From an optimization exercise on the open Yosys and OpenROAD flow, aimed at small area, a short achievable clock period and few clock cycles per item; shortcuts taken in it are not production practice. At most, simulation tests tie the RTL to the original design; equivalence was not proved. The series may have gaps, and a smaller design here may also do less where the tests do not look. Function not checked in runs 2 to 6 and 8 to 11: the RTL went through the layout flow alone.

### M1 wires, run 1

Scale bar: 100 um.
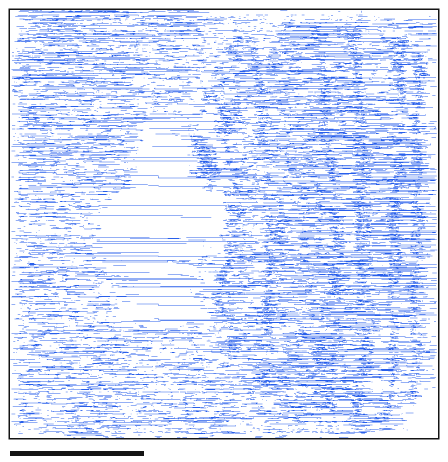
### Routed metal, one color a layer, run 1

Two of the layers only.
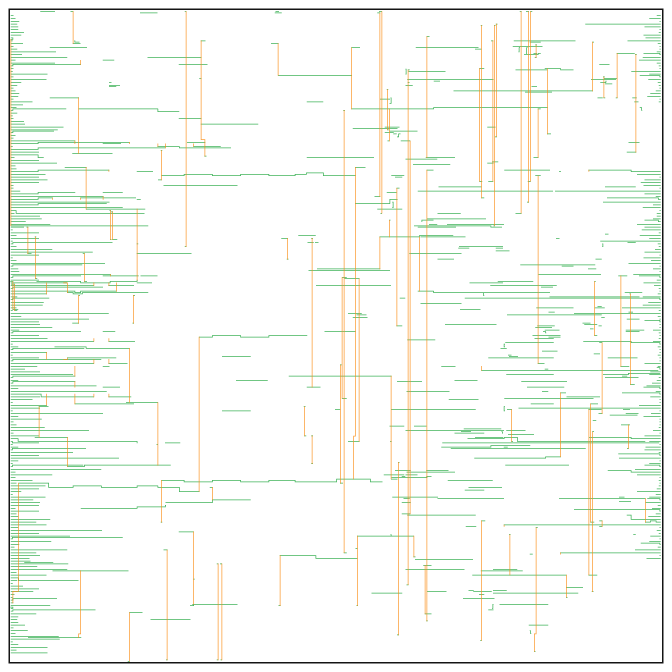
### Sequential cells colored by netlist name, run 1

Scale bar: 100 um.
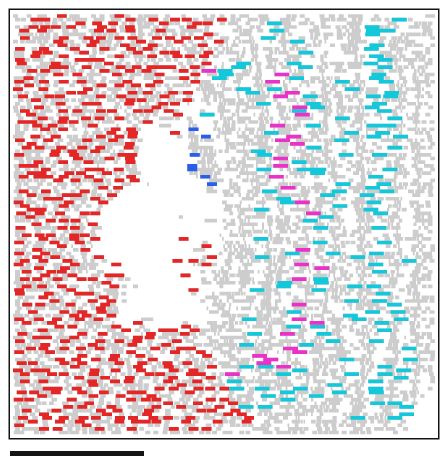
### Routing view, run 1

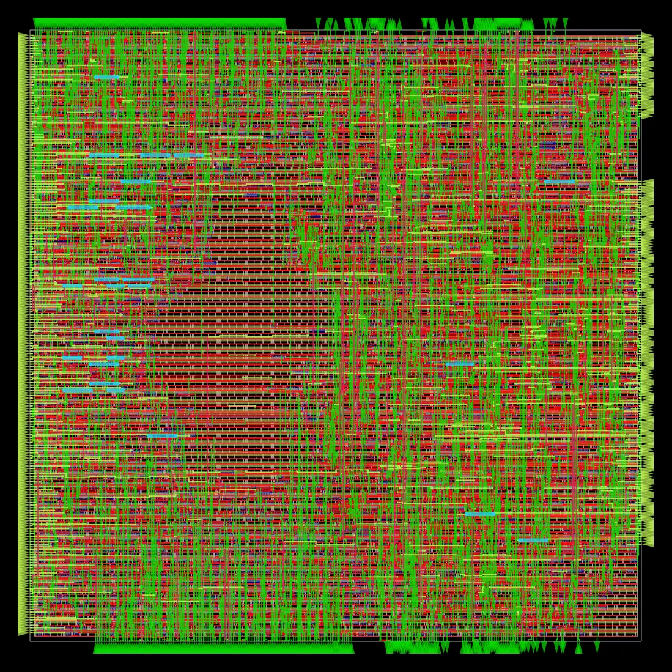
==> design/flow/design.v <==
module sha1_block (
    input wire clk,
    input wire rst,
    input wire start,
    input wire [159:0] context_in,
    input wire [511:0] block,
    output wire done,
    output wire [159:0] context_out);
reg [6:0] round;
reg [159:0] ctx;
wire [159:0] context_next;
assign done = round == 80;
wire [31:0] h0 = context_in[159:128];
wire [31:0] h1 = context_in[127:96];
wire [31:0] h2 = context_in[95:64];
wire [31:0] h3 = context_in[63:32];
wire [31:0] h4 = context_in[31:0];
wire [31:0] a = ctx[159:128];
wire [31:0] b = ctx[127:96];
wire [31:0] c = ctx[95:64];
wire [31:0] d = ctx[63:32];
wire [31:0] e = ctx[31:0];
wire [31:0] w;
wire [31:0] k = (round <= 19) ? 32'h5A827999 :
                (round <= 39) ? 32'h6ED9EBA1 :
                (round <= 59) ? 32'h8F1BBCDC :
                                32'hCA62C1D6;
reg [31:0] f;
wire [31:0] f_zero = ((h1 & h2) | (~h1 & h3));  
wire [31:0] f_next_20;
wire [31:0] f_next_40;
wire [31:0] f_next_60;
wire [31:0] f_next_80;
assign context_out = {h0+a, h1+b, h2+c, h3+d, h4+e};
w_machine w_machine (.clk(clk), .load(start), .block(block), .w(w));
sha1_round sha1_round (
    .context_in(ctx),
    .w(w), .k(k), .f(f),
    .context_out(context_next),
    .f_next_20(f_next_20),
    .f_next_40(f_next_40),
    .f_next_60(f_next_60),
    .f_next_80(f_next_80));
always @(posedge clk)
begin
    if (rst) begin
        round <= 81;  
    end else if (start) begin
        round <= 0;
        ctx <= context_in;
        f <= f_zero;
    end else begin
        if (round != 81)  
            round <= (round + 1) % 128;
        ctx <= context_next;
        if (round+1 <= 19)  
            f <= f_next_20;
        else if (round+1 <= 39)
            f <= f_next_40;
        else if (round+1 <= 59)
            f <= f_next_60;
        else
            f <= f_next_80;
    end
end
endmodule
module w_machine (
    input wire clk,
    input wire load,
    input wire [511:0] block,
    output wire [31:0] w);
reg [511:0] state;
assign w = state[511:480];
wire [31:0] w_im3 = state[95:64];
wire [31:0] w_im8 = state[255:224];
wire [31:0] w_im14 = state[447:416];
wire [31:0] w_im16 = state[511:480];
wire [31:0] w_temp = w_im3 ^ w_im8 ^ w_im14 ^ w_im16;
wire [31:0] w_next = {w_temp[30:0], w_temp[31]};
always @(posedge clk)
begin
    if (load)
        state <= block;
    else begin
        state <= {state[479:0], w_next};
    end
end
endmodule
module sha1_round (
    input wire [159:0] context_in,
    input wire [31:0] w,
    input wire [31:0] k,
    input wire [31:0] f,
    output wire [159:0] context_out,
    output wire [31:0] f_next_20,
    output wire [31:0] f_next_40,
    output wire [31:0] f_next_60,
    output wire [31:0] f_next_80);
wire [31:0] a_in = context_in[159:128];
wire [31:0] b_in = context_in[127:96];
wire [31:0] c_in = context_in[95:64];
wire [31:0] d_in = context_in[63:32];
wire [31:0] e_in = context_in[31:0];
wire [31:0] a_out = {a_in[26:0], a_in[31:27]} + f + e_in + k + w;
wire [31:0] b_out = a_in;
wire [31:0] c_out = {b_in[1:0],b_in[31:2]};
wire [31:0] d_out = c_in;
wire [31:0] e_out = d_in;
assign f_next_20 = ((b_out & c_out) | (~b_out & d_out));
assign f_next_40 = (b_out ^ c_out ^ d_out);
assign f_next_60 = ((b_out & c_out) | (b_out & d_out) | (c_out & d_out));
assign f_next_80 = (b_out ^ c_out ^ d_out);
assign context_out = {a_out, b_out, c_out, d_out, e_out};
endmodule
==> design/flow/run.sh <==
#!/bin/bash
# synth_recipe.tcl (not shown) runs the flow's synth.tcl, then flattens the netlist and writes it again
# the make line also repeats each setting of config.mk as NAME=value (left out here)
make -C /OpenROAD-flow-scripts/flow DESIGN_CONFIG=/design/flow/config.mk WORK_HOME=/design/flow/orfs CLKGATE_MAP_FILE= SYNTH_SCRIPT=/design/flow/synth_recipe.tcl finish
==> design/flow/config.mk <==
export PLATFORM = sky130hd
export DESIGN_NAME = sha1_block
export DESIGN_NICKNAME = sha1_block
export VERILOG_FILES = /design/flow/design.v
export SDC_FILE = /design/flow/constraint.sdc
export NUM_CORES = 4
export LEC_CHECK = 0
export CAP_MARGIN = 20
export CORE_MARGIN = 2
export CORE_UTILIZATION = 40
export PLACE_DENSITY = 0.6
export SLEW_MARGIN = 20
==> design/flow/constraint.sdc <==
create_clock -name core_clock -period 6.0 [get_ports {clk}]
set_input_delay 1.2000 -clock core_clock [delete_from_list [all_inputs] [get_ports {clk}]]
set_output_delay 1.2000 -clock core_clock [all_outputs]
set_load 0.01 [all_outputs]
==> impl_metrics.csv, run 1 <==
group,metric,value,unit
outcome,status,"finished clean",
sta,fin_ws,78.3,ps
synthesis,syn_area_per_cell,10.9,sq um
synthesis,async_flop_share,0,%
run,maxCapViolations,0,
sta,max_slew_margin,29.2,%
synthesis,synth_cells,3644,
layout,layout_commonest_cell,"clkdlybuf4s50_1",
sta,fmax,0.169,GHz
synthesis,ys_top_cells_by_area,"dfxtp_1, mux2_2, edfxtp_1",
setup_path,critPathMaxFanout,4,
placed_design,globalplace.congestion,0.955,
synthesis,synthFlopType,"dfxtp_1",
route,remaining_drc_errors,0,
setup_path,path_cells,"clkdlybuf4s50_1, ha_1, and4_1, and3_1, a221oi_2, o21ai_1, or3_1, a31o_1, a21oi_1, xnor2_1, clkdlybuf4s50_1",
sta,finalHoldViolations,0,
global_routing,busiest_layer,"met2",
layout,syn_to_final_growth,33.4,%
sta,clock_skew,42.8,ps
sta,min_period_over_period,98.7,%
layout,fin_nets,5534,
placed_design,dp_slack,-62.9,ps
global_routing,overflow,0,
synthesis,synth_top_area_share,26.2,%
global_routing,grt_antenna_before_repair,63,
placed_design,dp_hpwl,111,mm
sta,rsz0062_at_grt,"true",
setup_path,slowest_delay,600,ps
setup_path,worst_path_max_delay_cell,"clkdlybuf4s50_1",
synthesis,synth-edff-count,192,
layout,drive_above_1_share,18.8,%
cts,clkSinkCount,711,
sta,period_minus_slack,5920,ps
setup_path,crit_cells,11,
route,drtPass1Iterations,6,
global_routing,grtUsageMet2,45.1,%
min_path,hold_path_depth,1,
setup_path,worstSetupPathType,"input port to primary output",
synthesis,synth.distinct_cells,73,
cts,path_clk_slew,60,ps
route,drt_iter0_drc,2223,
synthesis,synth_area_leader_cell,"dfxtp_1",
setup_path,required,4800,ps
route,postRouteAntennaNets,0,
cts,cts_made_buffers,82,
route,viasPerCell,5.21,
setup_path,crit_top_cell,"clkdlybuf4s50_1",
synthesis,syn_nets,4638,
setup_path,start_kind,"input port",
min_path,holdCritPathClass,"flip-flop to flip-flop",
synthesis,synth_area,39600,sq um
die,core_area,98300,sq um
die,fp.dieW,319,um
setup_path,end_kind,"primary output",
layout,fillers,8896,
setup_path,cp_top_family,"buffers and inverters",
sta,tightest_slew,1060,ps
die,die_h,319,um
die,num_io_pins,836,
layout,layout_common_cells,"clkdlybuf4s50_1, mux2_2, dfxtp_1",
synthesis,ys_ff_latch,711,
setup_path,r2r_cells,16,
global_routing,use_met3,7.22,%
cts,insertion_delay,660,ps
sta,fin_tns_setup,0,ps
die,start_util,40.3,%
placed_design,port_buffers,835,
cts,htreeDepth,3,
cts,cts_buffer_depth,3,
sta,hold_ws,432,ps
layout,final_core_util,53.7,%
die,die_area,102000,sq um
synthesis,yosysWarnings,2,
setup_path,crit_buf_inv,2,
synthesis,yosysSeqAreaShare,40.8,%
sta,setup_violations,0,
global_routing,grt_max_degree,194,
cts,cts_tree,"done",
die,core.rowCount,115,
setup_path,crit_arrival,4720,ps
global_routing,grt_pass1_vias,31200,
setup_path,reg2reg_setup_slack,540,ps
sta,drv_slew,0,
global_routing,grt_pass1_wl,199,mm
cts,cts_root_buf,"clkbuf_16",
Testbench counts for the RTL of run 1, summed over its fixed seeds: cycles 41,984, blocks 512.
## Picture notes: 'M1 wires'
5184 nets have wire on it. The wires run mostly horizontal. The longest straight run is 117 um.
via count: 30900
grt met1 use: 31.7%
wirelength, routed: 137 mm

## Picture notes: 'Routed metal, one color a layer'
Key: green = metal 3 [wire length 10100 um]; orange = metal 4 [wire length 4550 um]
routed length per instance: 23.2 um
overall routing resource usage: 26.3%

## Picture notes: 'Sequential cells colored by netlist name'
Key: blue = round [placed flops 7]; magenta = f [placed flops 32]; red = w_machine.state [placed flops 512]; cyan = ctx [placed flops 160]

## Picture notes: 'Routing view'
WL met3: 10.1 mm
M1 WL: 56.0 mm
met2 routed WL: 66.1 mm

## run 1: path summary, 6_finish.rpt
| check | startpoint | to |
|---|---|---|
| hold reg to reg | w_machine.state[300]$_DFF_P_ | w_machine.state[332]$_DFF_P_ |
| setup reg to reg | round[0]$_SDFFE_PP1P_ | ctx[156]$_DFFE_PN_ |
| hold / removal | w_machine.state[300]$_DFF_P_ | w_machine.state[332]$_DFF_P_ |
| setup / recovery | context_in[70] | context_out[85] |
## run 1: layer usage
metal  vias up  wire length, um
met4        52             4550
met2      1057            66100
met1     14700            56000
met3       258            10100
met5         -              312
li1      14700                -
## run 1: synthesized netlist by cell type (106+ instances only)
cell type,instances
nor2_1,106
clkbuf_1,124
mux2_2,582
inv_1,277
nand2_1,200
xnor2_1,229
a21oi_1,187
dfxtp_1,519
ha_1,196
edfxtp_1,192
o21ai_0,157
fa_1,123
## run 1: cell families after synthesis
group                    share of synthesized area [%]
buffers and inverters                             4.03
flip-flops                                        40.8
AO/OA/AOI/OAI                                     12.2
XOR/XNOR                                          5.88
adder cells (fa/ha/maj)                           12.4
multiplexers                                      18.2
AND/OR/NAND/NOR                                   6.52
## run 1: per-stage QoR
step / instances / cell area (sq um)
6_report: 5917 / 52800
5_1_grt: 5910 / 52800
4_1_cts: 5890 / 52700
3_5_place_dp: 5739 / 49900
3_3_place_gp: 5739 / 49900
2_1_floorplan: 3644 / 39600
## run 1: worst reg2reg max path, stage by stage (launching register included)
cell	delay [ps]
dfxtp_1	400
ha_1	360
nor2_1	220
o21ai_0	180
o2111ai_1	680
inv_1	240
fa_1	540
inv_1	40
ha_1	400
and4_1	270
o2111ai_2	170
nor4b_2	510
or3_1	210
o2111ai_2	160
a211oi_1	520
a21boi_0	260
nor3_1	70
## run 1: state kept, by name (all words and copies together) (netlist names)
register	flops
ctx	160
f	32
round	7
w_machine.state	512
## run 1: repair_timing
| item | CTS | global route |
|---|---|---|
| hold buffers | 0 | 0 |
| setup endpoints to repair | 2 | 20 |
| hold endpoints to repair | 0 | 0 |
| resized for setup | 1 | 15 |
| setup buffers | 1 | 3 |
| cloned | 0 | 0 |
| pin swaps | 1 | 7 |
## run 1: area by class of cell
type                       count  area [sq um]  share of cell area (%)
multi-input combinational   2519         21900                    41.5
sequential                   711         16200                    30.6
timing repair buffer         949          9290                    17.6
clock buffer                 121          2400                    4.55
tap                         1287          1610                    3.05
inverter                     277          1040                    1.98
clock inverter                29           332                   0.628
antenna                       24          60.1                   0.114
==> run 2, diff against run 1 <==
==> design/flow/design.v (replaced) <==
module sha1_block (
    input wire clk,
    input wire rst,
    input wire start,
    input wire [159:0] context_in,
    input wire [511:0] block,
    output wire done,
    output wire [159:0] context_out);
reg [31:0] a, b, c, d, e;
reg [511:0] win;         
reg [31:0] p;            
reg [31:0] q;            
reg [5:0] cnt;           
reg [1:0] ph;            
reg busy;
reg done_r;
assign done = done_r;
assign context_out = {a, b, c, d, e};
wire [31:0] h0 = context_in[159:128];
wire [31:0] h1 = context_in[127:96];
wire [31:0] h2 = context_in[95:64];
wire [31:0] h3 = context_in[63:32];
wire [31:0] h4 = context_in[31:0];
function [31:0] rotl5(input [31:0] x); rotl5 = {x[26:0], x[31:27]}; endfunction
function [31:0] rotr2(input [31:0] x); rotr2 = {x[1:0], x[31:2]}; endfunction
function [31:0] rotl1(input [31:0] x); rotl1 = {x[30:0], x[31]}; endfunction
function [31:0] kconst(input [1:0] g);
    case (g)
        2'd0: kconst = 32'h5A827999;
        2'd1: kconst = 32'h6ED9EBA1;
        2'd2: kconst = 32'h8F1BBCDC;
        default: kconst = 32'hCA62C1D6;
    endcase
endfunction
function [31:0] ffun(input [1:0] g, input [31:0] x, input [31:0] y, input [31:0] z);
    case (g)
        2'd0: ffun = (x & y) | (~x & z);
        2'd2: ffun = (x & y) | (x & z) | (y & z);
        default: ffun = x ^ y ^ z;
    endcase
endfunction
wire last = busy && (cnt == 6'd40);
wire pre_last = busy && (cnt == 6'd39);
wire [1:0] ph_n = start ? 2'd0 :
                  (cnt == 6'd10) ? 2'd1 :
                  (cnt == 6'd20) ? 2'd2 :
                  (cnt == 6'd30) ? 2'd3 : ph;
wire [31:0] x13 = win[95:64];
wire [31:0] x8  = win[255:224];
wire [31:0] x2  = win[447:416];
wire [31:0] x0  = win[511:480];
wire [31:0] x14 = win[63:32];
wire [31:0] x9  = win[223:192];
wire [31:0] x3  = win[415:384];
wire [31:0] x1  = win[479:448];
wire [31:0] ws0 = rotl1(x13 ^ x8 ^ x2 ^ x0);
wire [31:0] ws1 = rotl1(x14 ^ x9 ^ x3 ^ x1);
wire [2:0] bsel = start ? 3'd0 : cnt[2:0];
wire [63:0] bpair = block[511 - 64*bsel -: 64];
wire from_block = start || (cnt < 6'd8);
wire [31:0] wn0 = from_block ? bpair[63:32] : ws0;
wire [31:0] wn1 = from_block ? bpair[31:0] : ws1;
wire [31:0] fa = ffun(ph, b, c, d);
wire [31:0] a1 = rotl5(a) + fa + p;
wire [31:0] fb = ffun(ph, a, rotr2(b), c);
wire [31:0] s2 = fb + q;
wire [31:0] a2 = rotl5(a1) + s2;
wire [31:0] k_n = last ? 32'd0 : kconst(ph_n);
wire [31:0] p_n = (start ? h4 : c) + k_n + (last ? h4 : wn0);
wire [31:0] q_n = (start ? h3 : rotr2(b)) + k_n + (last ? h3 : wn1) +
                  (pre_last ? h0 : 32'd0);
always @(posedge clk) begin
    if (rst) begin
        busy <= 1'b0;
        done_r <= 1'b0;
    end else begin
        done_r <= last;
        if (start) busy <= 1'b1;
        else if (last) busy <= 1'b0;
    end
    if (start) cnt <= 6'd1;
    else cnt <= cnt + 6'd1;
    ph <= ph_n;
    win <= {win[447:0], wn0, wn1};
    p <= p_n;
    q <= q_n;
    if (start) begin
        a <= h0; b <= h1; c <= h2; d <= h3; e <= h4;
    end else begin
        a <= a2;
        b <= a1 + (last ? h1 : 32'd0);
        c <= rotr2(a) + (last ? h2 : 32'd0);
        d <= last ? q_n : rotr2(b);
        e <= last ? p_n : c;
    end
end
endmodule
==> impl_metrics.csv, run 2 <==
group,metric,value,unit
outcome,status,"complete, but fails checks",
synthesis,yosys.cell_count.top_type,"dfxtp_1",
sta,setup_violations,30,
run,maxCapViolations,0,
setup_path,required,6520,ps
global_routing,grt_pass1_vias,41600,
route,remaining_drc_errors,0,
layout,fillers,9231,
layout,syn_to_final_growth,51.4,%
synthesis,syn_nets,5845,
cts,path_clk_slew,70,ps
sta,max_slew_margin,34.7,%
setup_path,worstSetupPathType,"flip-flop to flip-flop",
die,fp.dieW,331,um
setup_path,crit_top_cell,"a21o_1",
sta,hold_ws,290,ps
layout,regMostFlops,"win",
setup_path,end_kind,"flip-flop",
synthesis,ys_top_cells_by_area,"dfxtp_1, fa_1, xnor2_1",
die,core.rowCount,120,
synthesis,synth_area_leader_cell,"dfxtp_1",
sta,finalHoldViolations,0,
global_routing,grt_max_degree,93,
synthesis,yosysSeqAreaShare,34.8,%
route,postRouteAntennaNets,0,
global_routing,grt_antenna_before_repair,41,
layout,drive_above_1_share,24.7,%
die,num_io_pins,836,
sta,fmax,0.147,GHz
global_routing,overflow,0,
synthesis,yosysWarnings,1,
synthesis,ys_ff_latch,746,
route,dr_wl_met3,14.1,mm
synthesis,synth.distinct_cells,100,
die,start_util,40.2,%
cts,cts_buffer_depth,3,
placed_design,dp_hpwl,168,mm
synthesis,synth_area,42900,sq um
synthesis,async_flop_share,0,%
synthesis,synth_top_area_share,34.8,%
min_path,holdCritPathClass,"flip-flop to flip-flop",
route,viasPerCell,5.26,
synthesis,synth-edff-count,0,
sta,fin_ws,-780,ps
layout,layout_common_cells,"buf_4, clkdlybuf4s50_1, dfxtp_1",
cts,clkSinkCount,746,
layout,final_cells,7884,
die,die_area,110000,sq um
synthesis,synthFlopType,"dfxtp_1",
sta,clock_skew,43.8,ps
sta,period_minus_slack,6780,ps
cts,postCtsHoldBufs,0,
synthesis,yosys-top-cells-count,"dfxtp_1, nand2_1, inv_1, o21ai_0, xnor2_1",
synthesis,synth_cells,4752,
route,vias,41500,
global_routing,grt_pass1_wl,283,mm
placed_design,placed_cells,7619,
layout,multi_input_area,27600,sq um
die,die_h,331,um
layout,fin_nets,7485,
cts,cts_made_buffers,79,
synthesis,syn_area_per_cell,9.03,sq um
layout,largest_register_ffs,512,
placed_design,port_buffers,835,
cts,cts_root_buf,"clkbuf_16",
outcome,failed_checks,"setup timing",
setup_path,crit_arrival,7300,ps
route,drt_iter0_drc,3262,
setup_path,worst_path_max_delay_cell,"fa_2",
setup_path,start_kind,"flip-flop",
layout,layout_commonest_cell,"buf_4",
cts,htreeDepth,3,
setup_path,critPathMaxFanout,4,
route,drtPass1Iterations,6,
cts,cts_tree,"done",
cts,insertion_delay,650,ps
placed_design,globalplace.congestion,1.00,
sta,drv_slew,0,
layout,seq_area,15100,sq um
layout,final_core_util,60.8,%
setup_path,slowest_delay,510,ps
sta,rsz0062_at_grt,"true",
## run 2: kinds of logic (layout without fill, tap and decap cells)
group	after synthesis	in the layout	synth area share (%)
AO/OA/AOI/OAI	1093	1093	15.6
flip-flops	746	746	34.8
XOR/XNOR	359	359	7.41
multiplexers	226	226	7.22
buffers and inverters	631	2334	5.66
other	0	26	0
adder cells (fa/ha/maj)	418	418	16.1
AND/OR/NAND/NOR	1279	1279	13.2
## run 2: worst paths after layout
check | depth (start not counted) | slack, ps | startpoint | end
max | 30 | -780 | d[6]$_DFF_P_ | a[24]$_DFF_P_
min reg2reg | 0 | 290 | win[278]$_DFF_P_ | win[342]$_DFF_P_
max reg2reg | 30 | -780 | d[6]$_DFF_P_ | a[24]$_DFF_P_
min | 0 | 290 | win[278]$_DFF_P_ | win[342]$_DFF_P_
## run 2: worst max-delay path, delay by kind of cell, from the launching register on
family          cells  cell delay [ps]
compound gates     15             2950
xor+xnor            2              450
fa+ha+maj           5             1800
buf+inv             3              270
flops               1              330
mux                 1              220
simple gates        4              620
## run 2: repair_timing
item                                    4_1_cts  5_1_grt
endpoints found under the setup margin       78       91
buffers inserted                             31       71
gates resized for setup                     179      305
pin swaps                                   103      162
gates cloned                                  2        3
## run 2: layout make-up
cell class / instances / share of cell area (%)
clock buffer: 104 / 3.39
clock inverter: 40 / 0.892
timing repair buffer: 1760 / 24.7
tap: 1403 / 2.70
multi-input combinational: 3375 / 42.5
inverter: 430 / 2.52
sequential: 746 / 23.2
antenna: 26 / 0.100
## run 2: stage by stage
| stage | cell area [sq um] | setup TNS, ps | worst slack [ps] |
|---|---|---|---|
| 2_1_floorplan | 43700 | -2980 | -458 |
| 3_3_place_gp | 59400 | -66450 | -1120 |
| 3_5_place_dp | 59400 | -70030 | -1100 |
| 4_1_cts | 63100 | -8370 | -713 |
| 5_1_grt | 64900 | -16470 | -904 |
| 6_report | 64900 | -9890 | -780 |
## run 2: layer usage
metal | global-route usage (%) | vias to the layer above
met2 | 59.6 | 1723
met5 | 0 | -
met4 | 17.9 | 18
met1 | 44.2 | 20100
met3 | 6.34 | 396
li1 | - | 19300
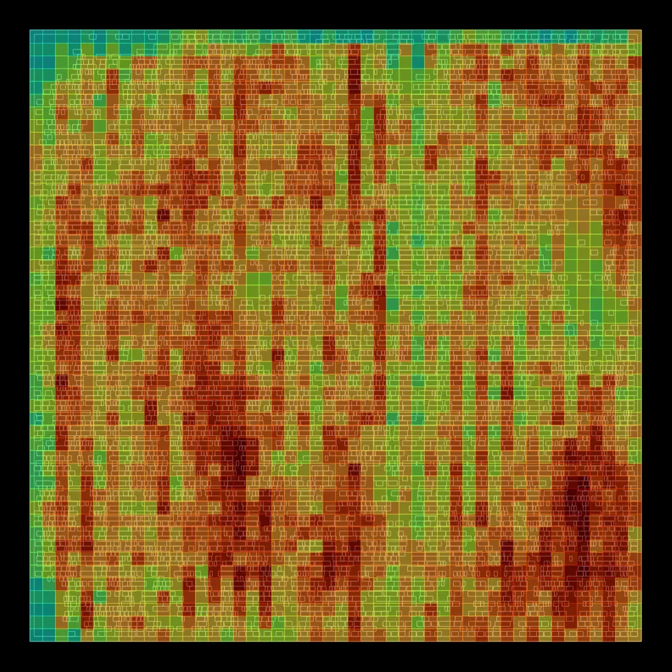
*Routing congestion, run 2*
overall routing resource usage: 35.6%
met2 Usage GRT: 59.6%
routed length per instance: 25.7 um
met3 Use GR: 6.34%

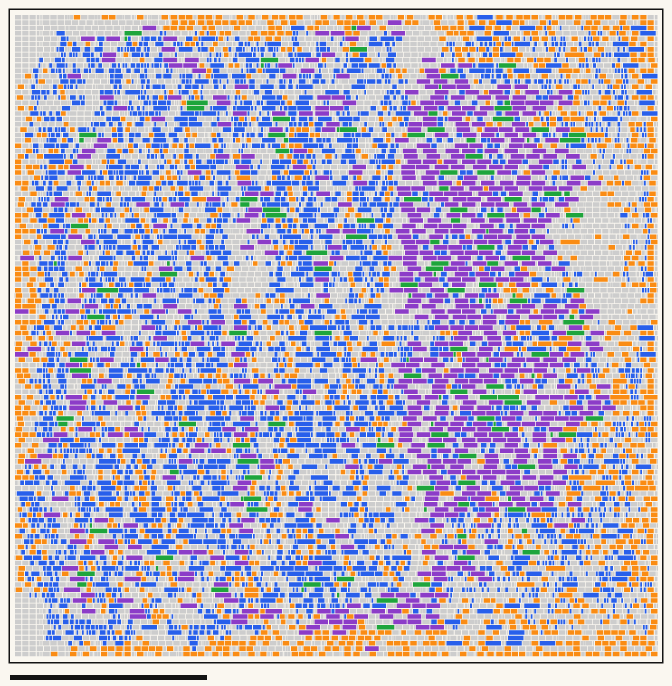
*Placement by cell class, run 2*
Scale bar: 100 um. Fill, decap, tap and diode cells in gray.
Key: orange = remaining buffers and delay cells [cells 1760]; green = clock drivers and dummy loads [cells 144]; blue = combinational and other logic [cells 3805]; purple = sequential cells [cells 746]

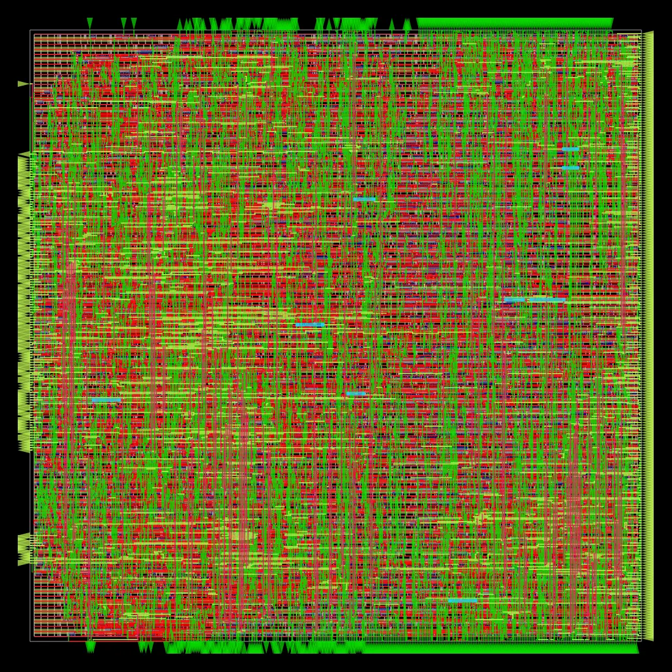
*Routing view, run 2*
met2 routed WL: 95.2 mm
M1 WL: 82.1 mm
top sig layer: met5

==> run 3, diff against run 2 <==
--- a/design/flow/config.mk
+++ b/design/flow/config.mk
@@ -9,4 +9,5 @@
 export CORE_MARGIN = 2
-export CORE_UTILIZATION = 40
-export PLACE_DENSITY = 0.6
+export CORE_UTILIZATION = 50
+export PLACE_DENSITY = 0.65
+export SETUP_SLACK_MARGIN = 2.5
 export SLEW_MARGIN = 20
==> impl_metrics.csv, run 3 <==
group,metric,value,unit
sta,fmax,0.148,GHz
setup_path,slowest_delay,550,ps
global_routing,overflow,0,
die,num_io_pins,836,
placed_design,dp_slack,-1110,ps
layout,fin_nets,7494,
synthesis,synth_top_area_share,34.8,%
global_routing,grt_use_total,45.1,%
die,start_util,50.4,%
synthesis,yosys.cell_count.top_type,"dfxtp_1",
synthesis,ys_top_cells_by_area,"dfxtp_1, fa_1, xnor2_1",
sta,max_slew_margin,35.4,%
layout,regMostFlops,"win",
cts,insertion_delay,650,ps
setup_path,worst_path_max_delay_cell,"fa_2",
layout,syn_to_final_growth,54.6,%
cts,cts_tree,"done",
setup_path,critPathMaxFanout,2,
route,postRouteAntennaNets,0,
placed_design,globalplace.congestion,1.07,
synthesis,ys_ff_latch,746,
setup_path,required,6570,ps
global_routing,grt_antenna_before_repair,57,
route,drtPass1Iterations,8,
run,maxCapViolations,0,
global_routing,grt_pass1_wl,291,mm
die,die_area,88100,sq um
placed_design,port_buffers,835,
layout,layout_common_cells,"clkdlybuf4s50_1, buf_4, dfxtp_1",
sta,tightest_slew,961,ps
sta,clock_skew,26.0,ps
synthesis,synth_area,42900,sq um
placed_design,dpl-instance-area,58700,sq um
cts,clkSinkCount,746,
sta,hold_ws,322,ps
placed_design,placed_cells,7294,
synthesis,yosysSeqAreaShare,34.8,%
global_routing,grt_pass1_vias,43400,
synthesis,synth-edff-count,0,
route,drt_wl_total,216,mm
sta,finalHoldViolations,0,
route,drt_iter0_drc,4576,
synthesis,synth_area_leader_cell,"dfxtp_1",
cts,htreeDepth,3,
cts,cts_made_buffers,76,
route,viasPerCell,5.80,
die,core_area,85100,sq um
cts,cts_buffer_depth,3,
sta,drv_slew,0,
synthesis,syn_area_per_cell,9.03,sq um
setup_path,crit_arrival,7330,ps
setup_path,worstSetupPathType,"flip-flop to flip-flop",
die,die_h,297,um
synthesis,synthFlopType,"dfxtp_1",
synthesis,yosys-top-cells-count,"dfxtp_1, nand2_1, inv_1, o21ai_0, xnor2_1",
cts,path_clk_slew,70,ps
synthesis,yosysWarnings,1,
cts,cts_root_buf,"clkbuf_16",
route,vias,44400,
sta,period_minus_slack,6760,ps
synthesis,syn_nets,5845,
synthesis,synth_cells,4752,
outcome,status,"complete, but fails checks",
die,fp.dieW,297,um
die,core.rowCount,107,
sta,rsz0062_at_grt,"true",
layout,final_cells,7656,
placed_design,dp_hpwl,164,mm
layout,drive_above_1_share,27.3,%
synthesis,synth.distinct_cells,100,
setup_path,end_kind,"flip-flop",
setup_path,crit_top_cell,"o21ai_2",
layout,largest_register_ffs,512,
layout,layout_commonest_cell,"clkdlybuf4s50_1",
sta,setup_violations,62,
route,remaining_drc_errors,0,
sta,min_period_over_period,113,%
sta,fin_ws,-764,ps
global_routing,grt_max_degree,143,
setup_path,start_kind,"flip-flop",
outcome,failed_checks,"setup timing",
min_path,holdCritPathClass,"flip-flop to flip-flop",
synthesis,async_flop_share,0,%
-- run 3: cell counts after synthesis --
No cell type changed its count.
-- run 3: cell families (layout without fill, tap and decap cells) --
| kind of cell | after synthesis | count (layout) | share of synthesized area (%) |
|---|---|---|---|
| muxes | 226 | 226 | 7.22 |
| other | 0 | 50 | 0 |
| and+or+nand+nor | 1279 | 1279 | 13.2 |
| adders and majority gates | 418 | 418 | 16.1 |
| buffers and inverters | 631 | 2341 | 5.66 |
| xor gates and xnor gates | 359 | 359 | 7.41 |
| AOI/OAI and AO/OA | 1093 | 1093 | 15.6 |
| DFF | 746 | 746 | 34.8 |
-- run 3: cell type report --
type	instances	area (sq um)
Antenna cell	50	125
Clock buffer	104	2180
Clock inverter	35	464
Fill cell	5699	18800
Inverter	430	1640
Multi-Input combinational cell	3375	29000
Sequential cell	746	15100
Tap cell	1144	1430
Timing Repair Buffer	1772	16400
-- run 3: path summary, 6_finish.rpt --
check	from	endpoint	slack (ps)	cells after the start
worst max register to register	d[4]$_DFF_P_	a[31]$_DFF_P_	-760	33
worst min register to register	win[114]$_DFF_P_	win[178]$_DFF_P_	320	0
worst max-delay path	d[4]$_DFF_P_	a[31]$_DFF_P_	-760	33
worst min-delay path	win[114]$_DFF_P_	win[178]$_DFF_P_	320	0
-- run 3: per-layer routing --
| layer | vias up | part of all wire [%] | GRT usage, % |
|---|---|---|---|
| met2 | 2770 | 45 | 72.4 |
| met3 | 792 | 9.5 | 8.89 |
| met5 | - | 0.061 | 0 |
| li1 | 19300 | - | - |
| met1 | 21500 | 35 | 53.0 |
| met4 | 18 | 9.7 | 35.3 |
-- run 3: critical path: cells and delay by family, from the launching register on --
kind / cells / cell delay, ps
compound gates: 15 / 2600
flops: 1 / 330
simple gates: 3 / 330
buf+inv: 6 / 560
fa+ha+maj: 6 / 2190
mux: 1 / 270
xor+xnor: 2 / 370
-- run 3: timing repair --
item	4_1_cts	5_1_grt
hold buffers	0	0
setup buffers	78	88
setup endpoints to repair	217	219
cloned	4	3
gates resized for setup	387	379
pin swaps	177	225
-- run 3: per-stage QoR --
stage	util, %	TNS, ps
2_1_floorplan	-	-3160
3_3_place_gp	69.0	-58620
3_5_place_dp	69.0	-67360
4_1_cts	74.9	-7870
5_1_grt	77.8	-25070
6_report	77.9	-14310
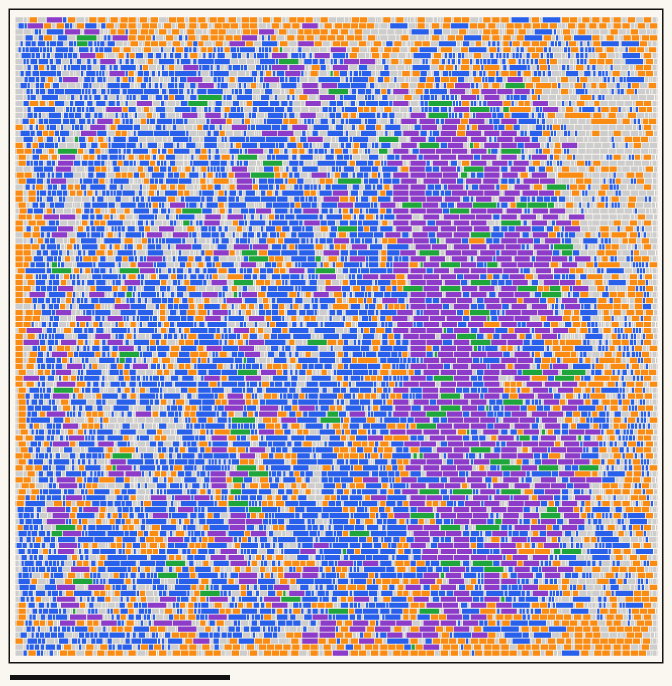
*Placement by cell class, run 3*
Scale bar: 100 um. Fill, decap, tap and diode cells in gray.
Key: orange = remaining buffers and delay cells [cells 1772]; green = clock drivers and dummy loads [cells 139]; blue = combinational and other logic [cells 3805]; purple = sequential cells [cells 746]
post-layout util: 77.9%
final instance area: 66300 sq um

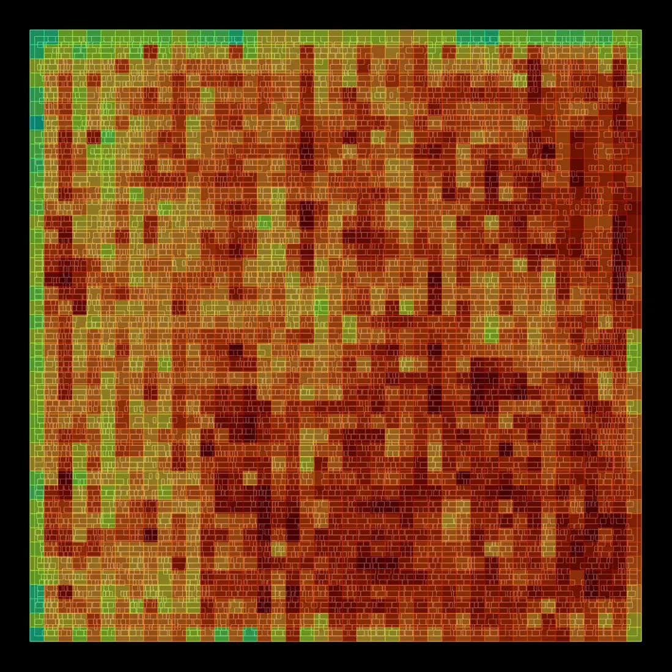
*Routing congestion, run 3*
met2 Usage GRT: 72.4%
routed length per instance: 28.2 um

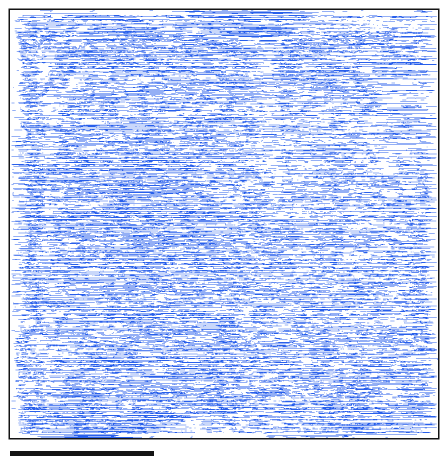
*M1 wires, run 3*
Scale bar: 100 um.
The longest straight run is 89.3 um. The layer holds 35% of the routed length. The layer carries 76.3 mm of wire. 7036 nets have wire on it. The wires run mostly horizontal.

==> run 4, diff against run 3 <==
==> design/flow/design.v (replaced) <==
module sha1_block (
    input wire clk,
    input wire rst,
    input wire start,
    input wire [159:0] context_in,
    input wire [511:0] block,
    output wire done,
    output wire [159:0] context_out);
reg [31:0] a, b, c, d, e;
reg [511:0] win;         
reg [31:0] s;            
reg [31:0] pw;           
reg [6:0] cnt;           
reg [1:0] gk;            
reg [1:0] gf;            
reg busy;
reg pre_last;            
reg done_r;
assign done = done_r;
assign context_out = {a, b, c, d, e};
wire [31:0] h0 = context_in[159:128];
wire [31:0] h1 = context_in[127:96];
wire [31:0] h2 = context_in[95:64];
wire [31:0] h3 = context_in[63:32];
wire [31:0] h4 = context_in[31:0];
function [31:0] rotl5(input [31:0] x); rotl5 = {x[26:0], x[31:27]}; endfunction
function [31:0] rotr2(input [31:0] x); rotr2 = {x[1:0], x[31:2]}; endfunction
function [31:0] rotl2(input [31:0] x); rotl2 = {x[29:0], x[31:30]}; endfunction
function [31:0] rotl1(input [31:0] x); rotl1 = {x[30:0], x[31]}; endfunction
function [31:0] kconst(input [1:0] g);
    case (g)
        2'd0: kconst = 32'h5A827999;
        2'd1: kconst = 32'h6ED9EBA1;
        2'd2: kconst = 32'h8F1BBCDC;
        default: kconst = 32'hCA62C1D6;
    endcase
endfunction
function [31:0] ffun(input [1:0] g, input [31:0] x, input [31:0] y, input [31:0] z);
    case (g)
        2'd0: ffun = (x & y) | (~x & z);
        2'd2: ffun = (x & y) | (x & z) | (y & z);
        default: ffun = x ^ y ^ z;
    endcase
endfunction
wire q1 = busy && (cnt == 7'd1);
wire q2 = busy && (cnt == 7'd2);
wire last = busy && (cnt == 7'd82);        
wire [31:0] wx = rotl1(win[95:64] ^ win[255:224] ^ win[447:416] ^ win[511:480]);
wire [31:0] wb = block[511 - 32*cnt[3:0] -: 32];
wire [31:0] wn = start ? block[511:480] : (cnt < 7'd16) ? wb : wx;
wire [31:0] wq1 = win[31:0];                
wire [31:0] a_n = rotl5(a) + s;
wire [31:0] s_n = ffun(gf, a, rotr2(b), c) + pw;
wire [31:0] pw_n = c + kconst(gk) + wq1 + (pre_last ? h0 : 32'd0);
always @(posedge clk) begin
    if (rst) begin
        busy <= 1'b0;
        done_r <= 1'b0;
    end else begin
        done_r <= last;
        if (start) busy <= 1'b1;
        else if (last) busy <= 1'b0;
    end
    pre_last <= busy && !start && (cnt == 7'd79);
    if (start) cnt <= 7'd1;
    else cnt <= cnt + 7'd1;
    gf <= gk;
    if (start || cnt < 7'd20) gk <= 2'd0;
    else if (cnt < 7'd40) gk <= 2'd1;
    else if (cnt < 7'd60) gk <= 2'd2;
    else gk <= 2'd3;
    win <= {win[479:0], wn};
    s <= s_n;
    pw <= pw_n;
    if (start) begin
        a <= rotl2(h2);
        b <= rotl2(h3);
        c <= h4;
    end else begin
        a <= q1 ? h1 : q2 ? h0 : a_n;
        b <= last ? a + h1 : a;
        c <= last ? rotr2(b) + h2 : rotr2(b);
    end
    d <= last ? c + h3 : c;
    e <= last ? d + h4 : d;
end
endmodule
--- a/design/flow/config.mk
+++ b/design/flow/config.mk
@@ -11,3 +11,3 @@
 export PLACE_DENSITY = 0.65
-export SETUP_SLACK_MARGIN = 2.5
+export SETUP_SLACK_MARGIN = 3.0
 export SLEW_MARGIN = 20
==> impl_metrics.csv, run 4 <==
group,metric,value,unit
run,maxCapViolations,0,
die,die_h,277,um
synthesis,async_flop_share,0,%
outcome,status,"finished clean",
cts,cts_tree,"done",
sta,clock_skew,32.3,ps
cts,cts_made_buffers,77,
global_routing,grt_use_total,40.5,%
sta,fin_ws,1820,ps
sta,finalHoldViolations,0,
route,drt_iter0_drc,2829,
synthesis,yosys-top-cells-count,"dfxtp_1, nand2_1, o21ai_0, a21oi_1, ha_1",
global_routing,grt_pass1_wl,225,mm
sta,fin_tns_setup,0,ps
cts,postCtsHoldBufs,0,
min_path,hold_path_depth,0,
setup_path,worstSetupPathType,"flip-flop to flip-flop",
synthesis,ys_top_cells_by_area,"dfxtp_1, ha_1, mux4_2",
synthesis,syn_nets,4722,
die,core.rowCount,99,
synthesis,synth_cells,3718,
sta,max_slew_margin,22.6,%
synthesis,synth-edff-count,0,
placed_design,dpl-instance-area,47300,sq um
layout,drive_above_1_share,21.1,%
sta,drv_slew,0,
route,viasPerCell,5.91,
cts,clkSinkCount,750,
layout,syn_to_final_growth,43.8,%
synthesis,ys_ff_latch,750,
die,die_area,76500,sq um
global_routing,overflow,0,
die,fp.dieW,277,um
setup_path,end_kind,"flip-flop",
setup_path,slowest_delay,530,ps
route,top_layer,"met5",
setup_path,worstSetupStartpoint,"gk[1]$_SDFF_PP0_",
synthesis,synthFlopType,"dfxtp_1",
setup_path,crit_top_cell,"fa_1",
synthesis,synth_area_leader_cell,"dfxtp_1",
setup_path,required,6530,ps
route,drtPass1Iterations,6,
min_path,holdCritPathClass,"flip-flop to flip-flop",
placed_design,dp_slack,1150,ps
cts,cts_root_buf,"clkbuf_16",
sta,rsz0062_at_grt,"true",
layout,layout_common_cells,"clkdlybuf4s50_1, dfxtp_1, nand2_1",
setup_path,path_cells,"buf_12, ha_4, nor2_4, fa_1, fa_1, inv_1, ha_1, a21o_1, a21oi_2, nor2b_1, o21a_1, o2111ai_2, a41oi_4, o2111ai_4, a21oi_4, a221oi_2, xnor2_1",
synthesis,synth_top_area_share,40.4,%
synthesis,synth_area,37200,sq um
route,remaining_drc_errors,0,
sta,fmax,0.239,GHz
synthesis,synth.distinct_cells,88,
sta,period_minus_slack,4180,ps
route,postRouteAntennaNets,0,
global_routing,grt_pass1_vias,33300,
placed_design,dp_hpwl,125,mm
sta,min_period_over_period,69.7,%
synthesis,yosysSeqAreaShare,40.4,%
setup_path,r2r-start,"gk[1]$_SDFF_PP0_",
cts,insertion_delay,660,ps
cts,path_clk_slew,70,ps
sta,tightest_slew,1160,ps
layout,regMostFlops,"win",
route,drt_wl_total,163,mm
setup_path,crit_arrival,4710,ps
synthesis,yosysWarnings,1,
die,start_util,50.7,%
cts,cts_buffer_depth,3,
layout,layout_commonest_cell,"clkdlybuf4s50_1",
placed_design,globalplace.congestion,1.02,
global_routing,grt_max_degree,103,
cts,htreeDepth,3,
layout,fin_area,53400,sq um
sta,setup_violations,0,
placed_design,port_buffers,835,
setup_path,r2r_cells,17,
layout,largest_register_ffs,512,
setup_path,start_kind,"flip-flop",
min_path,hp-start,"win[270]$_DFF_P_",
die,num_io_pins,836,
layout,fin_nets,5690,
setup_path,critPathMaxFanout,5,
setup_path,worst_path_max_delay_cell,"fa_1",
global_routing,grt_antenna_before_repair,52,
synthesis,syn_area_per_cell,10.0,sq um
synthesis,yosys.cell_count.top_type,"dfxtp_1",
run 4: changes by cell type after synthesis, moves of 55 or more:
cell	change
a211oi_1	-56
xnor2_1	-127
nand2_1	-265
mux2i_1	-56
inv_1	-251
nor2_1	-101
xor2_1	+55
mux4_2	+64
fa_1	-130
run 4: worst max-delay path: cells and delay by family, from the launching register on:
| family | cells | cell delay (ps) |
|---|---|---|
| AOI/OAI and AO/OA | 8 | 1720 |
| buffers and inverters | 2 | 190 |
| and+or+nand+nor | 2 | 200 |
| adders and majority gates | 4 | 1430 |
| DFF | 1 | 380 |
| xor gates and xnor gates | 1 | 100 |
run 4: routing by layer:
metal	vias to the layer above	GRT usage, %
met1	16500	46.1
met2	1655	64.9
met5	-	0
li1	15200	-
met4	16	31.2
met3	489	10.8
run 4: what timing repair did:
action | CTS | global route
gates cloned | 2 | 2
gates resized for setup | 450 | 257
pin swaps | 152 | 124
buffers inserted | 92 | 78
setup endpoints to repair | 294 | 161
run 4: worst paths after layout:
| check | to | slack [ps] |
|---|---|---|
| hold reg to reg | win[302]$_DFF_P_ | 310 |
| setup / recovery | pw[28]$_DFF_P_ | 1820 |
| hold / removal | win[302]$_DFF_P_ | 310 |
| setup reg to reg | pw[28]$_DFF_P_ | 1820 |
run 4: logic make-up (layout without fill, tap and decap cells):
logic type,after synthesis,count (layout),synth area share (%)
AOI/OAI and AO/OA,980,981,16.5
and+or+nand+nor,835,836,10.1
DFF,750,750,40.4
adders and majority gates,330,330,13.0
buffers and inverters,326,1351,3.35
xor gates and xnor gates,284,284,6.69
muxes,213,213,10.1
other,0,37,0
run 4: layout make-up:
cell class,count,area [sq um]
antenna,37,92.6
clock buffer,106,2230
clock inverter,32,364
fill,5385,19900
inverter,177,674
multi-input combinational,2644,23700
sequential,750,15200
tap,959,1200
timing repair buffer,1036,10000
run 4: through the flow:
stage,cells,hold WS (ps)
floorplan,3718,310
global placement,5392,310
detailed placement,5392,312
CTS,5624,309
global route,5735,324
finish,5741,309
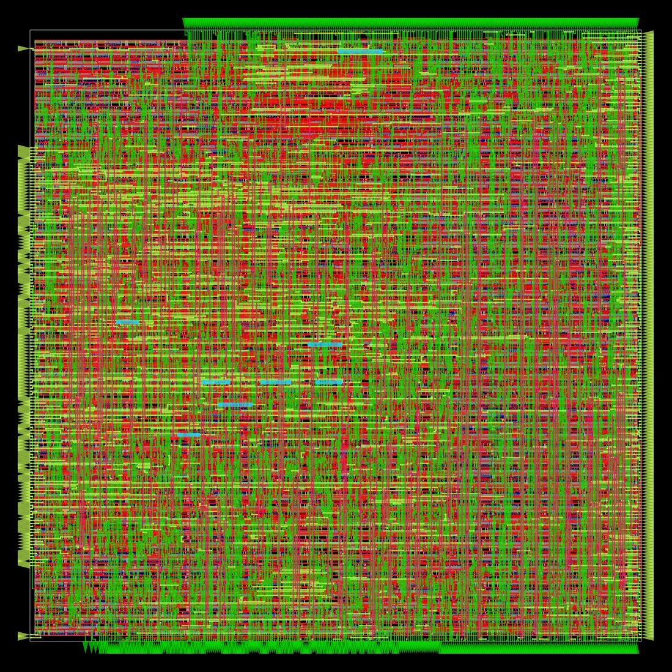
*Routing view, run 4*
M1 WL: 59.0 mm
via count: 33900
met2 routed WL: 74.9 mm
routed length per instance: 28.4 um
WL met3: 14.6 mm

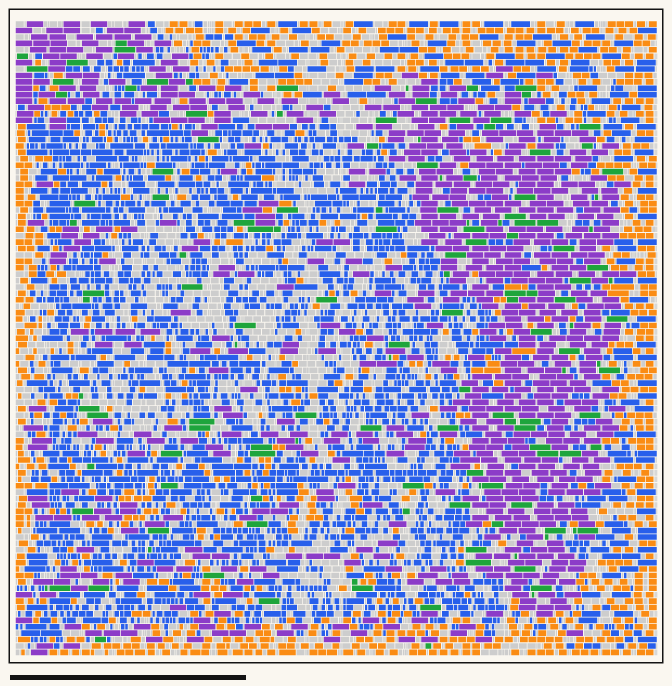
*Placement by cell class, run 4*
Scale bar: 100 um. Fill, decap, tap and diode cells in gray.
core area: 73300 sq um
Seq area share: 28.5%

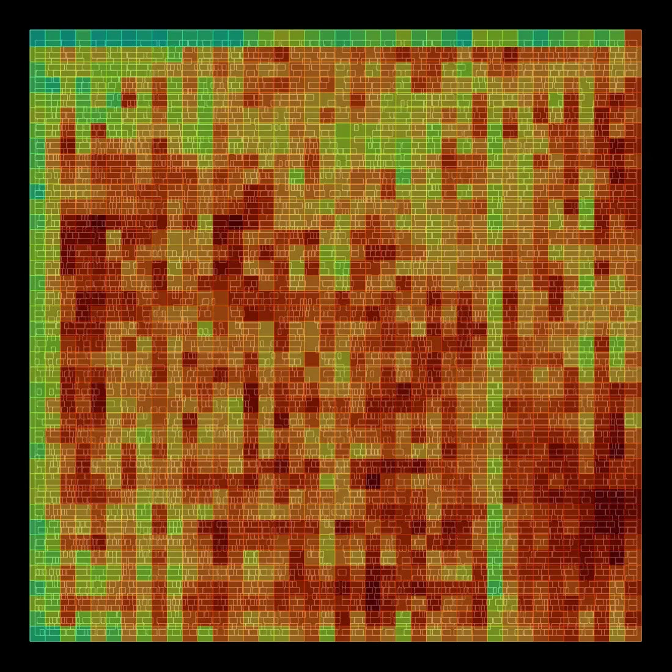
*Routing congestion, run 4*
post-layout util: 72.9%
met2 Usage GRT: 64.9%

==> run 5, diff against run 4 <==
--- a/design/flow/config.mk
+++ b/design/flow/config.mk
@@ -11,3 +11,2 @@
 export PLACE_DENSITY = 0.65
-export SETUP_SLACK_MARGIN = 3.0
 export SLEW_MARGIN = 20
==> impl_metrics.csv, run 5 <==
group,metric,value,unit
placed_design,placed_cells,5394,
layout,syn_to_final_growth,32.0,%
sta,clock_skew,23.3,ps
setup_path,critPathMaxFanout,6,
global_routing,grt_pass1_vias,31400,
route,postRouteAntennaNets,0,
route,viasPerCell,5.82,
synthesis,synth-edff-count,0,
cts,cts_setup_buffers,0,
cts,cts_resized,0,
layout,layout_common_cells,"clkdlybuf4s50_1, dfxtp_1, nand2_1",
synthesis,synth_area,37200,sq um
route,drt_iter0_drc,2950,
setup_path,required,6490,ps
route,drtPass1Iterations,5,
sta,max_slew_margin,29.5,%
cts,postCtsHoldBufs,0,
route,wire_per_inst,27.3,um
global_routing,grt_antenna_before_repair,37,
global_routing,grt_use_total,38.3,%
sta,fin_tns_setup,0,ps
synthesis,ys_ff_latch,750,
global_routing,overflow,0,
layout,fillers,5902,
synthesis,synth.distinct_cells,88,
route,remaining_drc_errors,0,
die,die_area,76500,sq um
synthesis,synth_area_leader_cell,"dfxtp_1",
setup_path,path_cells,"inv_1, ha_1, o21ai_0, fa_1, inv_1, fa_1, ha_1, nor2b_1, o21a_1, o211ai_1, a21boi_0, o311ai_2, nor3_1, a21oi_1, o21bai_1, a21o_1, xor2_1",
cts,cts_root_buf,"clkbuf_16",
synthesis,syn_area_per_cell,10.0,sq um
sta,period_minus_slack,5190,ps
route,vias,32200,
layout,final_cells,5541,
cts,cts_buffer_depth,3,
cts,cts_tree,"done",
min_path,hold_path_depth,0,
placed_design,port_buffers,835,
sta,rsz0062_at_grt,"false",
cts,path_clk_slew,70,ps
sta,drv_slew,0,
sta,min_period_over_period,86.4,%
cts,htreeDepth,3,
layout,largest_register_ffs,512,
setup_path,end_kind,"flip-flop",
synthesis,synth_cells,3718,
synthesis,ys_top_cells_by_area,"dfxtp_1, ha_1, mux4_2",
run,maxCapViolations,0,
layout,layout_commonest_cell,"clkdlybuf4s50_1",
setup_path,worst_path_max_delay_cell,"o21ai_0",
cts,cts_made_buffers,76,
sta,fmax,0.193,GHz
cts,insertion_delay,620,ps
sta,tightest_slew,1050,ps
synthesis,yosysSeqAreaShare,40.4,%
die,start_util,50.7,%
synthesis,synth_top_area_share,40.4,%
setup_path,start_kind,"flip-flop",
outcome,status,"finished clean",
synthesis,async_flop_share,0,%
route,drt_wl_total,151,mm
synthesis,yosysWarnings,1,
setup_path,r2r_cells,17,
setup_path,worstSetupPathType,"flip-flop to flip-flop",
layout,regMostFlops,"win",
cts,clkSinkCount,750,
synthesis,yosys-top-cells-count,"dfxtp_1, nand2_1, o21ai_0, a21oi_1, ha_1",
setup_path,crit_arrival,5680,ps
placed_design,dp_slack,871,ps
global_routing,grt_max_degree,100,
sta,finalHoldViolations,0,
synthesis,yosys.cell_count.top_type,"dfxtp_1",
synthesis,syn_nets,4722,
die,num_io_pins,836,
die,die_h,277,um
die,core_area,73300,sq um
sta,setup_violations,0,
min_path,holdCritPathClass,"flip-flop to flip-flop",
synthesis,synthFlopType,"dfxtp_1",
sta,fin_ws,815,ps
die,fp.dieW,277,um
layout,drive_above_1_share,7.16,%
placed_design,dp_hpwl,123,mm
placed_design,globalplace.congestion,1.06,
global_routing,grt_pass1_wl,213,mm
setup_path,slowest_delay,650,ps
layout,fin_nets,5517,
-- run 5: cell counts after synthesis --
Identical to the previous run, type by type.
-- run 5: logic make-up after synthesis --
logic type	after synthesis	synth area share (%)
buf+inv	326	3.35
fa+ha+maj	330	13.0
simple gates	835	10.1
flops	750	40.4
compound gates	980	16.5
mux	213	10.1
xor+xnor	284	6.69
-- run 5: path summary, 6_finish.rpt --
check | startpoint | to | slack, ps
max | gk[0]$_SDFF_PP0_ | pw[29]$_DFF_P_ | 810
max reg2reg | gk[0]$_SDFF_PP0_ | pw[29]$_DFF_P_ | 810
min | win[147]$_DFF_P_ | win[179]$_DFF_P_ | 320
min reg2reg | win[147]$_DFF_P_ | win[179]$_DFF_P_ | 320
-- run 5: through the flow --
stage	instance area [sq um]	hold WS (ps)
floorplan	37200	310
global route	49100	324
CTS	49000	323
finish	49100	322
global placement	46500	310
detailed placement	46500	312
-- run 5: final cells by class --
class	instances	area, sq um	share of cell area (%)
multi-input combinational	2642	21000	42.8
sequential	750	15000	30.6
timing repair buffer	866	8620	17.6
clock buffer	100	2120	4.33
tap	959	1200	2.45
inverter	177	664	1.35
clock inverter	29	420	0.857
antenna	18	45.0	0.0918
-- run 5: worst max-delay path, delay by kind of cell (launching register included) --
kind                     cells  cell delay (ps)
AND/OR/NAND/NOR              2              260
AO/OA/AOI/OAI                8             2410
flip-flops                   1              440
XOR/XNOR                     1              140
buffers and inverters        2              220
adder cells (fa/ha/maj)      4             1570
-- run 5: routing by layer --
layer / vias to the layer above / global-route usage (%) / part of all wire (%)
li1: 14800 / - / -
met1: 15500 / 46.8 / 39
met2: 1528 / 61.1 / 46
met3: 376 / 10.1 / 9.1
met4: 22 / 22.5 / 6.4
met5: - / 0 / 0.097
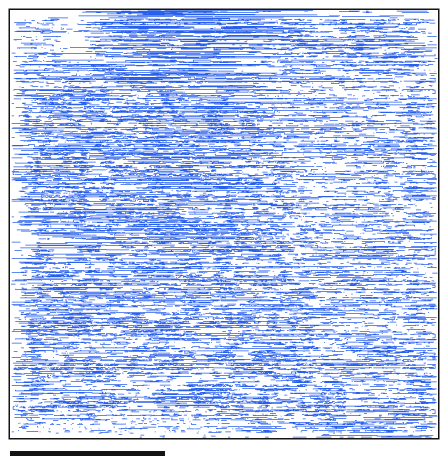
*M1 wires, run 5*
Scale bar: 100 um.
The longest straight run is 116 um. The layer carries 58.8 mm of wire. 5087 nets have wire on it.

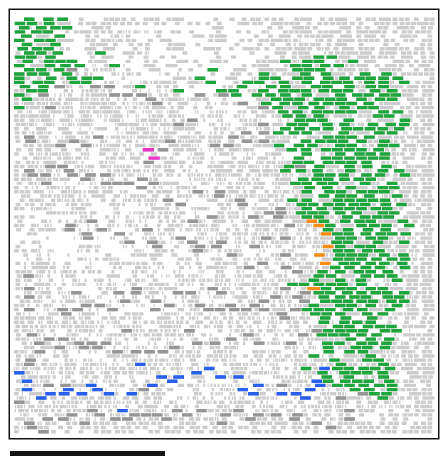
*Sequential cells colored by netlist name, run 5*
Scale bar: 100 um.
post-layout util: 66.9%
Seq. cell area: 15000 sq um
Seq area share: 30.6%

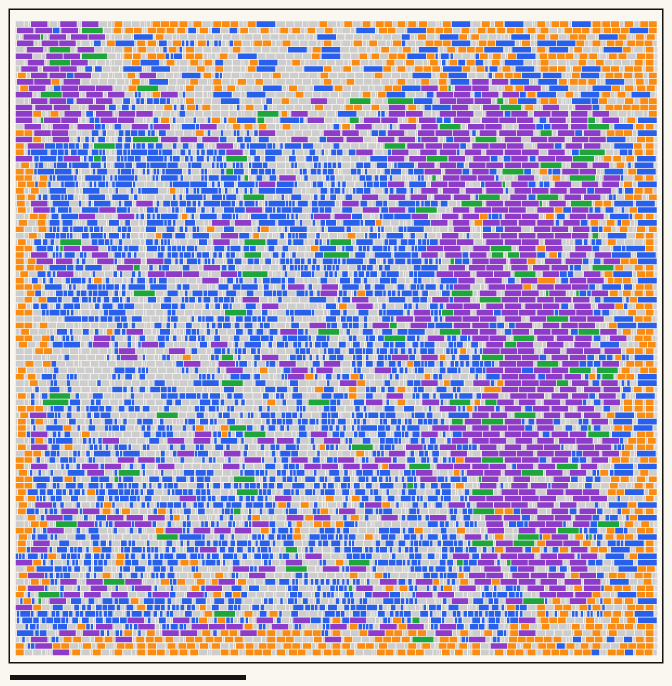
*Placement by cell class, run 5*
Scale bar: 100 um. Fill, decap, tap and diode cells in gray.
Key: orange = remaining buffers and delay cells [cells 866]; green = clock drivers and dummy loads [cells 129]; blue = combinational and other logic [cells 2819]; purple = sequential cells [cells 750]
number of cell rows: 99
final instance area: 49100 sq um

==> run 6, diff against run 5 <==
--- a/design/flow/design.v
+++ b/design/flow/design.v
@@ -14,8 +14,8 @@
 reg [1:0] gk;            
-reg [1:0] gf;            
+reg [2:0] gf;            
 reg busy;
-reg pre_last;            
+reg f1, f2, f80, f81, f82;   
 reg done_r;
 assign done = done_r;
-assign context_out = {a, b, c, d, e};
+assign context_out = {a, b, c, pw, s};
 wire [31:0] h0 = context_in[159:128];
@@ -37,12 +37,2 @@
 endfunction
-function [31:0] ffun(input [1:0] g, input [31:0] x, input [31:0] y, input [31:0] z);
-    case (g)
-        2'd0: ffun = (x & y) | (~x & z);
-        2'd2: ffun = (x & y) | (x & z) | (y & z);
-        default: ffun = x ^ y ^ z;
-    endcase
-endfunction
-wire q1 = busy && (cnt == 7'd1);
-wire q2 = busy && (cnt == 7'd2);
-wire last = busy && (cnt == 7'd82);        
 wire [31:0] wx = rotl1(win[95:64] ^ win[255:224] ^ win[447:416] ^ win[511:480]);
@@ -51,5 +41,11 @@
 wire [31:0] wq1 = win[31:0];                
+wire [31:0] x = a, y = rotr2(b), z = c;
+wire [31:0] f = ({32{gf[0]}} & ((x & y) | (~x & z))) |
+                ({32{gf[1]}} & (x ^ y ^ z)) |
+                ({32{gf[2]}} & ((x & y) | (x & z) | (y & z)));
 wire [31:0] a_n = rotl5(a) + s;
-wire [31:0] s_n = ffun(gf, a, rotr2(b), c) + pw;
-wire [31:0] pw_n = c + kconst(gk) + wq1 + (pre_last ? h0 : 32'd0);
+wire [31:0] s_n = f + pw;
+wire [31:0] pw_w = f81 ? h4 : f82 ? h3 : wq1;
+wire [31:0] pw_k = (f81 || f82) ? 32'd0 : kconst(gk);
+wire [31:0] pw_n = c + pw_k + pw_w + (f80 ? h0 : 32'd0);
 always @(posedge clk) begin
@@ -59,10 +55,13 @@
     end else begin
-        done_r <= last;
+        done_r <= busy && f82;
         if (start) busy <= 1'b1;
-        else if (last) busy <= 1'b0;
+        else if (f82) busy <= 1'b0;
     end
-    pre_last <= busy && !start && (cnt == 7'd79);
     if (start) cnt <= 7'd1;
     else cnt <= cnt + 7'd1;
-    gf <= gk;
+    f1 <= start;
+    f2 <= f1;
+    f80 <= busy && !start && (cnt == 7'd79);
+    f81 <= busy && !start && (cnt == 7'd80);
+    f82 <= busy && !start && (cnt == 7'd81);
     if (start || cnt < 7'd20) gk <= 2'd0;
@@ -71,2 +70,5 @@
     else gk <= 2'd3;
+    gf <= f81 ? 3'b000 :
+          (gk == 2'd0) ? 3'b001 :
+          (gk == 2'd2) ? 3'b100 : 3'b010;
     win <= {win[479:0], wn};
@@ -79,8 +81,8 @@
     end else begin
-        a <= q1 ? h1 : q2 ? h0 : a_n;
-        b <= last ? a + h1 : a;
-        c <= last ? rotr2(b) + h2 : rotr2(b);
+        a <= f1 ? h1 : f2 ? h0 : a_n;
+        b <= f82 ? a + h1 : a;
+        c <= f82 ? rotr2(b) + h2 : rotr2(b);
     end
-    d <= last ? c + h3 : c;
-    e <= last ? d + h4 : d;
+    d <= c;
+    e <= d;
 end
==> design/flow/flow/run.sh (new file) <==
#!/bin/bash
# The standard ORFS layout (standard.sh), except that the buffers ORFS puts on
# every input and output port are the smallest buffer cell instead of the
# resizer's default choice.
set -euo pipefail
bash standard.sh BUFFER_PORTS_ARGS="-buffer_cell sky130_fd_sc_hd__buf_1" finish > flow_make.log 2>&1
==> design/flow/standard.sh (new file) <==
#!/bin/bash
# synth_recipe.tcl (not shown) runs the flow's synth.tcl, then flattens the netlist and writes it again
# the make line also repeats each setting of config.mk as NAME=value (left out here)
make -C /OpenROAD-flow-scripts/flow DESIGN_CONFIG=/design/flow/config.mk WORK_HOME=/design/flow/orfs CLKGATE_MAP_FILE= SYNTH_SCRIPT=/design/flow/synth_recipe.tcl "${@:-finish}"
--- a/design/flow/config.mk
+++ b/design/flow/config.mk
@@ -11,2 +11,3 @@
 export PLACE_DENSITY = 0.65
+export SETUP_SLACK_MARGIN = 2.7
 export SLEW_MARGIN = 20
removed: design/flow/run.sh
==> impl_metrics.csv, run 6 <==
group,metric,value,unit
route,drt_iter0_drc,3413,
layout,seq_area,14000,sq um
synthesis,yosysSeqAreaShare,42.2,%
placed_design,dp_hpwl,109,mm
min_path,holdCritPathClass,"flip-flop to flip-flop",
setup_path,worst_path_max_delay_cell,"fa_1",
layout,fillers,5388,
min_path,hp-start,"win[308]$_DFF_P_",
die,num_io_pins,836,
setup_path,r2r-start,"gk[1]$_SDFF_PP0_",
min_path,hold_path_depth,0,
layout,layout_commonest_cell,"buf_1",
layout,largest_register_ffs,512,
layout,layout_common_cells,"buf_1, dfxtp_1, nand2_1",
cts,cts_tree,"done",
run,maxCapViolations,0,
outcome,status,"finished clean",
global_routing,grt_pass1_vias,28600,
layout,fin_nets,4991,
sta,fin_tns_setup,0,ps
setup_path,end_kind,"flip-flop",
setup_path,reg2reg_setup_slack,1470,ps
route,remaining_drc_errors,0,
global_routing,grt_max_degree,81,
route,postRouteAntennaNets,0,
layout,multi_input_area,19100,sq um
setup_path,crit_arrival,5070,ps
layout,syn_to_final_growth,28.8,%
setup_path,slowest_delay,490,ps
setup_path,critPathMaxFanout,3,
cts,cts_root_buf,"clkbuf_16",
die,core_area,64600,sq um
synthesis,synth_cells,3123,
synthesis,synthFlopType,"dfxtp_1",
sta,finalHoldViolations,0,
setup_path,rr_endpoint,"pw[19]$_DFF_P_",
setup_path,crit_buf_inv,2,
sta,fmax,0.219,GHz
synthesis,synth_area,32800,sq um
global_routing,overflow,0,
synthesis,ys_top_cells_by_area,"dfxtp_1, mux4_2, ha_1",
placed_design,globalplace.congestion,1.03,
setup_path,cp_top_family,"compound AO/OA/AOI/OAI gates",
sta,min_period_over_period,76.1,%
setup_path,crit_top_cell,"a21oi_2",
sta,tightest_slew,1140,ps
route,viasPerCell,5.96,
global_routing,grt_pass1_wl,195,mm
sta,rsz0062_at_grt,"true",
synthesis,synth-edff-count,0,
cts,cts_made_buffers,74,
synthesis,yosysWarnings,1,
layout,regMostFlops,"win",
synthesis,syn_nets,4061,
min_path,min_to,"win[340]$_DFF_P_",
setup_path,start_kind,"input port",
die,start_util,50.7,%
setup_path,r2r_cells,18,
cts,postCtsHoldBufs,0,
layout,drive_above_1_share,16.4,%
sta,clock_skew,37.5,ps
cts,path_clk_slew,60,ps
sta,period_minus_slack,4570,ps
global_routing,grt_antenna_before_repair,50,
die,fp.dieW,260,um
die,die_h,260,um
setup_path,worstSetupPathType,"input port to flip-flop",
setup_path,required,6500,ps
synthesis,yosys-top-cells-count,"dfxtp_1, nand2_1, o21ai_0, a21oi_1, ha_1",
route,drtPass1Iterations,6,
placed_design,port_buffers,835,
sta,max_slew_margin,24.2,%
die,core.rowCount,93,
cts,htreeDepth,3,
cts,cts_buffer_depth,3,
cts,insertion_delay,630,ps
die,die_area,67600,sq um
synthesis,yosys.cell_count.top_type,"dfxtp_1",
synthesis,async_flop_share,0,%
cts,clkSinkCount,691,
synthesis,ys_ff_latch,691,
synthesis,synth.distinct_cells,76,
sta,drv_slew,0,
setup_path,path_cells,"buf_1, mux2i_1, nor2_1, a21oi_2, fa_1, inv_1, fa_1, ha_4, fa_2, a21o_1, a21oi_2, o21bai_2, a2111oi_4, o21bai_2, a21o_1, a21oi_2, nor2b_2, o41ai_2, xnor2_1",
synthesis,synth_area_leader_cell,"dfxtp_1",
synthesis,synth_top_area_share,42.2,%
-- run 6: cell types whose count changed after synthesis, moves of 29 or more --
| cell | delta |
|---|---|
| nand2_1 | -100 |
| o21ai_0 | -71 |
| ha_1 | -69 |
| dfxtp_1 | -59 |
| a21oi_1 | -42 |
| nor2_1 | -34 |
| a222oi_1 | +32 |
| xor2_1 | -32 |
| nand3_1 | -29 |
-- run 6: per-stage QoR --
stage	utilization, %	cells	hold WS [ps]	area, sq um	worst slack [ps]
after global routing	65.3	4991	307	42200	1330
after detailed placement	57.3	4709	312	37000	708
after global placement	57.3	4709	310	37000	774
after floorplan	-	3123	310	33000	1270
final	65.3	4993	296	42200	1430
after CTS	64.0	4930	305	41300	1550
-- run 6: cell type report --
| cell class | count | share of cell area (%) |
|---|---|---|
| sequential | 691 | 33.1 |
| tap | 855 | 2.54 |
| timing repair buffer | 987 | 11.0 |
| inverter | 160 | 1.43 |
| multi-input combinational | 2139 | 45.3 |
| clock inverter | 41 | 1.53 |
| clock buffer | 95 | 4.94 |
| antenna | 25 | 0.148 |
-- run 6: per-layer routing --
| layer | vias to the layer above | GRT usage (%) | wire, um |
|---|---|---|---|
| li1 | 13000 | - | - |
| met1 | 14300 | 50.5 | 54100 |
| met2 | 1925 | 63.0 | 63400 |
| met3 | 443 | 11.5 | 15700 |
| met4 | 20 | 22.9 | 9190 |
| met5 | - | 0 | 138 |
-- run 6: how the worst max path moves through the flow --
stage                     startpoint        endpoint  depth (start not counted)
floorplan             context_in[33]  pw[31]$_DFF_P_                         18
global placement      context_in[33]  pw[31]$_DFF_P_                         19
detailed placement  gk[0]$_SDFF_PP0_  pw[31]$_DFF_P_                         18
CTS                   context_in[33]  pw[19]$_DFF_P_                         19
global route          context_in[33]  pw[19]$_DFF_P_                         19
finish                context_in[33]  pw[19]$_DFF_P_                         19
-- run 6: logic make-up (layout without fill, tap and decap cells) --
group	Yosys count	in the layout	share of synthesized area [%]
buf+inv	293	1283	3.37
fa+ha+maj	264	264	12.3
flops	691	691	42.2
mux	242	242	12.3
xor+xnor	243	243	6.50
compound gates	784	784	15.2
other cells	0	25	0
simple gates	606	606	8.18
-- run 6: timing repair --
action / in CTS / in global routing
buffers inserted: 82 / 38
gates cloned: 3 / 0
pin swaps: 78 / 74
gates resized for setup: 208 / 108
setup endpoints to repair: 107 / 83
-- run 6: worst reg2reg max path: stages (launching register included) --
cell,delay (ps)
dfxtp_2,350
inv_1,90
ha_1,250
o21ai_4,230
inv_1,100
fa_1,420
fa_1,510
ha_4,190
fa_2,390
a21o_1,180
a21oi_2,170
o21bai_2,100
a2111oi_4,350
o21bai_2,140
a21o_1,280
a21oi_2,170
nor2b_2,60
o41ai_2,310
xnor2_1,110
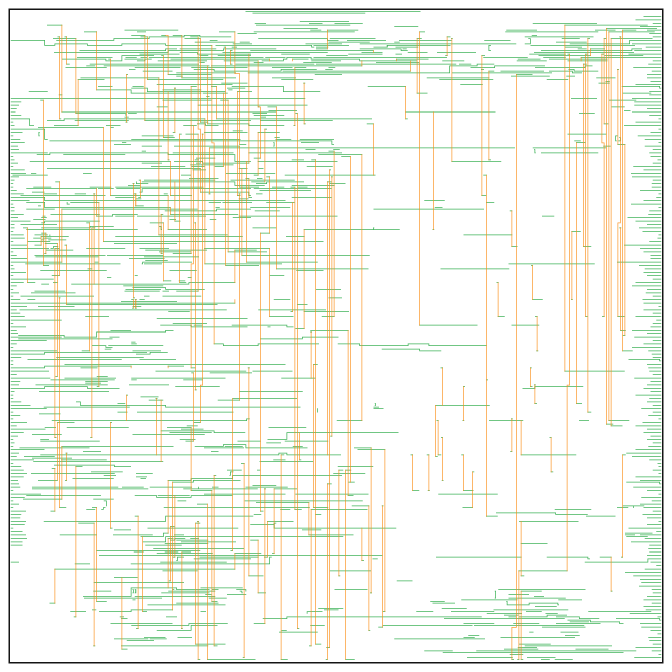
*Routed metal, one color a layer, run 6*
Two of the layers only.
Key: orange = metal 4 [wire length 9190 um]; green = metal 3 [wire length 15700 um]
via count: 29700
overall routing resource usage: 40.5%
wirelength, routed: 142 mm

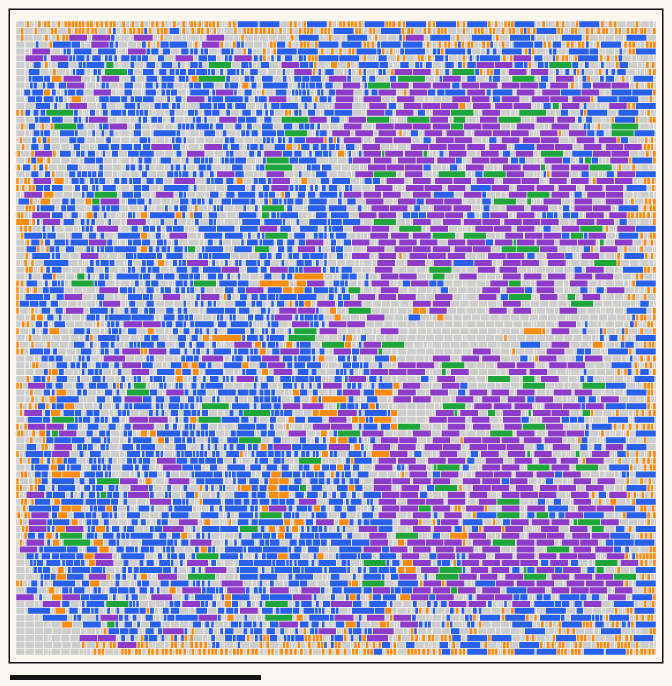
*Placement by cell class, run 6*
Scale bar: 100 um. Fill, decap, tap and diode cells in gray.
Key: orange = remaining buffers and delay cells [cells 987]; purple = sequential cells [cells 691]; green = clock drivers and dummy loads [cells 136]; blue = combinational and other logic [cells 2299]

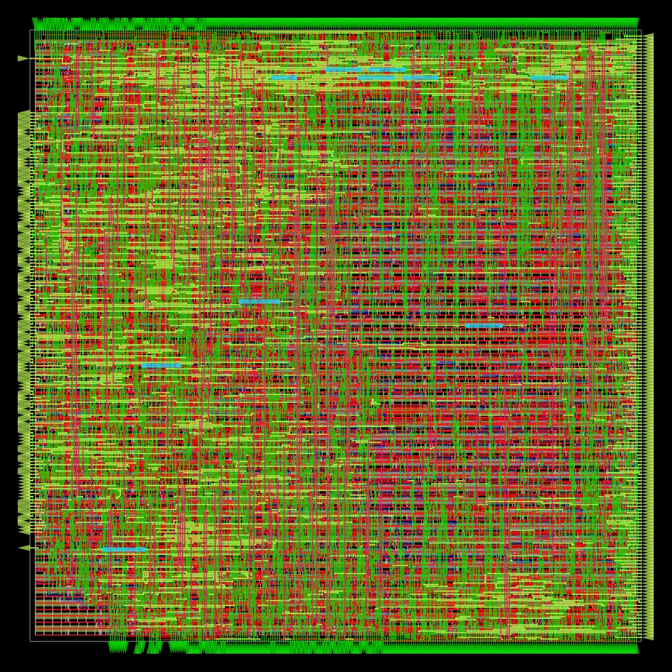
*Routing view, run 6*
M1 WL: 54.1 mm
WL met3: 15.7 mm
met2 routed WL: 63.4 mm
routed length per instance: 28.5 um

==> run 7, diff against run 6 <==
--- a/design/flow/design.v
+++ b/design/flow/design.v
@@ -8,3 +8,3 @@
     output wire [159:0] context_out);
-reg [31:0] a, b, c, d, e;
+reg [31:0] a, b, c;       
 reg [511:0] win;         
@@ -16,6 +16,6 @@
 reg busy;
-reg f1, f2, f80, f81, f82;   
+reg f1, f2, f81, f82, f83;   
 reg done_r;
 assign done = done_r;
-assign context_out = {a, b, c, pw, s};
+assign context_out = {b, rotl2(c), pw, s, a};
 wire [31:0] h0 = context_in[159:128];
@@ -47,5 +47,5 @@
 wire [31:0] s_n = f + pw;
-wire [31:0] pw_w = f81 ? h4 : f82 ? h3 : wq1;
-wire [31:0] pw_k = (f81 || f82) ? 32'd0 : kconst(gk);
-wire [31:0] pw_n = c + pw_k + pw_w + (f80 ? h0 : 32'd0);
+wire [31:0] pw_w = (f81 || f82 || f83) ? 32'd0 : wq1;
+wire [31:0] pw_k = f81 ? h4 : f82 ? h3 : f83 ? h2 : kconst(gk);
+wire [31:0] pw_n = c + pw_k + pw_w;
 always @(posedge clk) begin
@@ -55,5 +55,5 @@
     end else begin
-        done_r <= busy && f82;
+        done_r <= busy && f83;
         if (start) busy <= 1'b1;
-        else if (f82) busy <= 1'b0;
+        else if (f83) busy <= 1'b0;
     end
@@ -63,5 +63,5 @@
     f2 <= f1;
-    f80 <= busy && !start && (cnt == 7'd79);
     f81 <= busy && !start && (cnt == 7'd80);
     f82 <= busy && !start && (cnt == 7'd81);
+    f83 <= busy && !start && (cnt == 7'd82);
     if (start || cnt < 7'd20) gk <= 2'd0;
@@ -70,3 +70,3 @@
     else gk <= 2'd3;
-    gf <= f81 ? 3'b000 :
+    gf <= (f81 || f82) ? 3'b000 :
           (gk == 2'd0) ? 3'b001 :
@@ -81,8 +81,6 @@
     end else begin
-        a <= f1 ? h1 : f2 ? h0 : a_n;
-        b <= f82 ? a + h1 : a;
-        c <= f82 ? rotr2(b) + h2 : rotr2(b);
+        a <= f1 ? h1 : f2 ? h0 : f83 ? s : a_n;
+        b <= (f82 || f83) ? a + (f82 ? h1 : h0) : a;
+        c <= rotr2(b);
     end
-    d <= c;
-    e <= d;
 end
==> impl_metrics.csv, run 7 <==
group,metric,value,unit
synthesis,yosys-top-cells-count,"dfxtp_1, o21ai_0, nand2_1, a21oi_1, xnor2_1",
setup_path,path_cells,"inv_4, ha_4, nor3_4, nor3_2, a211oi_2, a21oi_1, fa_1, ha_1, a21o_1, a21o_1, a2111oi_4, o211ai_1, o2bb2ai_2, a221oi_2, o2bb2ai_2, o221ai_1, a21oi_1, xnor2_1",
route,drtPass1Iterations,9,
setup_path,critPathMaxFanout,3,
setup_path,worstSetupStartpoint,"gk[0]$_SDFF_PP0_",
placed_design,placed_cells,4424,
cts,insertion_delay,640,ps
global_routing,grt_max_degree,74,
synthesis,yosysWarnings,1,
route,top_layer,"met5",
route,postRouteAntennaNets,0,
global_routing,grt_pass1_vias,28400,
die,start_util,50.6,%
synthesis,synth_cells,2857,
cts,cts_root_buf,"clkbuf_16",
die,core.rowCount,91,
setup_path,worstSetupEndpoint,"pw[30]$_DFF_P_",
sta,min_period_over_period,70.8,%
cts,cts_tree,"done",
die,die_area,64300,sq um
cts,path_clk_slew,60,ps
run,maxCapViolations,0,
synthesis,async_flop_share,0,%
layout,fin_nets,4687,
synthesis,syn_nets,3733,
route,remaining_drc_errors,0,
die,die_h,254,um
synthesis,synth_area_leader_cell,"dfxtp_1",
cts,cts_buffer_depth,3,
layout,syn_to_final_growth,31.9,%
synthesis,synth.distinct_cells,78,
placed_design,port_buffers,835,
setup_path,required,6520,ps
die,core_area,61600,sq um
sta,fin_tns_setup,0,ps
cts,clkSinkCount,691,
setup_path,end_kind,"flip-flop",
synthesis,synth-edff-count,0,
die,fp.dieW,254,um
setup_path,r2r-start,"gk[0]$_SDFF_PP0_",
synthesis,ys_top_cells_by_area,"dfxtp_1, mux4_2, ha_1",
layout,largest_register_ffs,512,
outcome,status,"finished clean",
synthesis,synth_area,31100,sq um
sta,period_minus_slack,4250,ps
synthesis,synthFlopType,"dfxtp_1",
placed_design,globalplace.congestion,1.11,
min_path,hold_path_depth,0,
sta,max_slew_margin,31.5,%
synthesis,yosys.cell_count.top_type,"dfxtp_1",
layout,layout_commonest_cell,"buf_1",
sta,rsz0062_at_grt,"true",
layout,layout_common_cells,"buf_1, dfxtp_1, nand2_1",
min_path,holdCritPathClass,"flip-flop to flip-flop",
cts,htreeDepth,3,
sta,finalHoldViolations,0,
global_routing,grt_pass1_wl,198,mm
layout,final_cells,4739,
synthesis,synth_top_area_share,44.4,%
setup_path,crit_arrival,4770,ps
setup_path,worstSetupPathType,"flip-flop to flip-flop",
route,viasPerCell,6.09,
setup_path,r2r_cells,18,
sta,drv_slew,0,
placed_design,dp_hpwl,111,mm
setup_path,slowest_delay,490,ps
route,drt_iter0_drc,3514,
synthesis,yosysSeqAreaShare,44.4,%
setup_path,worst_path_max_delay_cell,"fa_1",
layout,regMostFlops,"win",
sta,setup_violations,0,
sta,clock_skew,61.1,ps
setup_path,rr_endpoint,"pw[30]$_DFF_P_",
die,num_io_pins,836,
sta,tightest_slew,1020,ps
sta,fmax,0.236,GHz
setup_path,start_kind,"flip-flop",
cts,cts_made_buffers,71,
layout,drive_above_1_share,22.4,%
Testbench counts for the RTL of run 7, summed over its fixed seeds: cycles 43,520, blocks 512.
==> run 7: layout make-up <==
type	count	area (sq um)
Clock inverter	24	362
Tap cell	837	1050
Timing Repair Buffer	1020	5030
Multi-Input combinational cell	1921	18100
Clock buffer	104	2060
Inverter	106	408
Antenna cell	36	90.1
Fill cell	4819	20500
Sequential cell	691	14000
==> run 7: worst min-delay path by stage <==
| stage | from | end | slack [ps] |
|---|---|---|---|
| after floorplan | win[96]$_DFF_P_ | win[128]$_DFF_P_ | 310 |
| after global placement | win[50]$_DFF_P_ | win[82]$_DFF_P_ | 310 |
| after detailed placement | win[373]$_DFF_P_ | win[405]$_DFF_P_ | 310 |
| after CTS | win[186]$_DFF_P_ | win[218]$_DFF_P_ | 270 |
| after global routing | win[315]$_DFF_P_ | win[347]$_DFF_P_ | 290 |
| final | win[186]$_DFF_P_ | win[218]$_DFF_P_ | 280 |
==> run 7: what timing repair did <==
action,in CTS,in global routing
setup buffers,104,38
gates resized for setup,314,117
pin swaps,120,105
hold buffers,0,0
setup endpoints to repair,110,89
gates cloned,7,2
==> run 7: layer usage <==
metal | global-route usage [%] | up-vias
met3 | 11.1 | 481
li1 | - | 12300
met1 | 53.7 | 14100
met2 | 66.9 | 1975
met5 | 1.24 | -
met4 | 29.9 | 24
==> run 7: cell families after synthesis <==
logic type,Yosys count,share of synthesized area [%]
flip-flops,691,44.4
XOR/XNOR,214,6.02
AO/OA/AOI/OAI,725,14.9
AND/OR/NAND/NOR,499,7.37
adder cells (fa/ha/maj),202,9.72
buffers and inverters,245,2.98
multiplexers,281,14.6
==> run 7: critical path, delay by kind of cell, from the launching register on <==
family	cells	cell delay, ps
AOI/OAI and AO/OA	11	2290
adders and majority gates	3	940
DFF	1	380
and+or+nand+nor	2	330
xor gates and xnor gates	1	130
buffers and inverters	1	50
==> run 7: through the flow <==
stage                     setup WS (ps)  cell area, sq um  hold WS, ps
final                              1750             41100          277
after global routing               1620             41100          287
after CTS                          1700             40200          267
after detailed placement           1060             35500          312
after global placement             1090             35500          310
after floorplan                    1870             31600          310
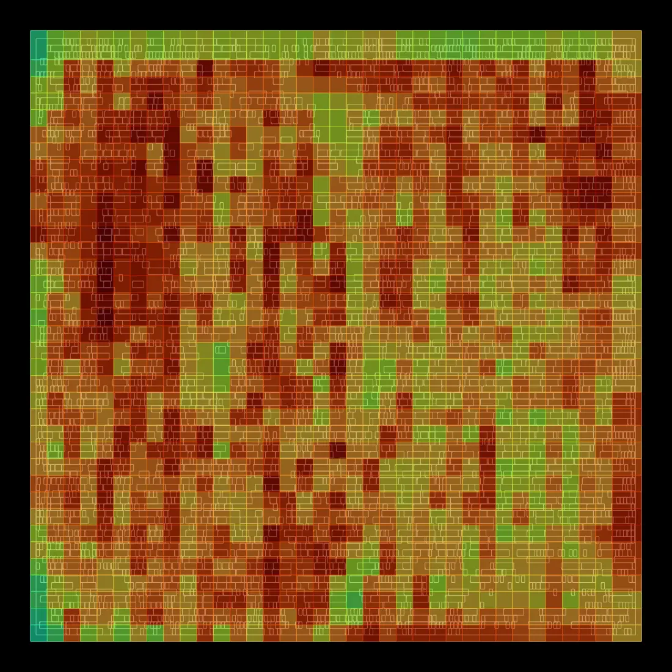
*Routing congestion, run 7*
overall routing resource usage: 43.5%
routed length per instance: 30.8 um
post-layout util: 66.7%

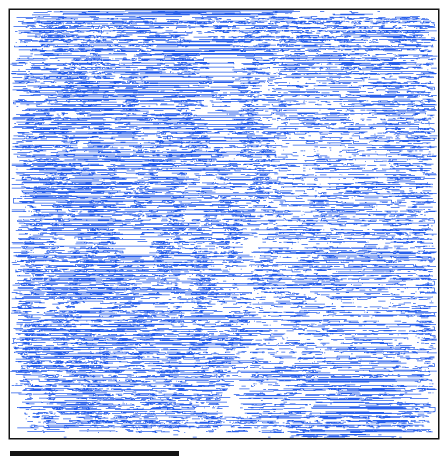
*M1 wires, run 7*
Scale bar: 100 um.
The longest straight run is 99.8 um. The layer holds 38% of the routed length. The wires run mostly horizontal. The layer carries 55.5 mm of wire.
grt met1 use: 53.7%
wirelength, routed: 146 mm
via count: 28900

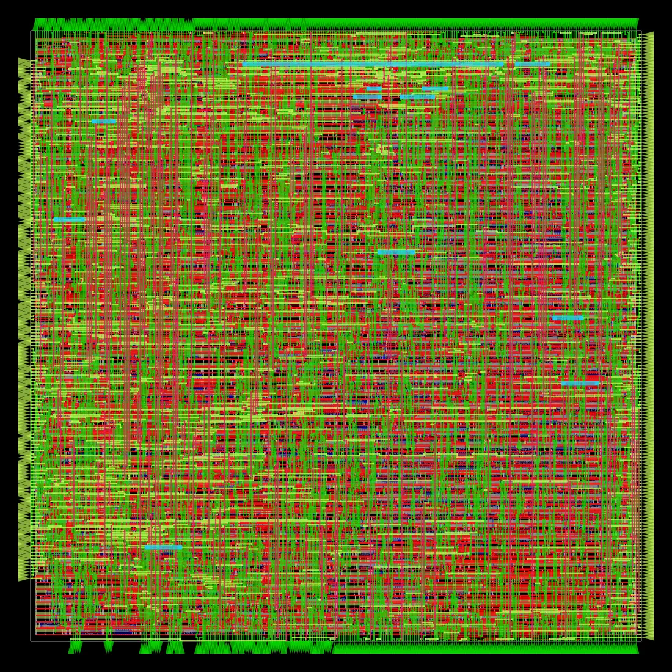
*Routing view, run 7*
M1 WL: 55.5 mm
WL met3: 13.8 mm
met2 routed WL: 64.5 mm

==> run 8, diff against run 7 <==
--- a/design/flow/design.v
+++ b/design/flow/design.v
@@ -12,4 +12,5 @@
 reg [31:0] pw;           
+reg [31:0] yz;           
 reg [6:0] cnt;           
-reg [1:0] gk;            
+reg [2:0] gk;            
 reg [2:0] gf;            
@@ -29,8 +30,9 @@
 function [31:0] rotl1(input [31:0] x); rotl1 = {x[30:0], x[31]}; endfunction
-function [31:0] kconst(input [1:0] g);
+function [31:0] kconst(input [2:0] g);
     case (g)
-        2'd0: kconst = 32'h5A827999;
-        2'd1: kconst = 32'h6ED9EBA1;
-        2'd2: kconst = 32'h8F1BBCDC;
-        default: kconst = 32'hCA62C1D6;
+        3'd0: kconst = 32'h5A827999;
+        3'd1: kconst = 32'h6ED9EBA1;
+        3'd2: kconst = 32'h8F1BBCDC;
+        3'd3: kconst = 32'hCA62C1D6;
+        default: kconst = 32'd0;
     endcase
@@ -39,13 +41,13 @@
 wire [31:0] wb = block[511 - 32*cnt[3:0] -: 32];
-wire [31:0] wn = start ? block[511:480] : (cnt < 7'd16) ? wb : wx;
+wire [31:0] wh = (cnt[1:0] == 2'd0) ? h4 : (cnt[1:0] == 2'd1) ? h3 : h2;
+wire [31:0] wn = start ? block[511:480] : (cnt < 7'd16) ? wb : (cnt >= 7'd80) ? wh : wx;
 wire [31:0] wq1 = win[31:0];                
-wire [31:0] x = a, y = rotr2(b), z = c;
-wire [31:0] f = ({32{gf[0]}} & ((x & y) | (~x & z))) |
-                ({32{gf[1]}} & (x ^ y ^ z)) |
-                ({32{gf[2]}} & ((x & y) | (x & z) | (y & z)));
+wire [31:0] y = rotr2(b), z = c;
+wire [31:0] fp = ({32{gf[0]}} & y) | ({32{gf[1]}} & ~yz) | ({32{gf[2]}} & (y | z));
+wire [31:0] fq = ({32{gf[0]}} & z) | ({32{gf[1]}} & yz) | ({32{gf[2]}} & (y & z));
+wire [31:0] f = (a & fp) | (~a & fq);      
 wire [31:0] a_n = rotl5(a) + s;
 wire [31:0] s_n = f + pw;
-wire [31:0] pw_w = (f81 || f82 || f83) ? 32'd0 : wq1;
-wire [31:0] pw_k = f81 ? h4 : f82 ? h3 : f83 ? h2 : kconst(gk);
-wire [31:0] pw_n = c + pw_k + pw_w;
+wire [31:0] pw_n = c + kconst(gk) + wq1;
+wire [31:0] hb = ({32{f82}} & h1) | ({32{f83}} & h0);
 always @(posedge clk) begin
@@ -66,9 +68,10 @@
     f83 <= busy && !start && (cnt == 7'd82);
-    if (start || cnt < 7'd20) gk <= 2'd0;
-    else if (cnt < 7'd40) gk <= 2'd1;
-    else if (cnt < 7'd60) gk <= 2'd2;
-    else gk <= 2'd3;
+    if (start || cnt < 7'd20) gk <= 3'd0;
+    else if (cnt < 7'd40) gk <= 3'd1;
+    else if (cnt < 7'd60) gk <= 3'd2;
+    else if (cnt < 7'd80) gk <= 3'd3;
+    else gk <= 3'd4;
     gf <= (f81 || f82) ? 3'b000 :
-          (gk == 2'd0) ? 3'b001 :
-          (gk == 2'd2) ? 3'b100 : 3'b010;
+          (gk == 3'd0) ? 3'b001 :
+          (gk == 3'd2) ? 3'b100 : 3'b010;
     win <= {win[479:0], wn};
@@ -76,2 +79,3 @@
     pw <= pw_n;
+    yz <= rotr2(a) ^ rotr2(b);
     if (start) begin
@@ -82,3 +86,3 @@
         a <= f1 ? h1 : f2 ? h0 : f83 ? s : a_n;
-        b <= (f82 || f83) ? a + (f82 ? h1 : h0) : a;
+        b <= a + hb;
         c <= rotr2(b);
==> impl_metrics.csv, run 8 <==
group,metric,value,unit
cts,insertion_delay,630,ps
placed_design,port_buffers,835,
route,remaining_drc_errors,0,
synthesis,yosys-top-cells-count,"dfxtp_1, nand2_1, o21ai_0, a21oi_1, xnor2_1",
layout,drive_above_1_share,14.8,%
sta,fin_tns_setup,0,ps
synthesis,synth_cells,3033,
cts,postCtsHoldBufs,0,
synthesis,yosysWarnings,1,
synthesis,syn_nets,3870,
synthesis,synth_xor_area_share,7.42,%
global_routing,grt_max_degree,73,
synthesis,async_flop_share,0,%
placed_design,dpl-instance-area,35700,sq um
layout,fin_nets,4761,
setup_path,worstSetupStartpoint,"context_in[128]",
synthesis,synth_top_area_share,45.8,%
setup_path,worstSetupPathType,"input port to flip-flop",
sta,fmax,0.269,GHz
placed_design,globalplace.congestion,1.02,
synthesis,synth_compound_area_share,17.6,%
layout,syn_to_final_growth,27.1,%
sta,setup_violations,0,
setup_path,r2r-start,"gk[2]$_SDFF_PP0_",
die,die_area,65300,sq um
setup_path,slowest_delay,470,ps
cts,cts_made_buffers,73,
layout,multi_input_area,17300,sq um
die,die_h,256,um
sta,period_minus_slack,3710,ps
layout,regMostFlops,"win",
synthesis,synth.distinct_cells,83,
setup_path,rr_endpoint,"pw[17]$_DFF_P_",
route,drt_iter0_drc,2978,
setup_path,r2r_cells,18,
setup_path,required,6490,ps
cts,cts_tree,"done",
placed_design,dp_hpwl,109,mm
cts,cts_buffer_depth,3,
layout,seq_area,14600,sq um
synthesis,synthMuxAreaShare,11.3,%
setup_path,path_cells,"buf_6, a22o_4, ha_4, fa_2, a211oi_4, o21bai_2, a2111o_1, a31o_1, a21o_1, a221oi_4, o21bai_1, a21oi_2, xor2_1, o21ai_1",
sta,clock_skew,18.0,ps
route,wire_per_inst,28.7,um
layout,layout_commonest_cell,"buf_1",
route,viasPerCell,5.85,
route,drt_wl_total,140,mm
global_routing,grt_pass1_vias,26400,
setup_path,worst_path_max_delay_cell,"a2111o_1",
cts,htreeDepth,3,
layout,largest_register_ffs,512,
synthesis,synthSimpleGateAreaFrac,7.76,%
synthesis,synth_area,31600,sq um
outcome,status,"finished clean",
route,postRouteAntennaNets,0,
synthesis,yosysSeqAreaShare,45.8,%
layout,layout_common_cells,"buf_1, dfxtp_1, nand2_1",
setup_path,worstSetupEndpoint,"b[20]$_DFF_P_",
min_path,holdCritPathClass,"flip-flop to flip-flop",
sta,rsz0062_at_grt,"true",
[run 8: area by class of cell]
class,instances,share of cell area (%)
Inverter,85,0.819
Tap cell,846,2.63
Multi-Input combinational cell,2072,43.0
Timing Repair Buffer,968,10.8
Antenna cell,42,0.262
Clock inverter,24,0.760
Clock buffer,106,5.36
Sequential cell,724,36.3
[run 8: metrics by stage]
| stage | setup slack (ps) | util (%) | instances |
|---|---|---|---|
| after global placement | 1580 | 56.7 | 4592 |
| after floorplan | 2090 | - | 3033 |
| after detailed placement | 1530 | 56.8 | 4592 |
| final | 2290 | 63.9 | 4867 |
| after global routing | 2240 | 63.9 | 4860 |
| after CTS | 2340 | 62.2 | 4773 |
[run 8: kinds of logic (layout without fill, tap and decap cells)]
kind of cell             count (synthesis)  count (layout)
other                                    0              42
XOR/XNOR                               268             268
AO/OA/AOI/OAI                          844             844
flip-flops                             724             724
multiplexers                           233             233
buffers and inverters                  238            1183
AND/OR/NAND/NOR                        563             564
adder cells (fa/ha/maj)                163             163
[run 8: how the worst min path moves through the flow]
| stage | end | startpoint | cells past startpoint |
|---|---|---|---|
| 2_1_floorplan | win[128]$_DFF_P_ | win[96]$_DFF_P_ | 0 |
| 3_3_place_gp | win[503]$_DFF_P_ | win[471]$_DFF_P_ | 0 |
| 3_5_place_dp | win[139]$_DFF_P_ | win[107]$_DFF_P_ | 0 |
| 4_1_cts | win[305]$_DFF_P_ | win[273]$_DFF_P_ | 0 |
| 5_1_grt | win[414]$_DFF_P_ | win[382]$_DFF_P_ | 0 |
| 6_report | win[305]$_DFF_P_ | win[273]$_DFF_P_ | 0 |
[run 8: worst max-delay path, delay by kind of cell]
| family | cells | cell delay [ps] |
|---|---|---|
| AOI/OAI and AO/OA | 10 | 2150 |
| adders and majority gates | 2 | 570 |
| xor gates and xnor gates | 1 | 180 |
| buffers and inverters | 1 | 90 |
[run 8: repair_timing]
action / CTS / global route
buffers inserted: 50 / 52
endpoints found under the setup margin: 95 / 83
pin swaps: 58 / 96
resized for setup: 128 / 132
gates cloned: 1 / 0
[run 8: layer usage]
metal  vias up  global-route usage, %  share of wire (%)
met1     13800                   52.5                 39
met4        22                   25.7                7.4
met3       375                   12.0                 10
met5         -                      0              0.098
met2      1580                   60.7                 43
li1      12700                      -                  -
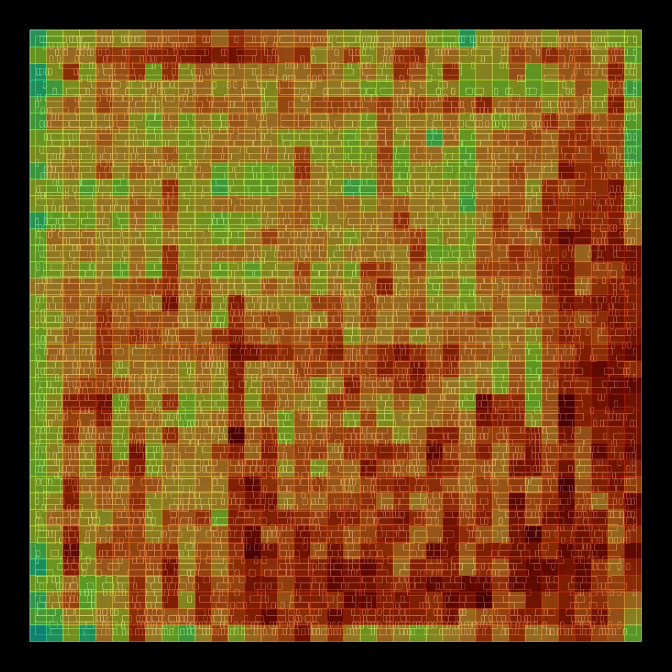
*Routing congestion, run 8*
Most Crowded Layer GR: met2
overall routing resource usage: 40.9%
post-layout util: 63.9%

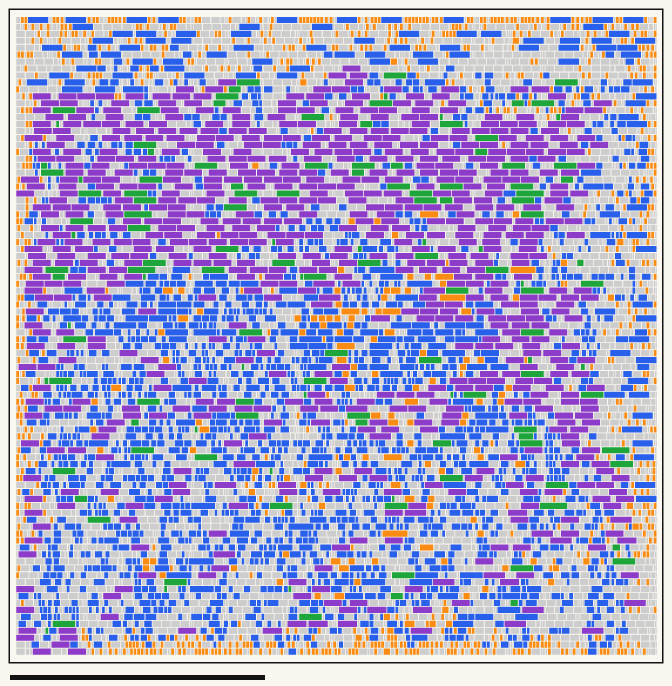
*Placement by cell class, run 8*
Scale bar: 100 um. Fill, decap, tap and diode cells in gray.
Key: orange = remaining buffers and delay cells [cells 968]; green = clock drivers and dummy loads [cells 130]; blue = combinational and other logic [cells 2157]; purple = sequential cells [cells 724]
Seq area share: 36.3%
number of cell rows: 92
final instance area: 40200 sq um
core area: 62900 sq um

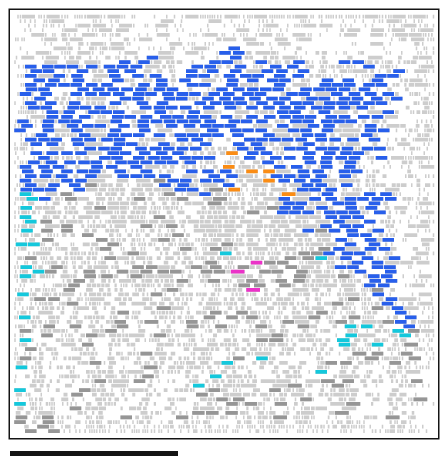
*Sequential cells colored by netlist name, run 8*
Scale bar: 100 um.
Key: blue = win [placed flops 512]; cyan = c [placed flops 32]; magenta = gf [placed flops 3]; orange = cnt [placed flops 7]
Another 170 sequential cells are not colored.

==> run 9, diff against run 8 <==
--- a/design/flow/config.mk
+++ b/design/flow/config.mk
@@ -11,3 +11,3 @@
 export PLACE_DENSITY = 0.65
-export SETUP_SLACK_MARGIN = 2.7
+export SETUP_SLACK_MARGIN = 2.3
 export SLEW_MARGIN = 20
==> impl_metrics.csv, run 9 <==
group,metric,value,unit
outcome,status,"finished clean",
global_routing,grt_antenna_before_repair,37,
synthesis,synthSimpleGateAreaFrac,7.76,%
route,viasPerCell,5.90,
layout,regMostFlops,"win",
synthesis,async_flop_share,0,%
die,num_io_pins,836,
synthesis,syn_nets,3870,
placed_design,dp_slack,1470,ps
route,drt_iter0_drc,3236,
setup_path,worstSetupEndpoint,"b[20]$_DFF_P_",
cts,insertion_delay,630,ps
sta,drv_slew,0,
placed_design,dp_hpwl,110,mm
die,die_h,256,um
sta,fin_ws,2260,ps
sta,finalHoldViolations,0,
placed_design,port_buffers,835,
layout,drive_above_1_share,10.9,%
sta,setup_violations,0,
sta,period_minus_slack,3740,ps
cts,cts_buffer_depth,3,
synthesis,synth_area,31600,sq um
synthesis,yosysWarnings,1,
layout,multi_input_area,16600,sq um
setup_path,reg2reg_setup_slack,2280,ps
layout,syn_to_final_growth,22.6,%
synthesis,synth_area_leader_cell,"dfxtp_1",
setup_path,start_kind,"input port",
sta,fmax,0.267,GHz
setup_path,end_kind,"flip-flop",
setup_path,worstSetupPathType,"input port to flip-flop",
synthesis,ys_ff_latch,724,
layout,layout_commonest_cell,"buf_1",
cts,clkSinkCount,724,
sta,fin_tns_setup,0,ps
cts,cts_tree,"done",
synthesis,synth.distinct_cells,83,
synthesis,synth_top_area_share,45.8,%
route,postRouteAntennaNets,0,
synthesis,ys_top_cells_by_area,"dfxtp_1, mux4_2, ha_1",
global_routing,grt_pass1_wl,191,mm
synthesis,synth_compound_area_share,17.6,%
global_routing,grt_pass1_vias,26300,
synthesis,synthMuxAreaShare,11.3,%
setup_path,required,6500,ps
setup_path,rr_endpoint,"pw[31]$_DFF_P_",
cts,postCtsHoldBufs,0,
route,drt_wl_total,140,mm
cts,htreeDepth,3,
route,remaining_drc_errors,0,
route,drtPass1Iterations,6,
synthesis,synth_top_family_by_area,"compound AO/OA/AOI/OAI gates",
layout,layout_common_cells,"buf_1, dfxtp_1, nand2_1",
route,vias,28200,
synthesis,yosys-top-cells-count,"dfxtp_1, nand2_1, o21ai_0, a21oi_1, xnor2_1",
synthesis,yosysSeqAreaShare,45.8,%
die,fp.dieW,256,um
synthesis,yosys.cell_count.top_type,"dfxtp_1",
die,core.rowCount,92,
sta,min_period_over_period,62.4,%
global_routing,grt_max_degree,161,
die,start_util,50.3,%
setup_path,worstSetupStartpoint,"context_in[128]",
sta,max_slew_margin,21.2,%
die,core_area,62900,sq um
synthesis,synth-edff-count,0,
sta,tightest_slew,1180,ps
sta,rsz0062_at_grt,"true",
cts,cts_root_buf,"clkbuf_16",
route,wire_per_inst,29.2,um
min_path,holdCritPathClass,"flip-flop to flip-flop",
cts,cts_made_buffers,72,
synthesis,synth_xor_area_share,7.42,%
setup_path,r2r_cells,17,
die,die_area,65300,sq um
layout,fin_nets,4687,
placed_design,globalplace.congestion,1.09,
setup_path,r2r-start,"gk[2]$_SDFF_PP0_",
synthesis,synthFlopType,"dfxtp_1",
sta,clock_skew,23.0,ps
global_routing,overflow,0,
cts,path_clk_slew,60,ps
synthesis,synth_cells,3033,
layout,largest_register_ffs,512,
[run 9: changes by cell type in the layout (fill, tap and decap cells not counted), moves of 6 or more]
cell | before | now
a211oi_1 | 42 | 49
a21oi_1 | 142 | 161
a21oi_2 | 22 | 7
buf_4 | 105 | 54
buf_6 | 18 | 2
dfxtp_4 | 20 | 11
diode_2 | 42 | 25
ha_1 | 105 | 122
ha_4 | 20 | 4
nor2_1 | 105 | 111
o21ai_0 | 222 | 243
o21ai_1 | 21 | 5
[run 9: cell families after synthesis]
family | Yosys count
AOI/OAI and AO/OA | 844
adders and majority gates | 163
xor gates and xnor gates | 268
buffers and inverters | 238
muxes | 233
DFF | 724
and+or+nand+nor | 563
[run 9: worst min-delay path by stage]
stage / from / end / slack (ps) / cells past startpoint
floorplan: win[96]$_DFF_P_ / win[128]$_DFF_P_ / 310 / 0
global placement: win[124]$_DFF_P_ / win[156]$_DFF_P_ / 310 / 0
detailed placement: win[121]$_DFF_P_ / win[153]$_DFF_P_ / 310 / 0
CTS: win[353]$_DFF_P_ / win[385]$_DFF_P_ / 310 / 0
global route: win[129]$_DFF_P_ / win[161]$_DFF_P_ / 320 / 0
finish: win[189]$_DFF_P_ / win[221]$_DFF_P_ / 310 / 0
[run 9: per-layer routing]
metal / wire length (um) / global-route usage, %
met1: 55700 / 53.3
met2: 58900 / 59.3
met3: 15000 / 12.0
met4: 10000 / 26.4
met5: 76 / 0
[run 9: stage by stage]
| stage | instance area, sq um | std cells | hold WS (ps) |
|---|---|---|---|
| finish | 38800 | 4779 | 313 |
| CTS | 38300 | 4726 | 313 |
| global route | 38800 | 4775 | 322 |
| detailed placement | 35600 | 4589 | 312 |
| floorplan | 31600 | 3033 | 310 |
| global placement | 35600 | 4589 | 310 |
[run 9: critical path: stages]
cell and delay, ps:
buf_1 90, a22o_1 210, ha_2 200, fa_2 400, a211oi_4 240, o21bai_2 110
a2111o_1 500, a31o_1 260, a21o_4 230, a221oi_4 290, o21bai_1 120, a21oi_2 140
xor2_1 160, o21ai_1 80
[run 9: final cells by class]
cell class | count | share of cell area (%)
diodes | 25 | 0.161
flip-flops and latches | 724 | 37.5
multi-input cells | 2072 | 42.8
clock buffers | 99 | 5.30
clock inverters | 33 | 1.26
repair buffers | 895 | 9.39
well taps | 846 | 2.73
inverters | 85 | 0.848
[run 9: timing repair]
action                     CTS  global route
gates resized for setup     45            62
pin swaps                    8            31
gates cloned                 0             1
buffers inserted             5            26
setup endpoints to repair   47            38
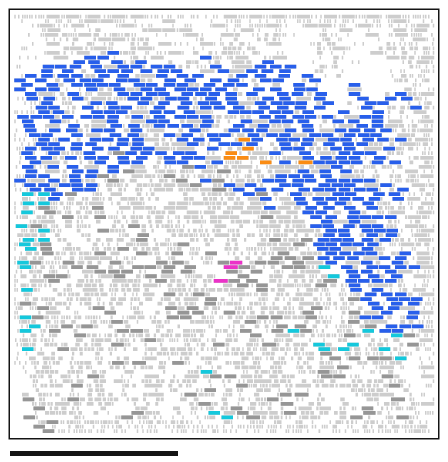
*Sequential cells colored by netlist name, run 9*
Scale bar: 100 um.
Key: blue = win [placed flops 512]; magenta = gf [placed flops 3]; orange = cnt [placed flops 7]; cyan = c [placed flops 32]
Another 170 sequential cells are not colored.
Seq area share: 37.5%
post-layout util: 61.7%
Seq. cell area: 14600 sq um

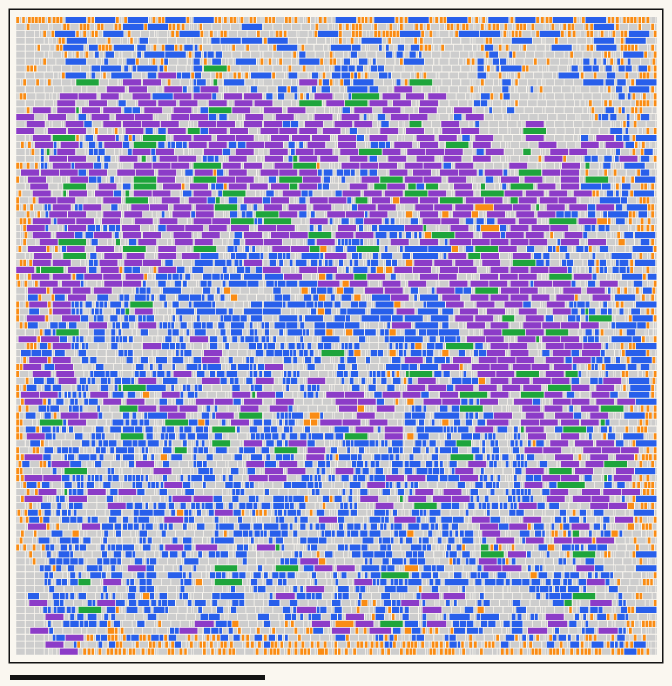
*Placement by cell class, run 9*
Scale bar: 100 um. Fill, decap, tap and diode cells in gray.
final instance area: 38800 sq um

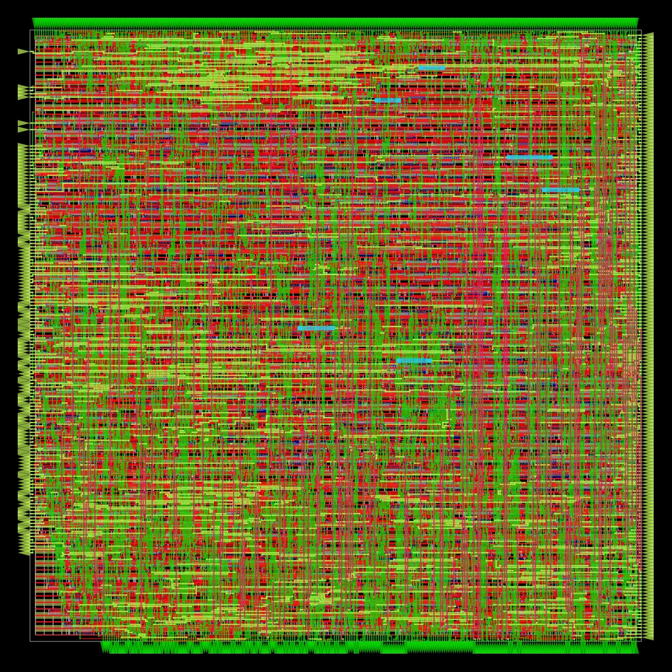
*Routing view, run 9*
WL met3: 15.0 mm
overall routing resource usage: 40.9%
met2 routed WL: 58.9 mm

==> run 10, diff against run 9 <==
--- a/design/flow/config.mk
+++ b/design/flow/config.mk
@@ -11,3 +11,3 @@
 export PLACE_DENSITY = 0.65
-export SETUP_SLACK_MARGIN = 2.3
+export SETUP_SLACK_MARGIN = 3.1
 export SLEW_MARGIN = 20
==> impl_metrics.csv, run 10 <==
group,metric,value,unit
outcome,status,"finished clean",
layout,layout_common_cells,"buf_1, dfxtp_1, nand2_1",
synthesis,synth_cells,3033,
sta,tightest_slew,1230,ps
route,remaining_drc_errors,0,
die,start_util,50.3,%
die,die_area,65300,sq um
placed_design,dp_hpwl,109,mm
route,drtPass1Iterations,6,
synthesis,async_flop_share,0,%
layout,drive_above_1_share,17.0,%
route,viasPerCell,5.91,
setup_path,crit_buf_inv,1,
sta,period_minus_slack,3720,ps
global_routing,grt_antenna_before_repair,53,
sta,finalHoldViolations,0,
cts,cts_root_buf,"clkbuf_16",
cts,cts_made_buffers,73,
cts,clkSinkCount,724,
global_routing,grt_pass1_wl,196,mm
sta,drv_slew,0,
route,drt_wl_total,143,mm
layout,fin_nets,4785,
layout,syn_to_final_growth,29.6,%
cts,insertion_delay,620,ps
synthesis,yosys.cell_count.top_type,"dfxtp_1",
synthesis,ys_ff_latch,724,
layout,regMostFlops,"win",
die,core.rowCount,92,
setup_path,end_kind,"flip-flop",
cts,path_clk_slew,60,ps
setup_path,slowest_delay,450,ps
synthesis,synth_area,31600,sq um
global_routing,overflow,0,
placed_design,dp_slack,1570,ps
synthesis,synth.distinct_cells,83,
synthesis,ys_top_cells_by_area,"dfxtp_1, mux4_2, ha_1",
cts,htreeDepth,3,
synthesis,yosysWarnings,1,
layout,layout_commonest_cell,"buf_1",
setup_path,cp_top_family,"compound AO/OA/AOI/OAI gates",
global_routing,grt_max_degree,74,
placed_design,globalplace.congestion,1.05,
synthesis,syn_nets,3870,
route,drt_iter0_drc,3325,
synthesis,yosysSeqAreaShare,45.8,%
placed_design,dpl-instance-area,35800,sq um
synthesis,synth-edff-count,0,
placed_design,placed_cells,4591,
sta,fin_ws,2280,ps
setup_path,required,6500,ps
sta,setup_violations,0,
layout,largest_register_ffs,512,
setup_path,start_kind,"input port",
die,core_area,62900,sq um
layout,final_cells,4889,
die,fp.dieW,256,um
sta,fin_tns_setup,0,ps
synthesis,synthFlopType,"dfxtp_1",
sta,rsz0062_at_grt,"true",
placed_design,port_buffers,835,
die,die_h,256,um
global_routing,grt_pass1_vias,27000,
synthesis,yosys-top-cells-count,"dfxtp_1, nand2_1, o21ai_0, a21oi_1, xnor2_1",
setup_path,path_cells,"buf_6, a22o_1, ha_2, fa_2, a211oi_2, o21bai_2, a2111o_1, a31o_1, a21o_1, a221oi_4, o21bai_1, a21oi_2, xor2_1, o21ai_1",
sta,max_slew_margin,17.6,%
synthesis,synth_area_leader_cell,"dfxtp_1",
die,num_io_pins,836,
setup_path,worst_path_max_delay_cell,"a2111o_1",
## run 10: final cells by class
type                            count  area, sq um
Clock inverter                     37          449
Clock buffer                       96         2100
Inverter                           85          329
Fill cell                        5201        21900
Sequential cell                   724        14600
Antenna cell                       37         92.6
Tap cell                          846         1060
Timing Repair Buffer              990         4670
Multi-Input combinational cell   2074        17700
## run 10: kinds of logic after synthesis
| group | Yosys count | share of synthesized area (%) |
|---|---|---|
| xor gates and xnor gates | 268 | 7.42 |
| AOI/OAI and AO/OA | 844 | 17.6 |
| DFF | 724 | 45.8 |
| adders and majority gates | 163 | 7.25 |
| buffers and inverters | 238 | 2.88 |
| muxes | 233 | 11.3 |
| and+or+nand+nor | 563 | 7.76 |
## run 10: worst reg2reg max path, cell delays in order, from the launching register on
cell	delay, ps
dfxtp_4	370
inv_8	80
nand2_8	50
inv_4	50
and2_4	170
fa_2	470
ha_4	190
buf_6	110
buf_6	110
a211oi_4	260
o21bai_4	100
o311ai_4	250
nand3_2	170
a21oi_4	250
a21oi_2	100
o21ai_2	160
a21oi_2	90
or4b_1	470
nand3_1	80
## run 10: per-layer routing
layer	vias to the layer above	GRT usage (%)	part of all wire (%)
met5	-	0	0.12
met4	24	26.5	7.5
met3	456	13.6	11
met2	1886	60.7	42
met1	13800	54.1	39
li1	12800	-	-
## run 10: path summary, 6_finish.rpt
kind                          from                to  slack (ps)  cells after the start
hold / removal    win[396]$_DFF_P_  win[428]$_DFF_P_         310                      0
setup reg to reg  gk[2]$_SDFF_PP0_    pw[30]$_DFF_P_        2420                     18
hold reg to reg   win[396]$_DFF_P_  win[428]$_DFF_P_         310                      0
setup / recovery   context_in[128]     b[20]$_DFF_P_        2280                     14
## run 10: what timing repair did
action / 4_1_cts / 5_1_grt
buffers inserted: 64 / 59
resized for setup: 193 / 149
gates cloned: 4 / 1
hold buffers: 0 / 0
endpoints found under the setup margin: 116 / 110
pin swaps: 81 / 98
## run 10: through the flow
stage,hold slack [ps]
6_report,312
5_1_grt,318
4_1_cts,321
3_5_place_dp,312
3_3_place_gp,310
2_1_floorplan,310
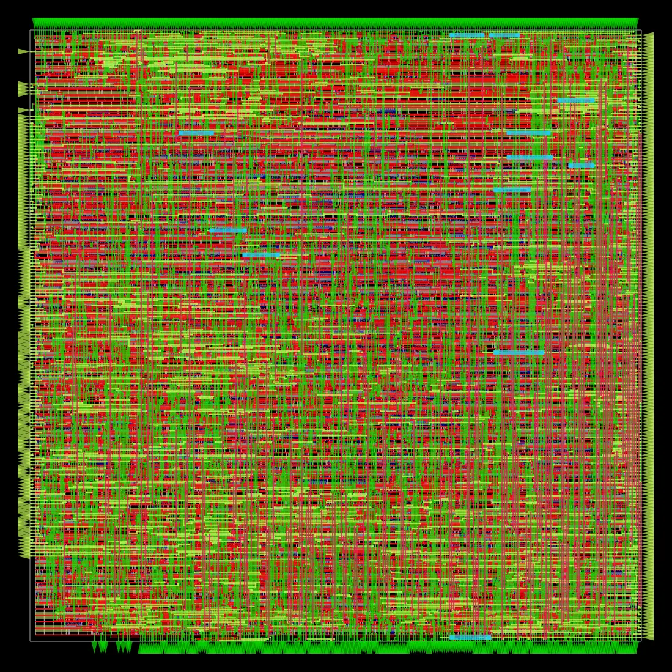
*Routing view, run 10*
met2 routed WL: 60.0 mm
routed length per instance: 29.2 um
via count: 28900

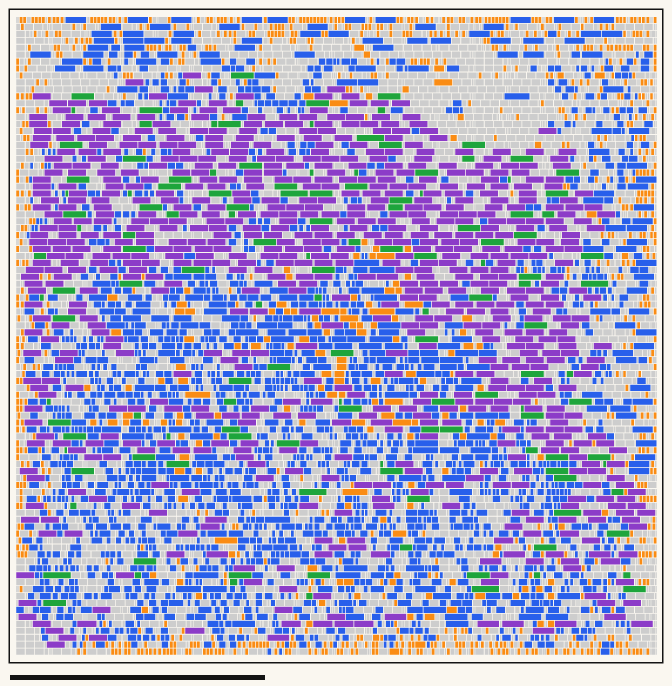
*Placement by cell class, run 10*
Scale bar: 100 um. Fill, decap, tap and diode cells in gray.
post-layout util: 65.2%
Seq area share: 35.6%
final instance area: 41000 sq um

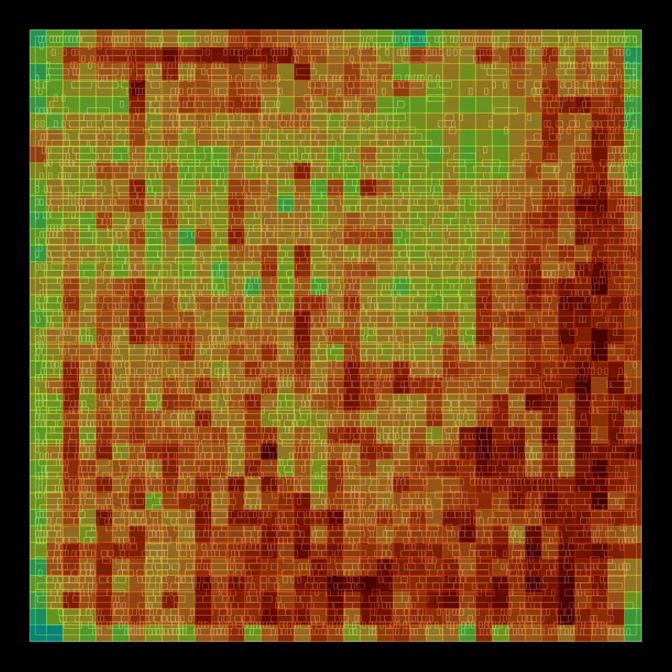
*Routing congestion, run 10*
grt met1 use: 54.1%
overall routing resource usage: 42.0%
met3 Use GR: 13.6%
met2 Usage GRT: 60.7%

==> run 11, diff against run 10 <==
--- a/design/flow/config.mk
+++ b/design/flow/config.mk
@@ -10,4 +10,6 @@
 export CORE_UTILIZATION = 50
+export CTS_BUF_LIST = sky130_fd_sc_hd__clkbuf_4 sky130_fd_sc_hd__clkbuf_8
+export CTS_CLUSTER_SIZE = 30
 export PLACE_DENSITY = 0.65
-export SETUP_SLACK_MARGIN = 3.1
+export SETUP_SLACK_MARGIN = 2.3
 export SLEW_MARGIN = 20
==> impl_metrics.csv, run 11 <==
group,metric,value,unit
outcome,status,"finished clean",
synthesis,syn_area_per_cell,10.4,sq um
layout,layout_common_cells,"buf_1, dfxtp_1, nand2_1",
synthesis,synth_cells,3033,
cts,postCtsHoldBufs,0,
setup_path,required,6610,ps
global_routing,grt_pass1_vias,26600,
setup_path,crit_cells,16,
synthesis,ys_top_cells_by_area,"dfxtp_1, mux4_2, ha_1",
layout,syn_to_final_growth,22.1,%
synthesis,ys_ff_latch,724,
die,die_area,65300,sq um
cts,clkSinkCount,724,
setup_path,end_kind,"flip-flop",
route,viasPerCell,5.84,
cts,cts_tree,"done",
setup_path,worst_path_max_delay_cell,"dfxtp_1",
synthesis,yosys.cell_count.top_type,"dfxtp_1",
die,core_area,62900,sq um
setup_path,crit_buf_inv,1,
global_routing,grt_max_degree,161,
die,core.rowCount,92,
die,num_io_pins,836,
setup_path,start_kind,"flip-flop",
layout,fin_nets,4718,
setup_path,cp_top_family,"compound AO/OA/AOI/OAI gates",
route,drtPass1Iterations,5,
synthesis,yosysSeqAreaShare,45.8,%
synthesis,yosysWarnings,1,
sta,hold_ws,304,ps
synthesis,synth-edff-count,0,
sta,rsz0062_at_grt,"true",
synthesis,synth.distinct_cells,83,
sta,min_period_over_period,62.4,%
setup_path,worstSetupPathType,"flip-flop to flip-flop",
sta,period_minus_slack,3750,ps
layout,largest_register_ffs,512,
die,die_h,256,um
placed_design,dp_hpwl,110,mm
cts,htreeDepth,3,
global_routing,overflow,0,
layout,layout_commonest_cell,"buf_1",
sta,setup_violations,0,
placed_design,globalplace.congestion,1.09,
global_routing,grt_antenna_before_repair,43,
route,drt_iter0_drc,3194,
cts,cts_made_buffers,108,
sta,tightest_slew,1200,ps
cts,cts_root_buf,"clkbuf_8",
setup_path,path_cells,"inv_1, o21ai_0, nand2_1, o21ai_0, nand2_1, ha_1, nand2_1, o21bai_1, o41ai_4, o21ai_2, o31ai_2, o21a_1, a21oi_1, a41oi_1, and2b_1, xnor2_1",
sta,max_slew_margin,19.3,%
cts,insertion_delay,740,ps
synthesis,yosys-top-cells-count,"dfxtp_1, nand2_1, o21ai_0, a21oi_1, xnor2_1",
synthesis,async_flop_share,0,%
layout,drive_above_1_share,12.5,%
layout,regMostFlops,"win",
sta,fin_tns_setup,0,ps
setup_path,r2r_cells,16,
synthesis,syn_nets,3870,
die,fp.dieW,256,um
synthesis,synthFlopType,"dfxtp_1",
min_path,hold_path_depth,0,
placed_design,dpl-instance-area,35600,sq um
sta,finalHoldViolations,0,
placed_design,port_buffers,835,
cts,path_clk_slew,70,ps
synthesis,synth_area,31600,sq um
die,start_util,50.3,%
global_routing,grt_pass1_wl,191,mm
sta,drv_slew,0,
route,remaining_drc_errors,0,
setup_path,slowest_delay,710,ps
synthesis,synth_area_leader_cell,"dfxtp_1",
setup_path,crit_top_cell,"nand2_1",
-- run 11: kinds of logic after synthesis --
| family | count (synthesis) | share of synthesized area [%] |
|---|---|---|
| AND/OR/NAND/NOR | 563 | 7.76 |
| buffers and inverters | 238 | 2.88 |
| AO/OA/AOI/OAI | 844 | 17.6 |
| multiplexers | 233 | 11.3 |
| adder cells (fa/ha/maj) | 163 | 7.25 |
| flip-flops | 724 | 45.8 |
| XOR/XNOR | 268 | 7.42 |
-- run 11: path summary, 6_finish.rpt --
kind	start	to	slack, ps
hold / removal	win[464]$_DFF_P_	win[496]$_DFF_P_	300
setup reg to reg	a[5]$_DFF_P_	s[29]$_DFF_P_	2250
setup / recovery	a[5]$_DFF_P_	s[29]$_DFF_P_	2250
hold reg to reg	win[464]$_DFF_P_	win[496]$_DFF_P_	300
-- run 11: timing repair --
item,4_1_cts,5_1_grt
setup endpoints to repair,44,38
gates resized for setup,48,58
setup buffers,3,24
pin swaps,9,38
-- run 11: metal layers --
metal,wire [um],vias up,GRT usage (%)
met2,57800,1772,58.3
met5,90,-,0
met4,10900,14,27.6
met1,55800,13500,53.7
met3,15000,358,12.0
li1,-,12600,-
-- run 11: layout make-up --
type                       instances  area [sq um]
inverter                          85           329
fill                            5542         24200
multi-input combinational       2071         16600
clock buffer                     169          2150
antenna                           31          77.6
tap                              846          1060
timing repair buffer             891          3620
sequential                       724         14600
clock inverter                    24           235
-- run 11: stage by stage --
step | std cells | setup slack [ps]
6_report | 4841 | 2250
5_1_grt | 4836 | 2100
3_3_place_gp | 4589 | 1480
2_1_floorplan | 3033 | 2090
3_5_place_dp | 4589 | 1470
4_1_cts | 4785 | 2190
-- run 11: worst register-to-register path, stage by stage, from the launching register on --
cell	delay, ps
dfxtp_1	710
inv_1	80
o21ai_0	160
nand2_1	60
o21ai_0	70
nand2_1	100
ha_1	380
nand2_1	80
o21bai_1	250
o41ai_4	170
o21ai_2	380
o31ai_2	140
o21a_1	240
a21oi_1	270
a41oi_1	210
and2b_1	220
xnor2_1	110
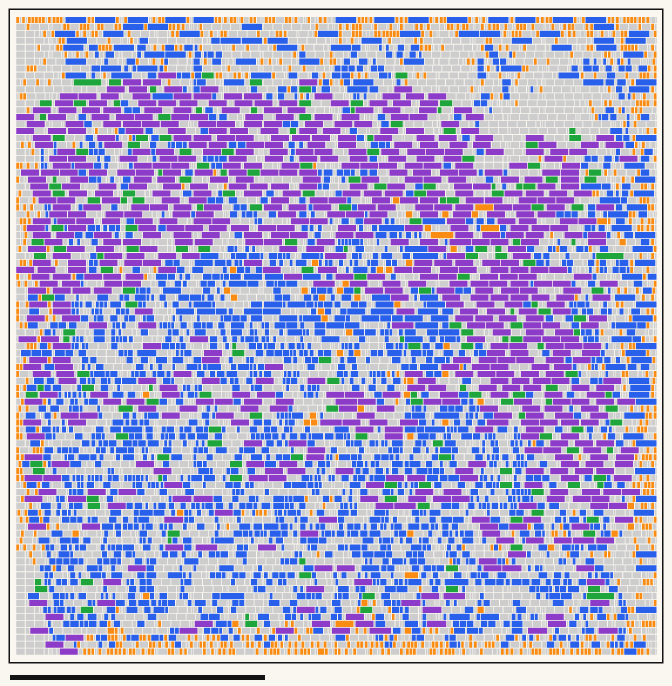
*Placement by cell class, run 11*
Scale bar: 100 um. Fill, decap, tap and diode cells in gray.
Key: green = clock drivers and dummy loads [cells 193]; blue = combinational and other logic [cells 2156]; orange = remaining buffers and delay cells [cells 891]; purple = sequential cells [cells 724]
post-layout util: 61.4%
final instance area: 38600 sq um
Seq area share: 37.7%

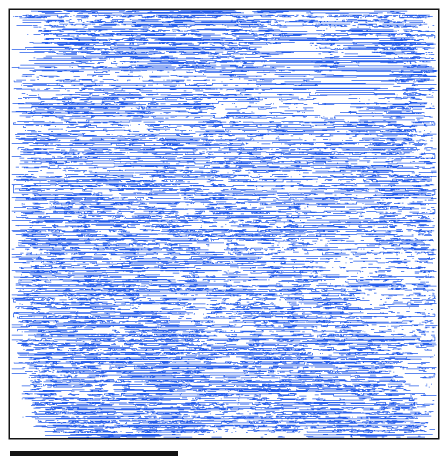
*M1 wires, run 11*
Scale bar: 100 um.
4311 nets have wire on it. The layer holds 40% of the routed length. The wires run mostly horizontal. The layer carries 55.8 mm of wire. The longest straight run is 159 um.
wirelength, routed: 140 mm
grt met1 use: 53.7%
via count: 28300

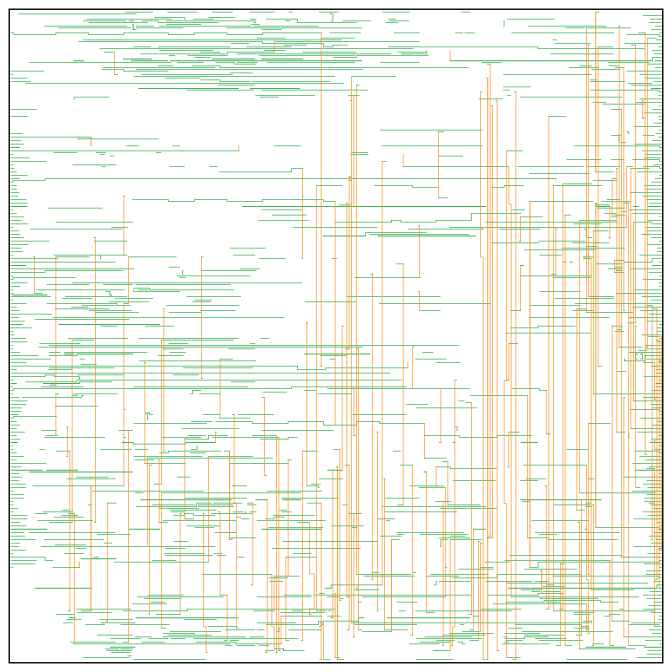
*Routed metal, one color a layer, run 11*
Two of the layers only.
routed length per instance: 28.9 um
overall routing resource usage: 40.9%

port drivers added, routing unchanged:
No port has a modelled driver above. Below, the same layouts with a new extraction and two added sets of constraints. Step 1, drivers: a clkbuf_16 drives clk and a buf_2 each remaining input, both assumed. Step 2 times the ports against the registers' clock, not the clock port: input delays grow and output delays shrink by t, the midpoint of the rising clock arrivals with the driver on. Slacks: ideal / step 1 / step 2; pairs: ideal / step 1.
run	shift t [ns]	slack for setup (ns)	worst register clock-pin slew, ns	worst slew at a driven data input, ns
run 1	0.702	0.078 / 0.038 / 0.038	0.06 / 0.06	0.17
run 2	0.705	-0.780 / -0.780 / -0.780	0.07 / 0.07	0.21
run 3	0.689	-0.764 / -0.764 / -1.030	0.07 / 0.07	0.29
run 4	0.711	1.818 / 1.818 / 1.260	0.07 / 0.07	0.28
run 5	0.678	0.815 / 0.815 / 0.809	0.07 / 0.07	0.24
run 6	0.680	1.431 / 1.467 / 0.795	0.07 / 0.07	0.23
run 7	0.670	1.754 / 1.754 / 1.118	0.07 / 0.07	0.27
run 8	0.684	2.286 / 2.315 / 1.631	0.07 / 0.07	0.34
run 9	0.681	2.258 / 2.276 / 1.620	0.07 / 0.07	0.29
run 10	0.680	2.278 / 2.318 / 1.638	0.07 / 0.07	0.38
run 11	0.786	2.254 / 2.254 / 1.586	0.07 / 0.07	0.24
The setup slack of run 11, which loses most, moves by 0.000 ns with the drivers and by -0.668 ns with both steps.
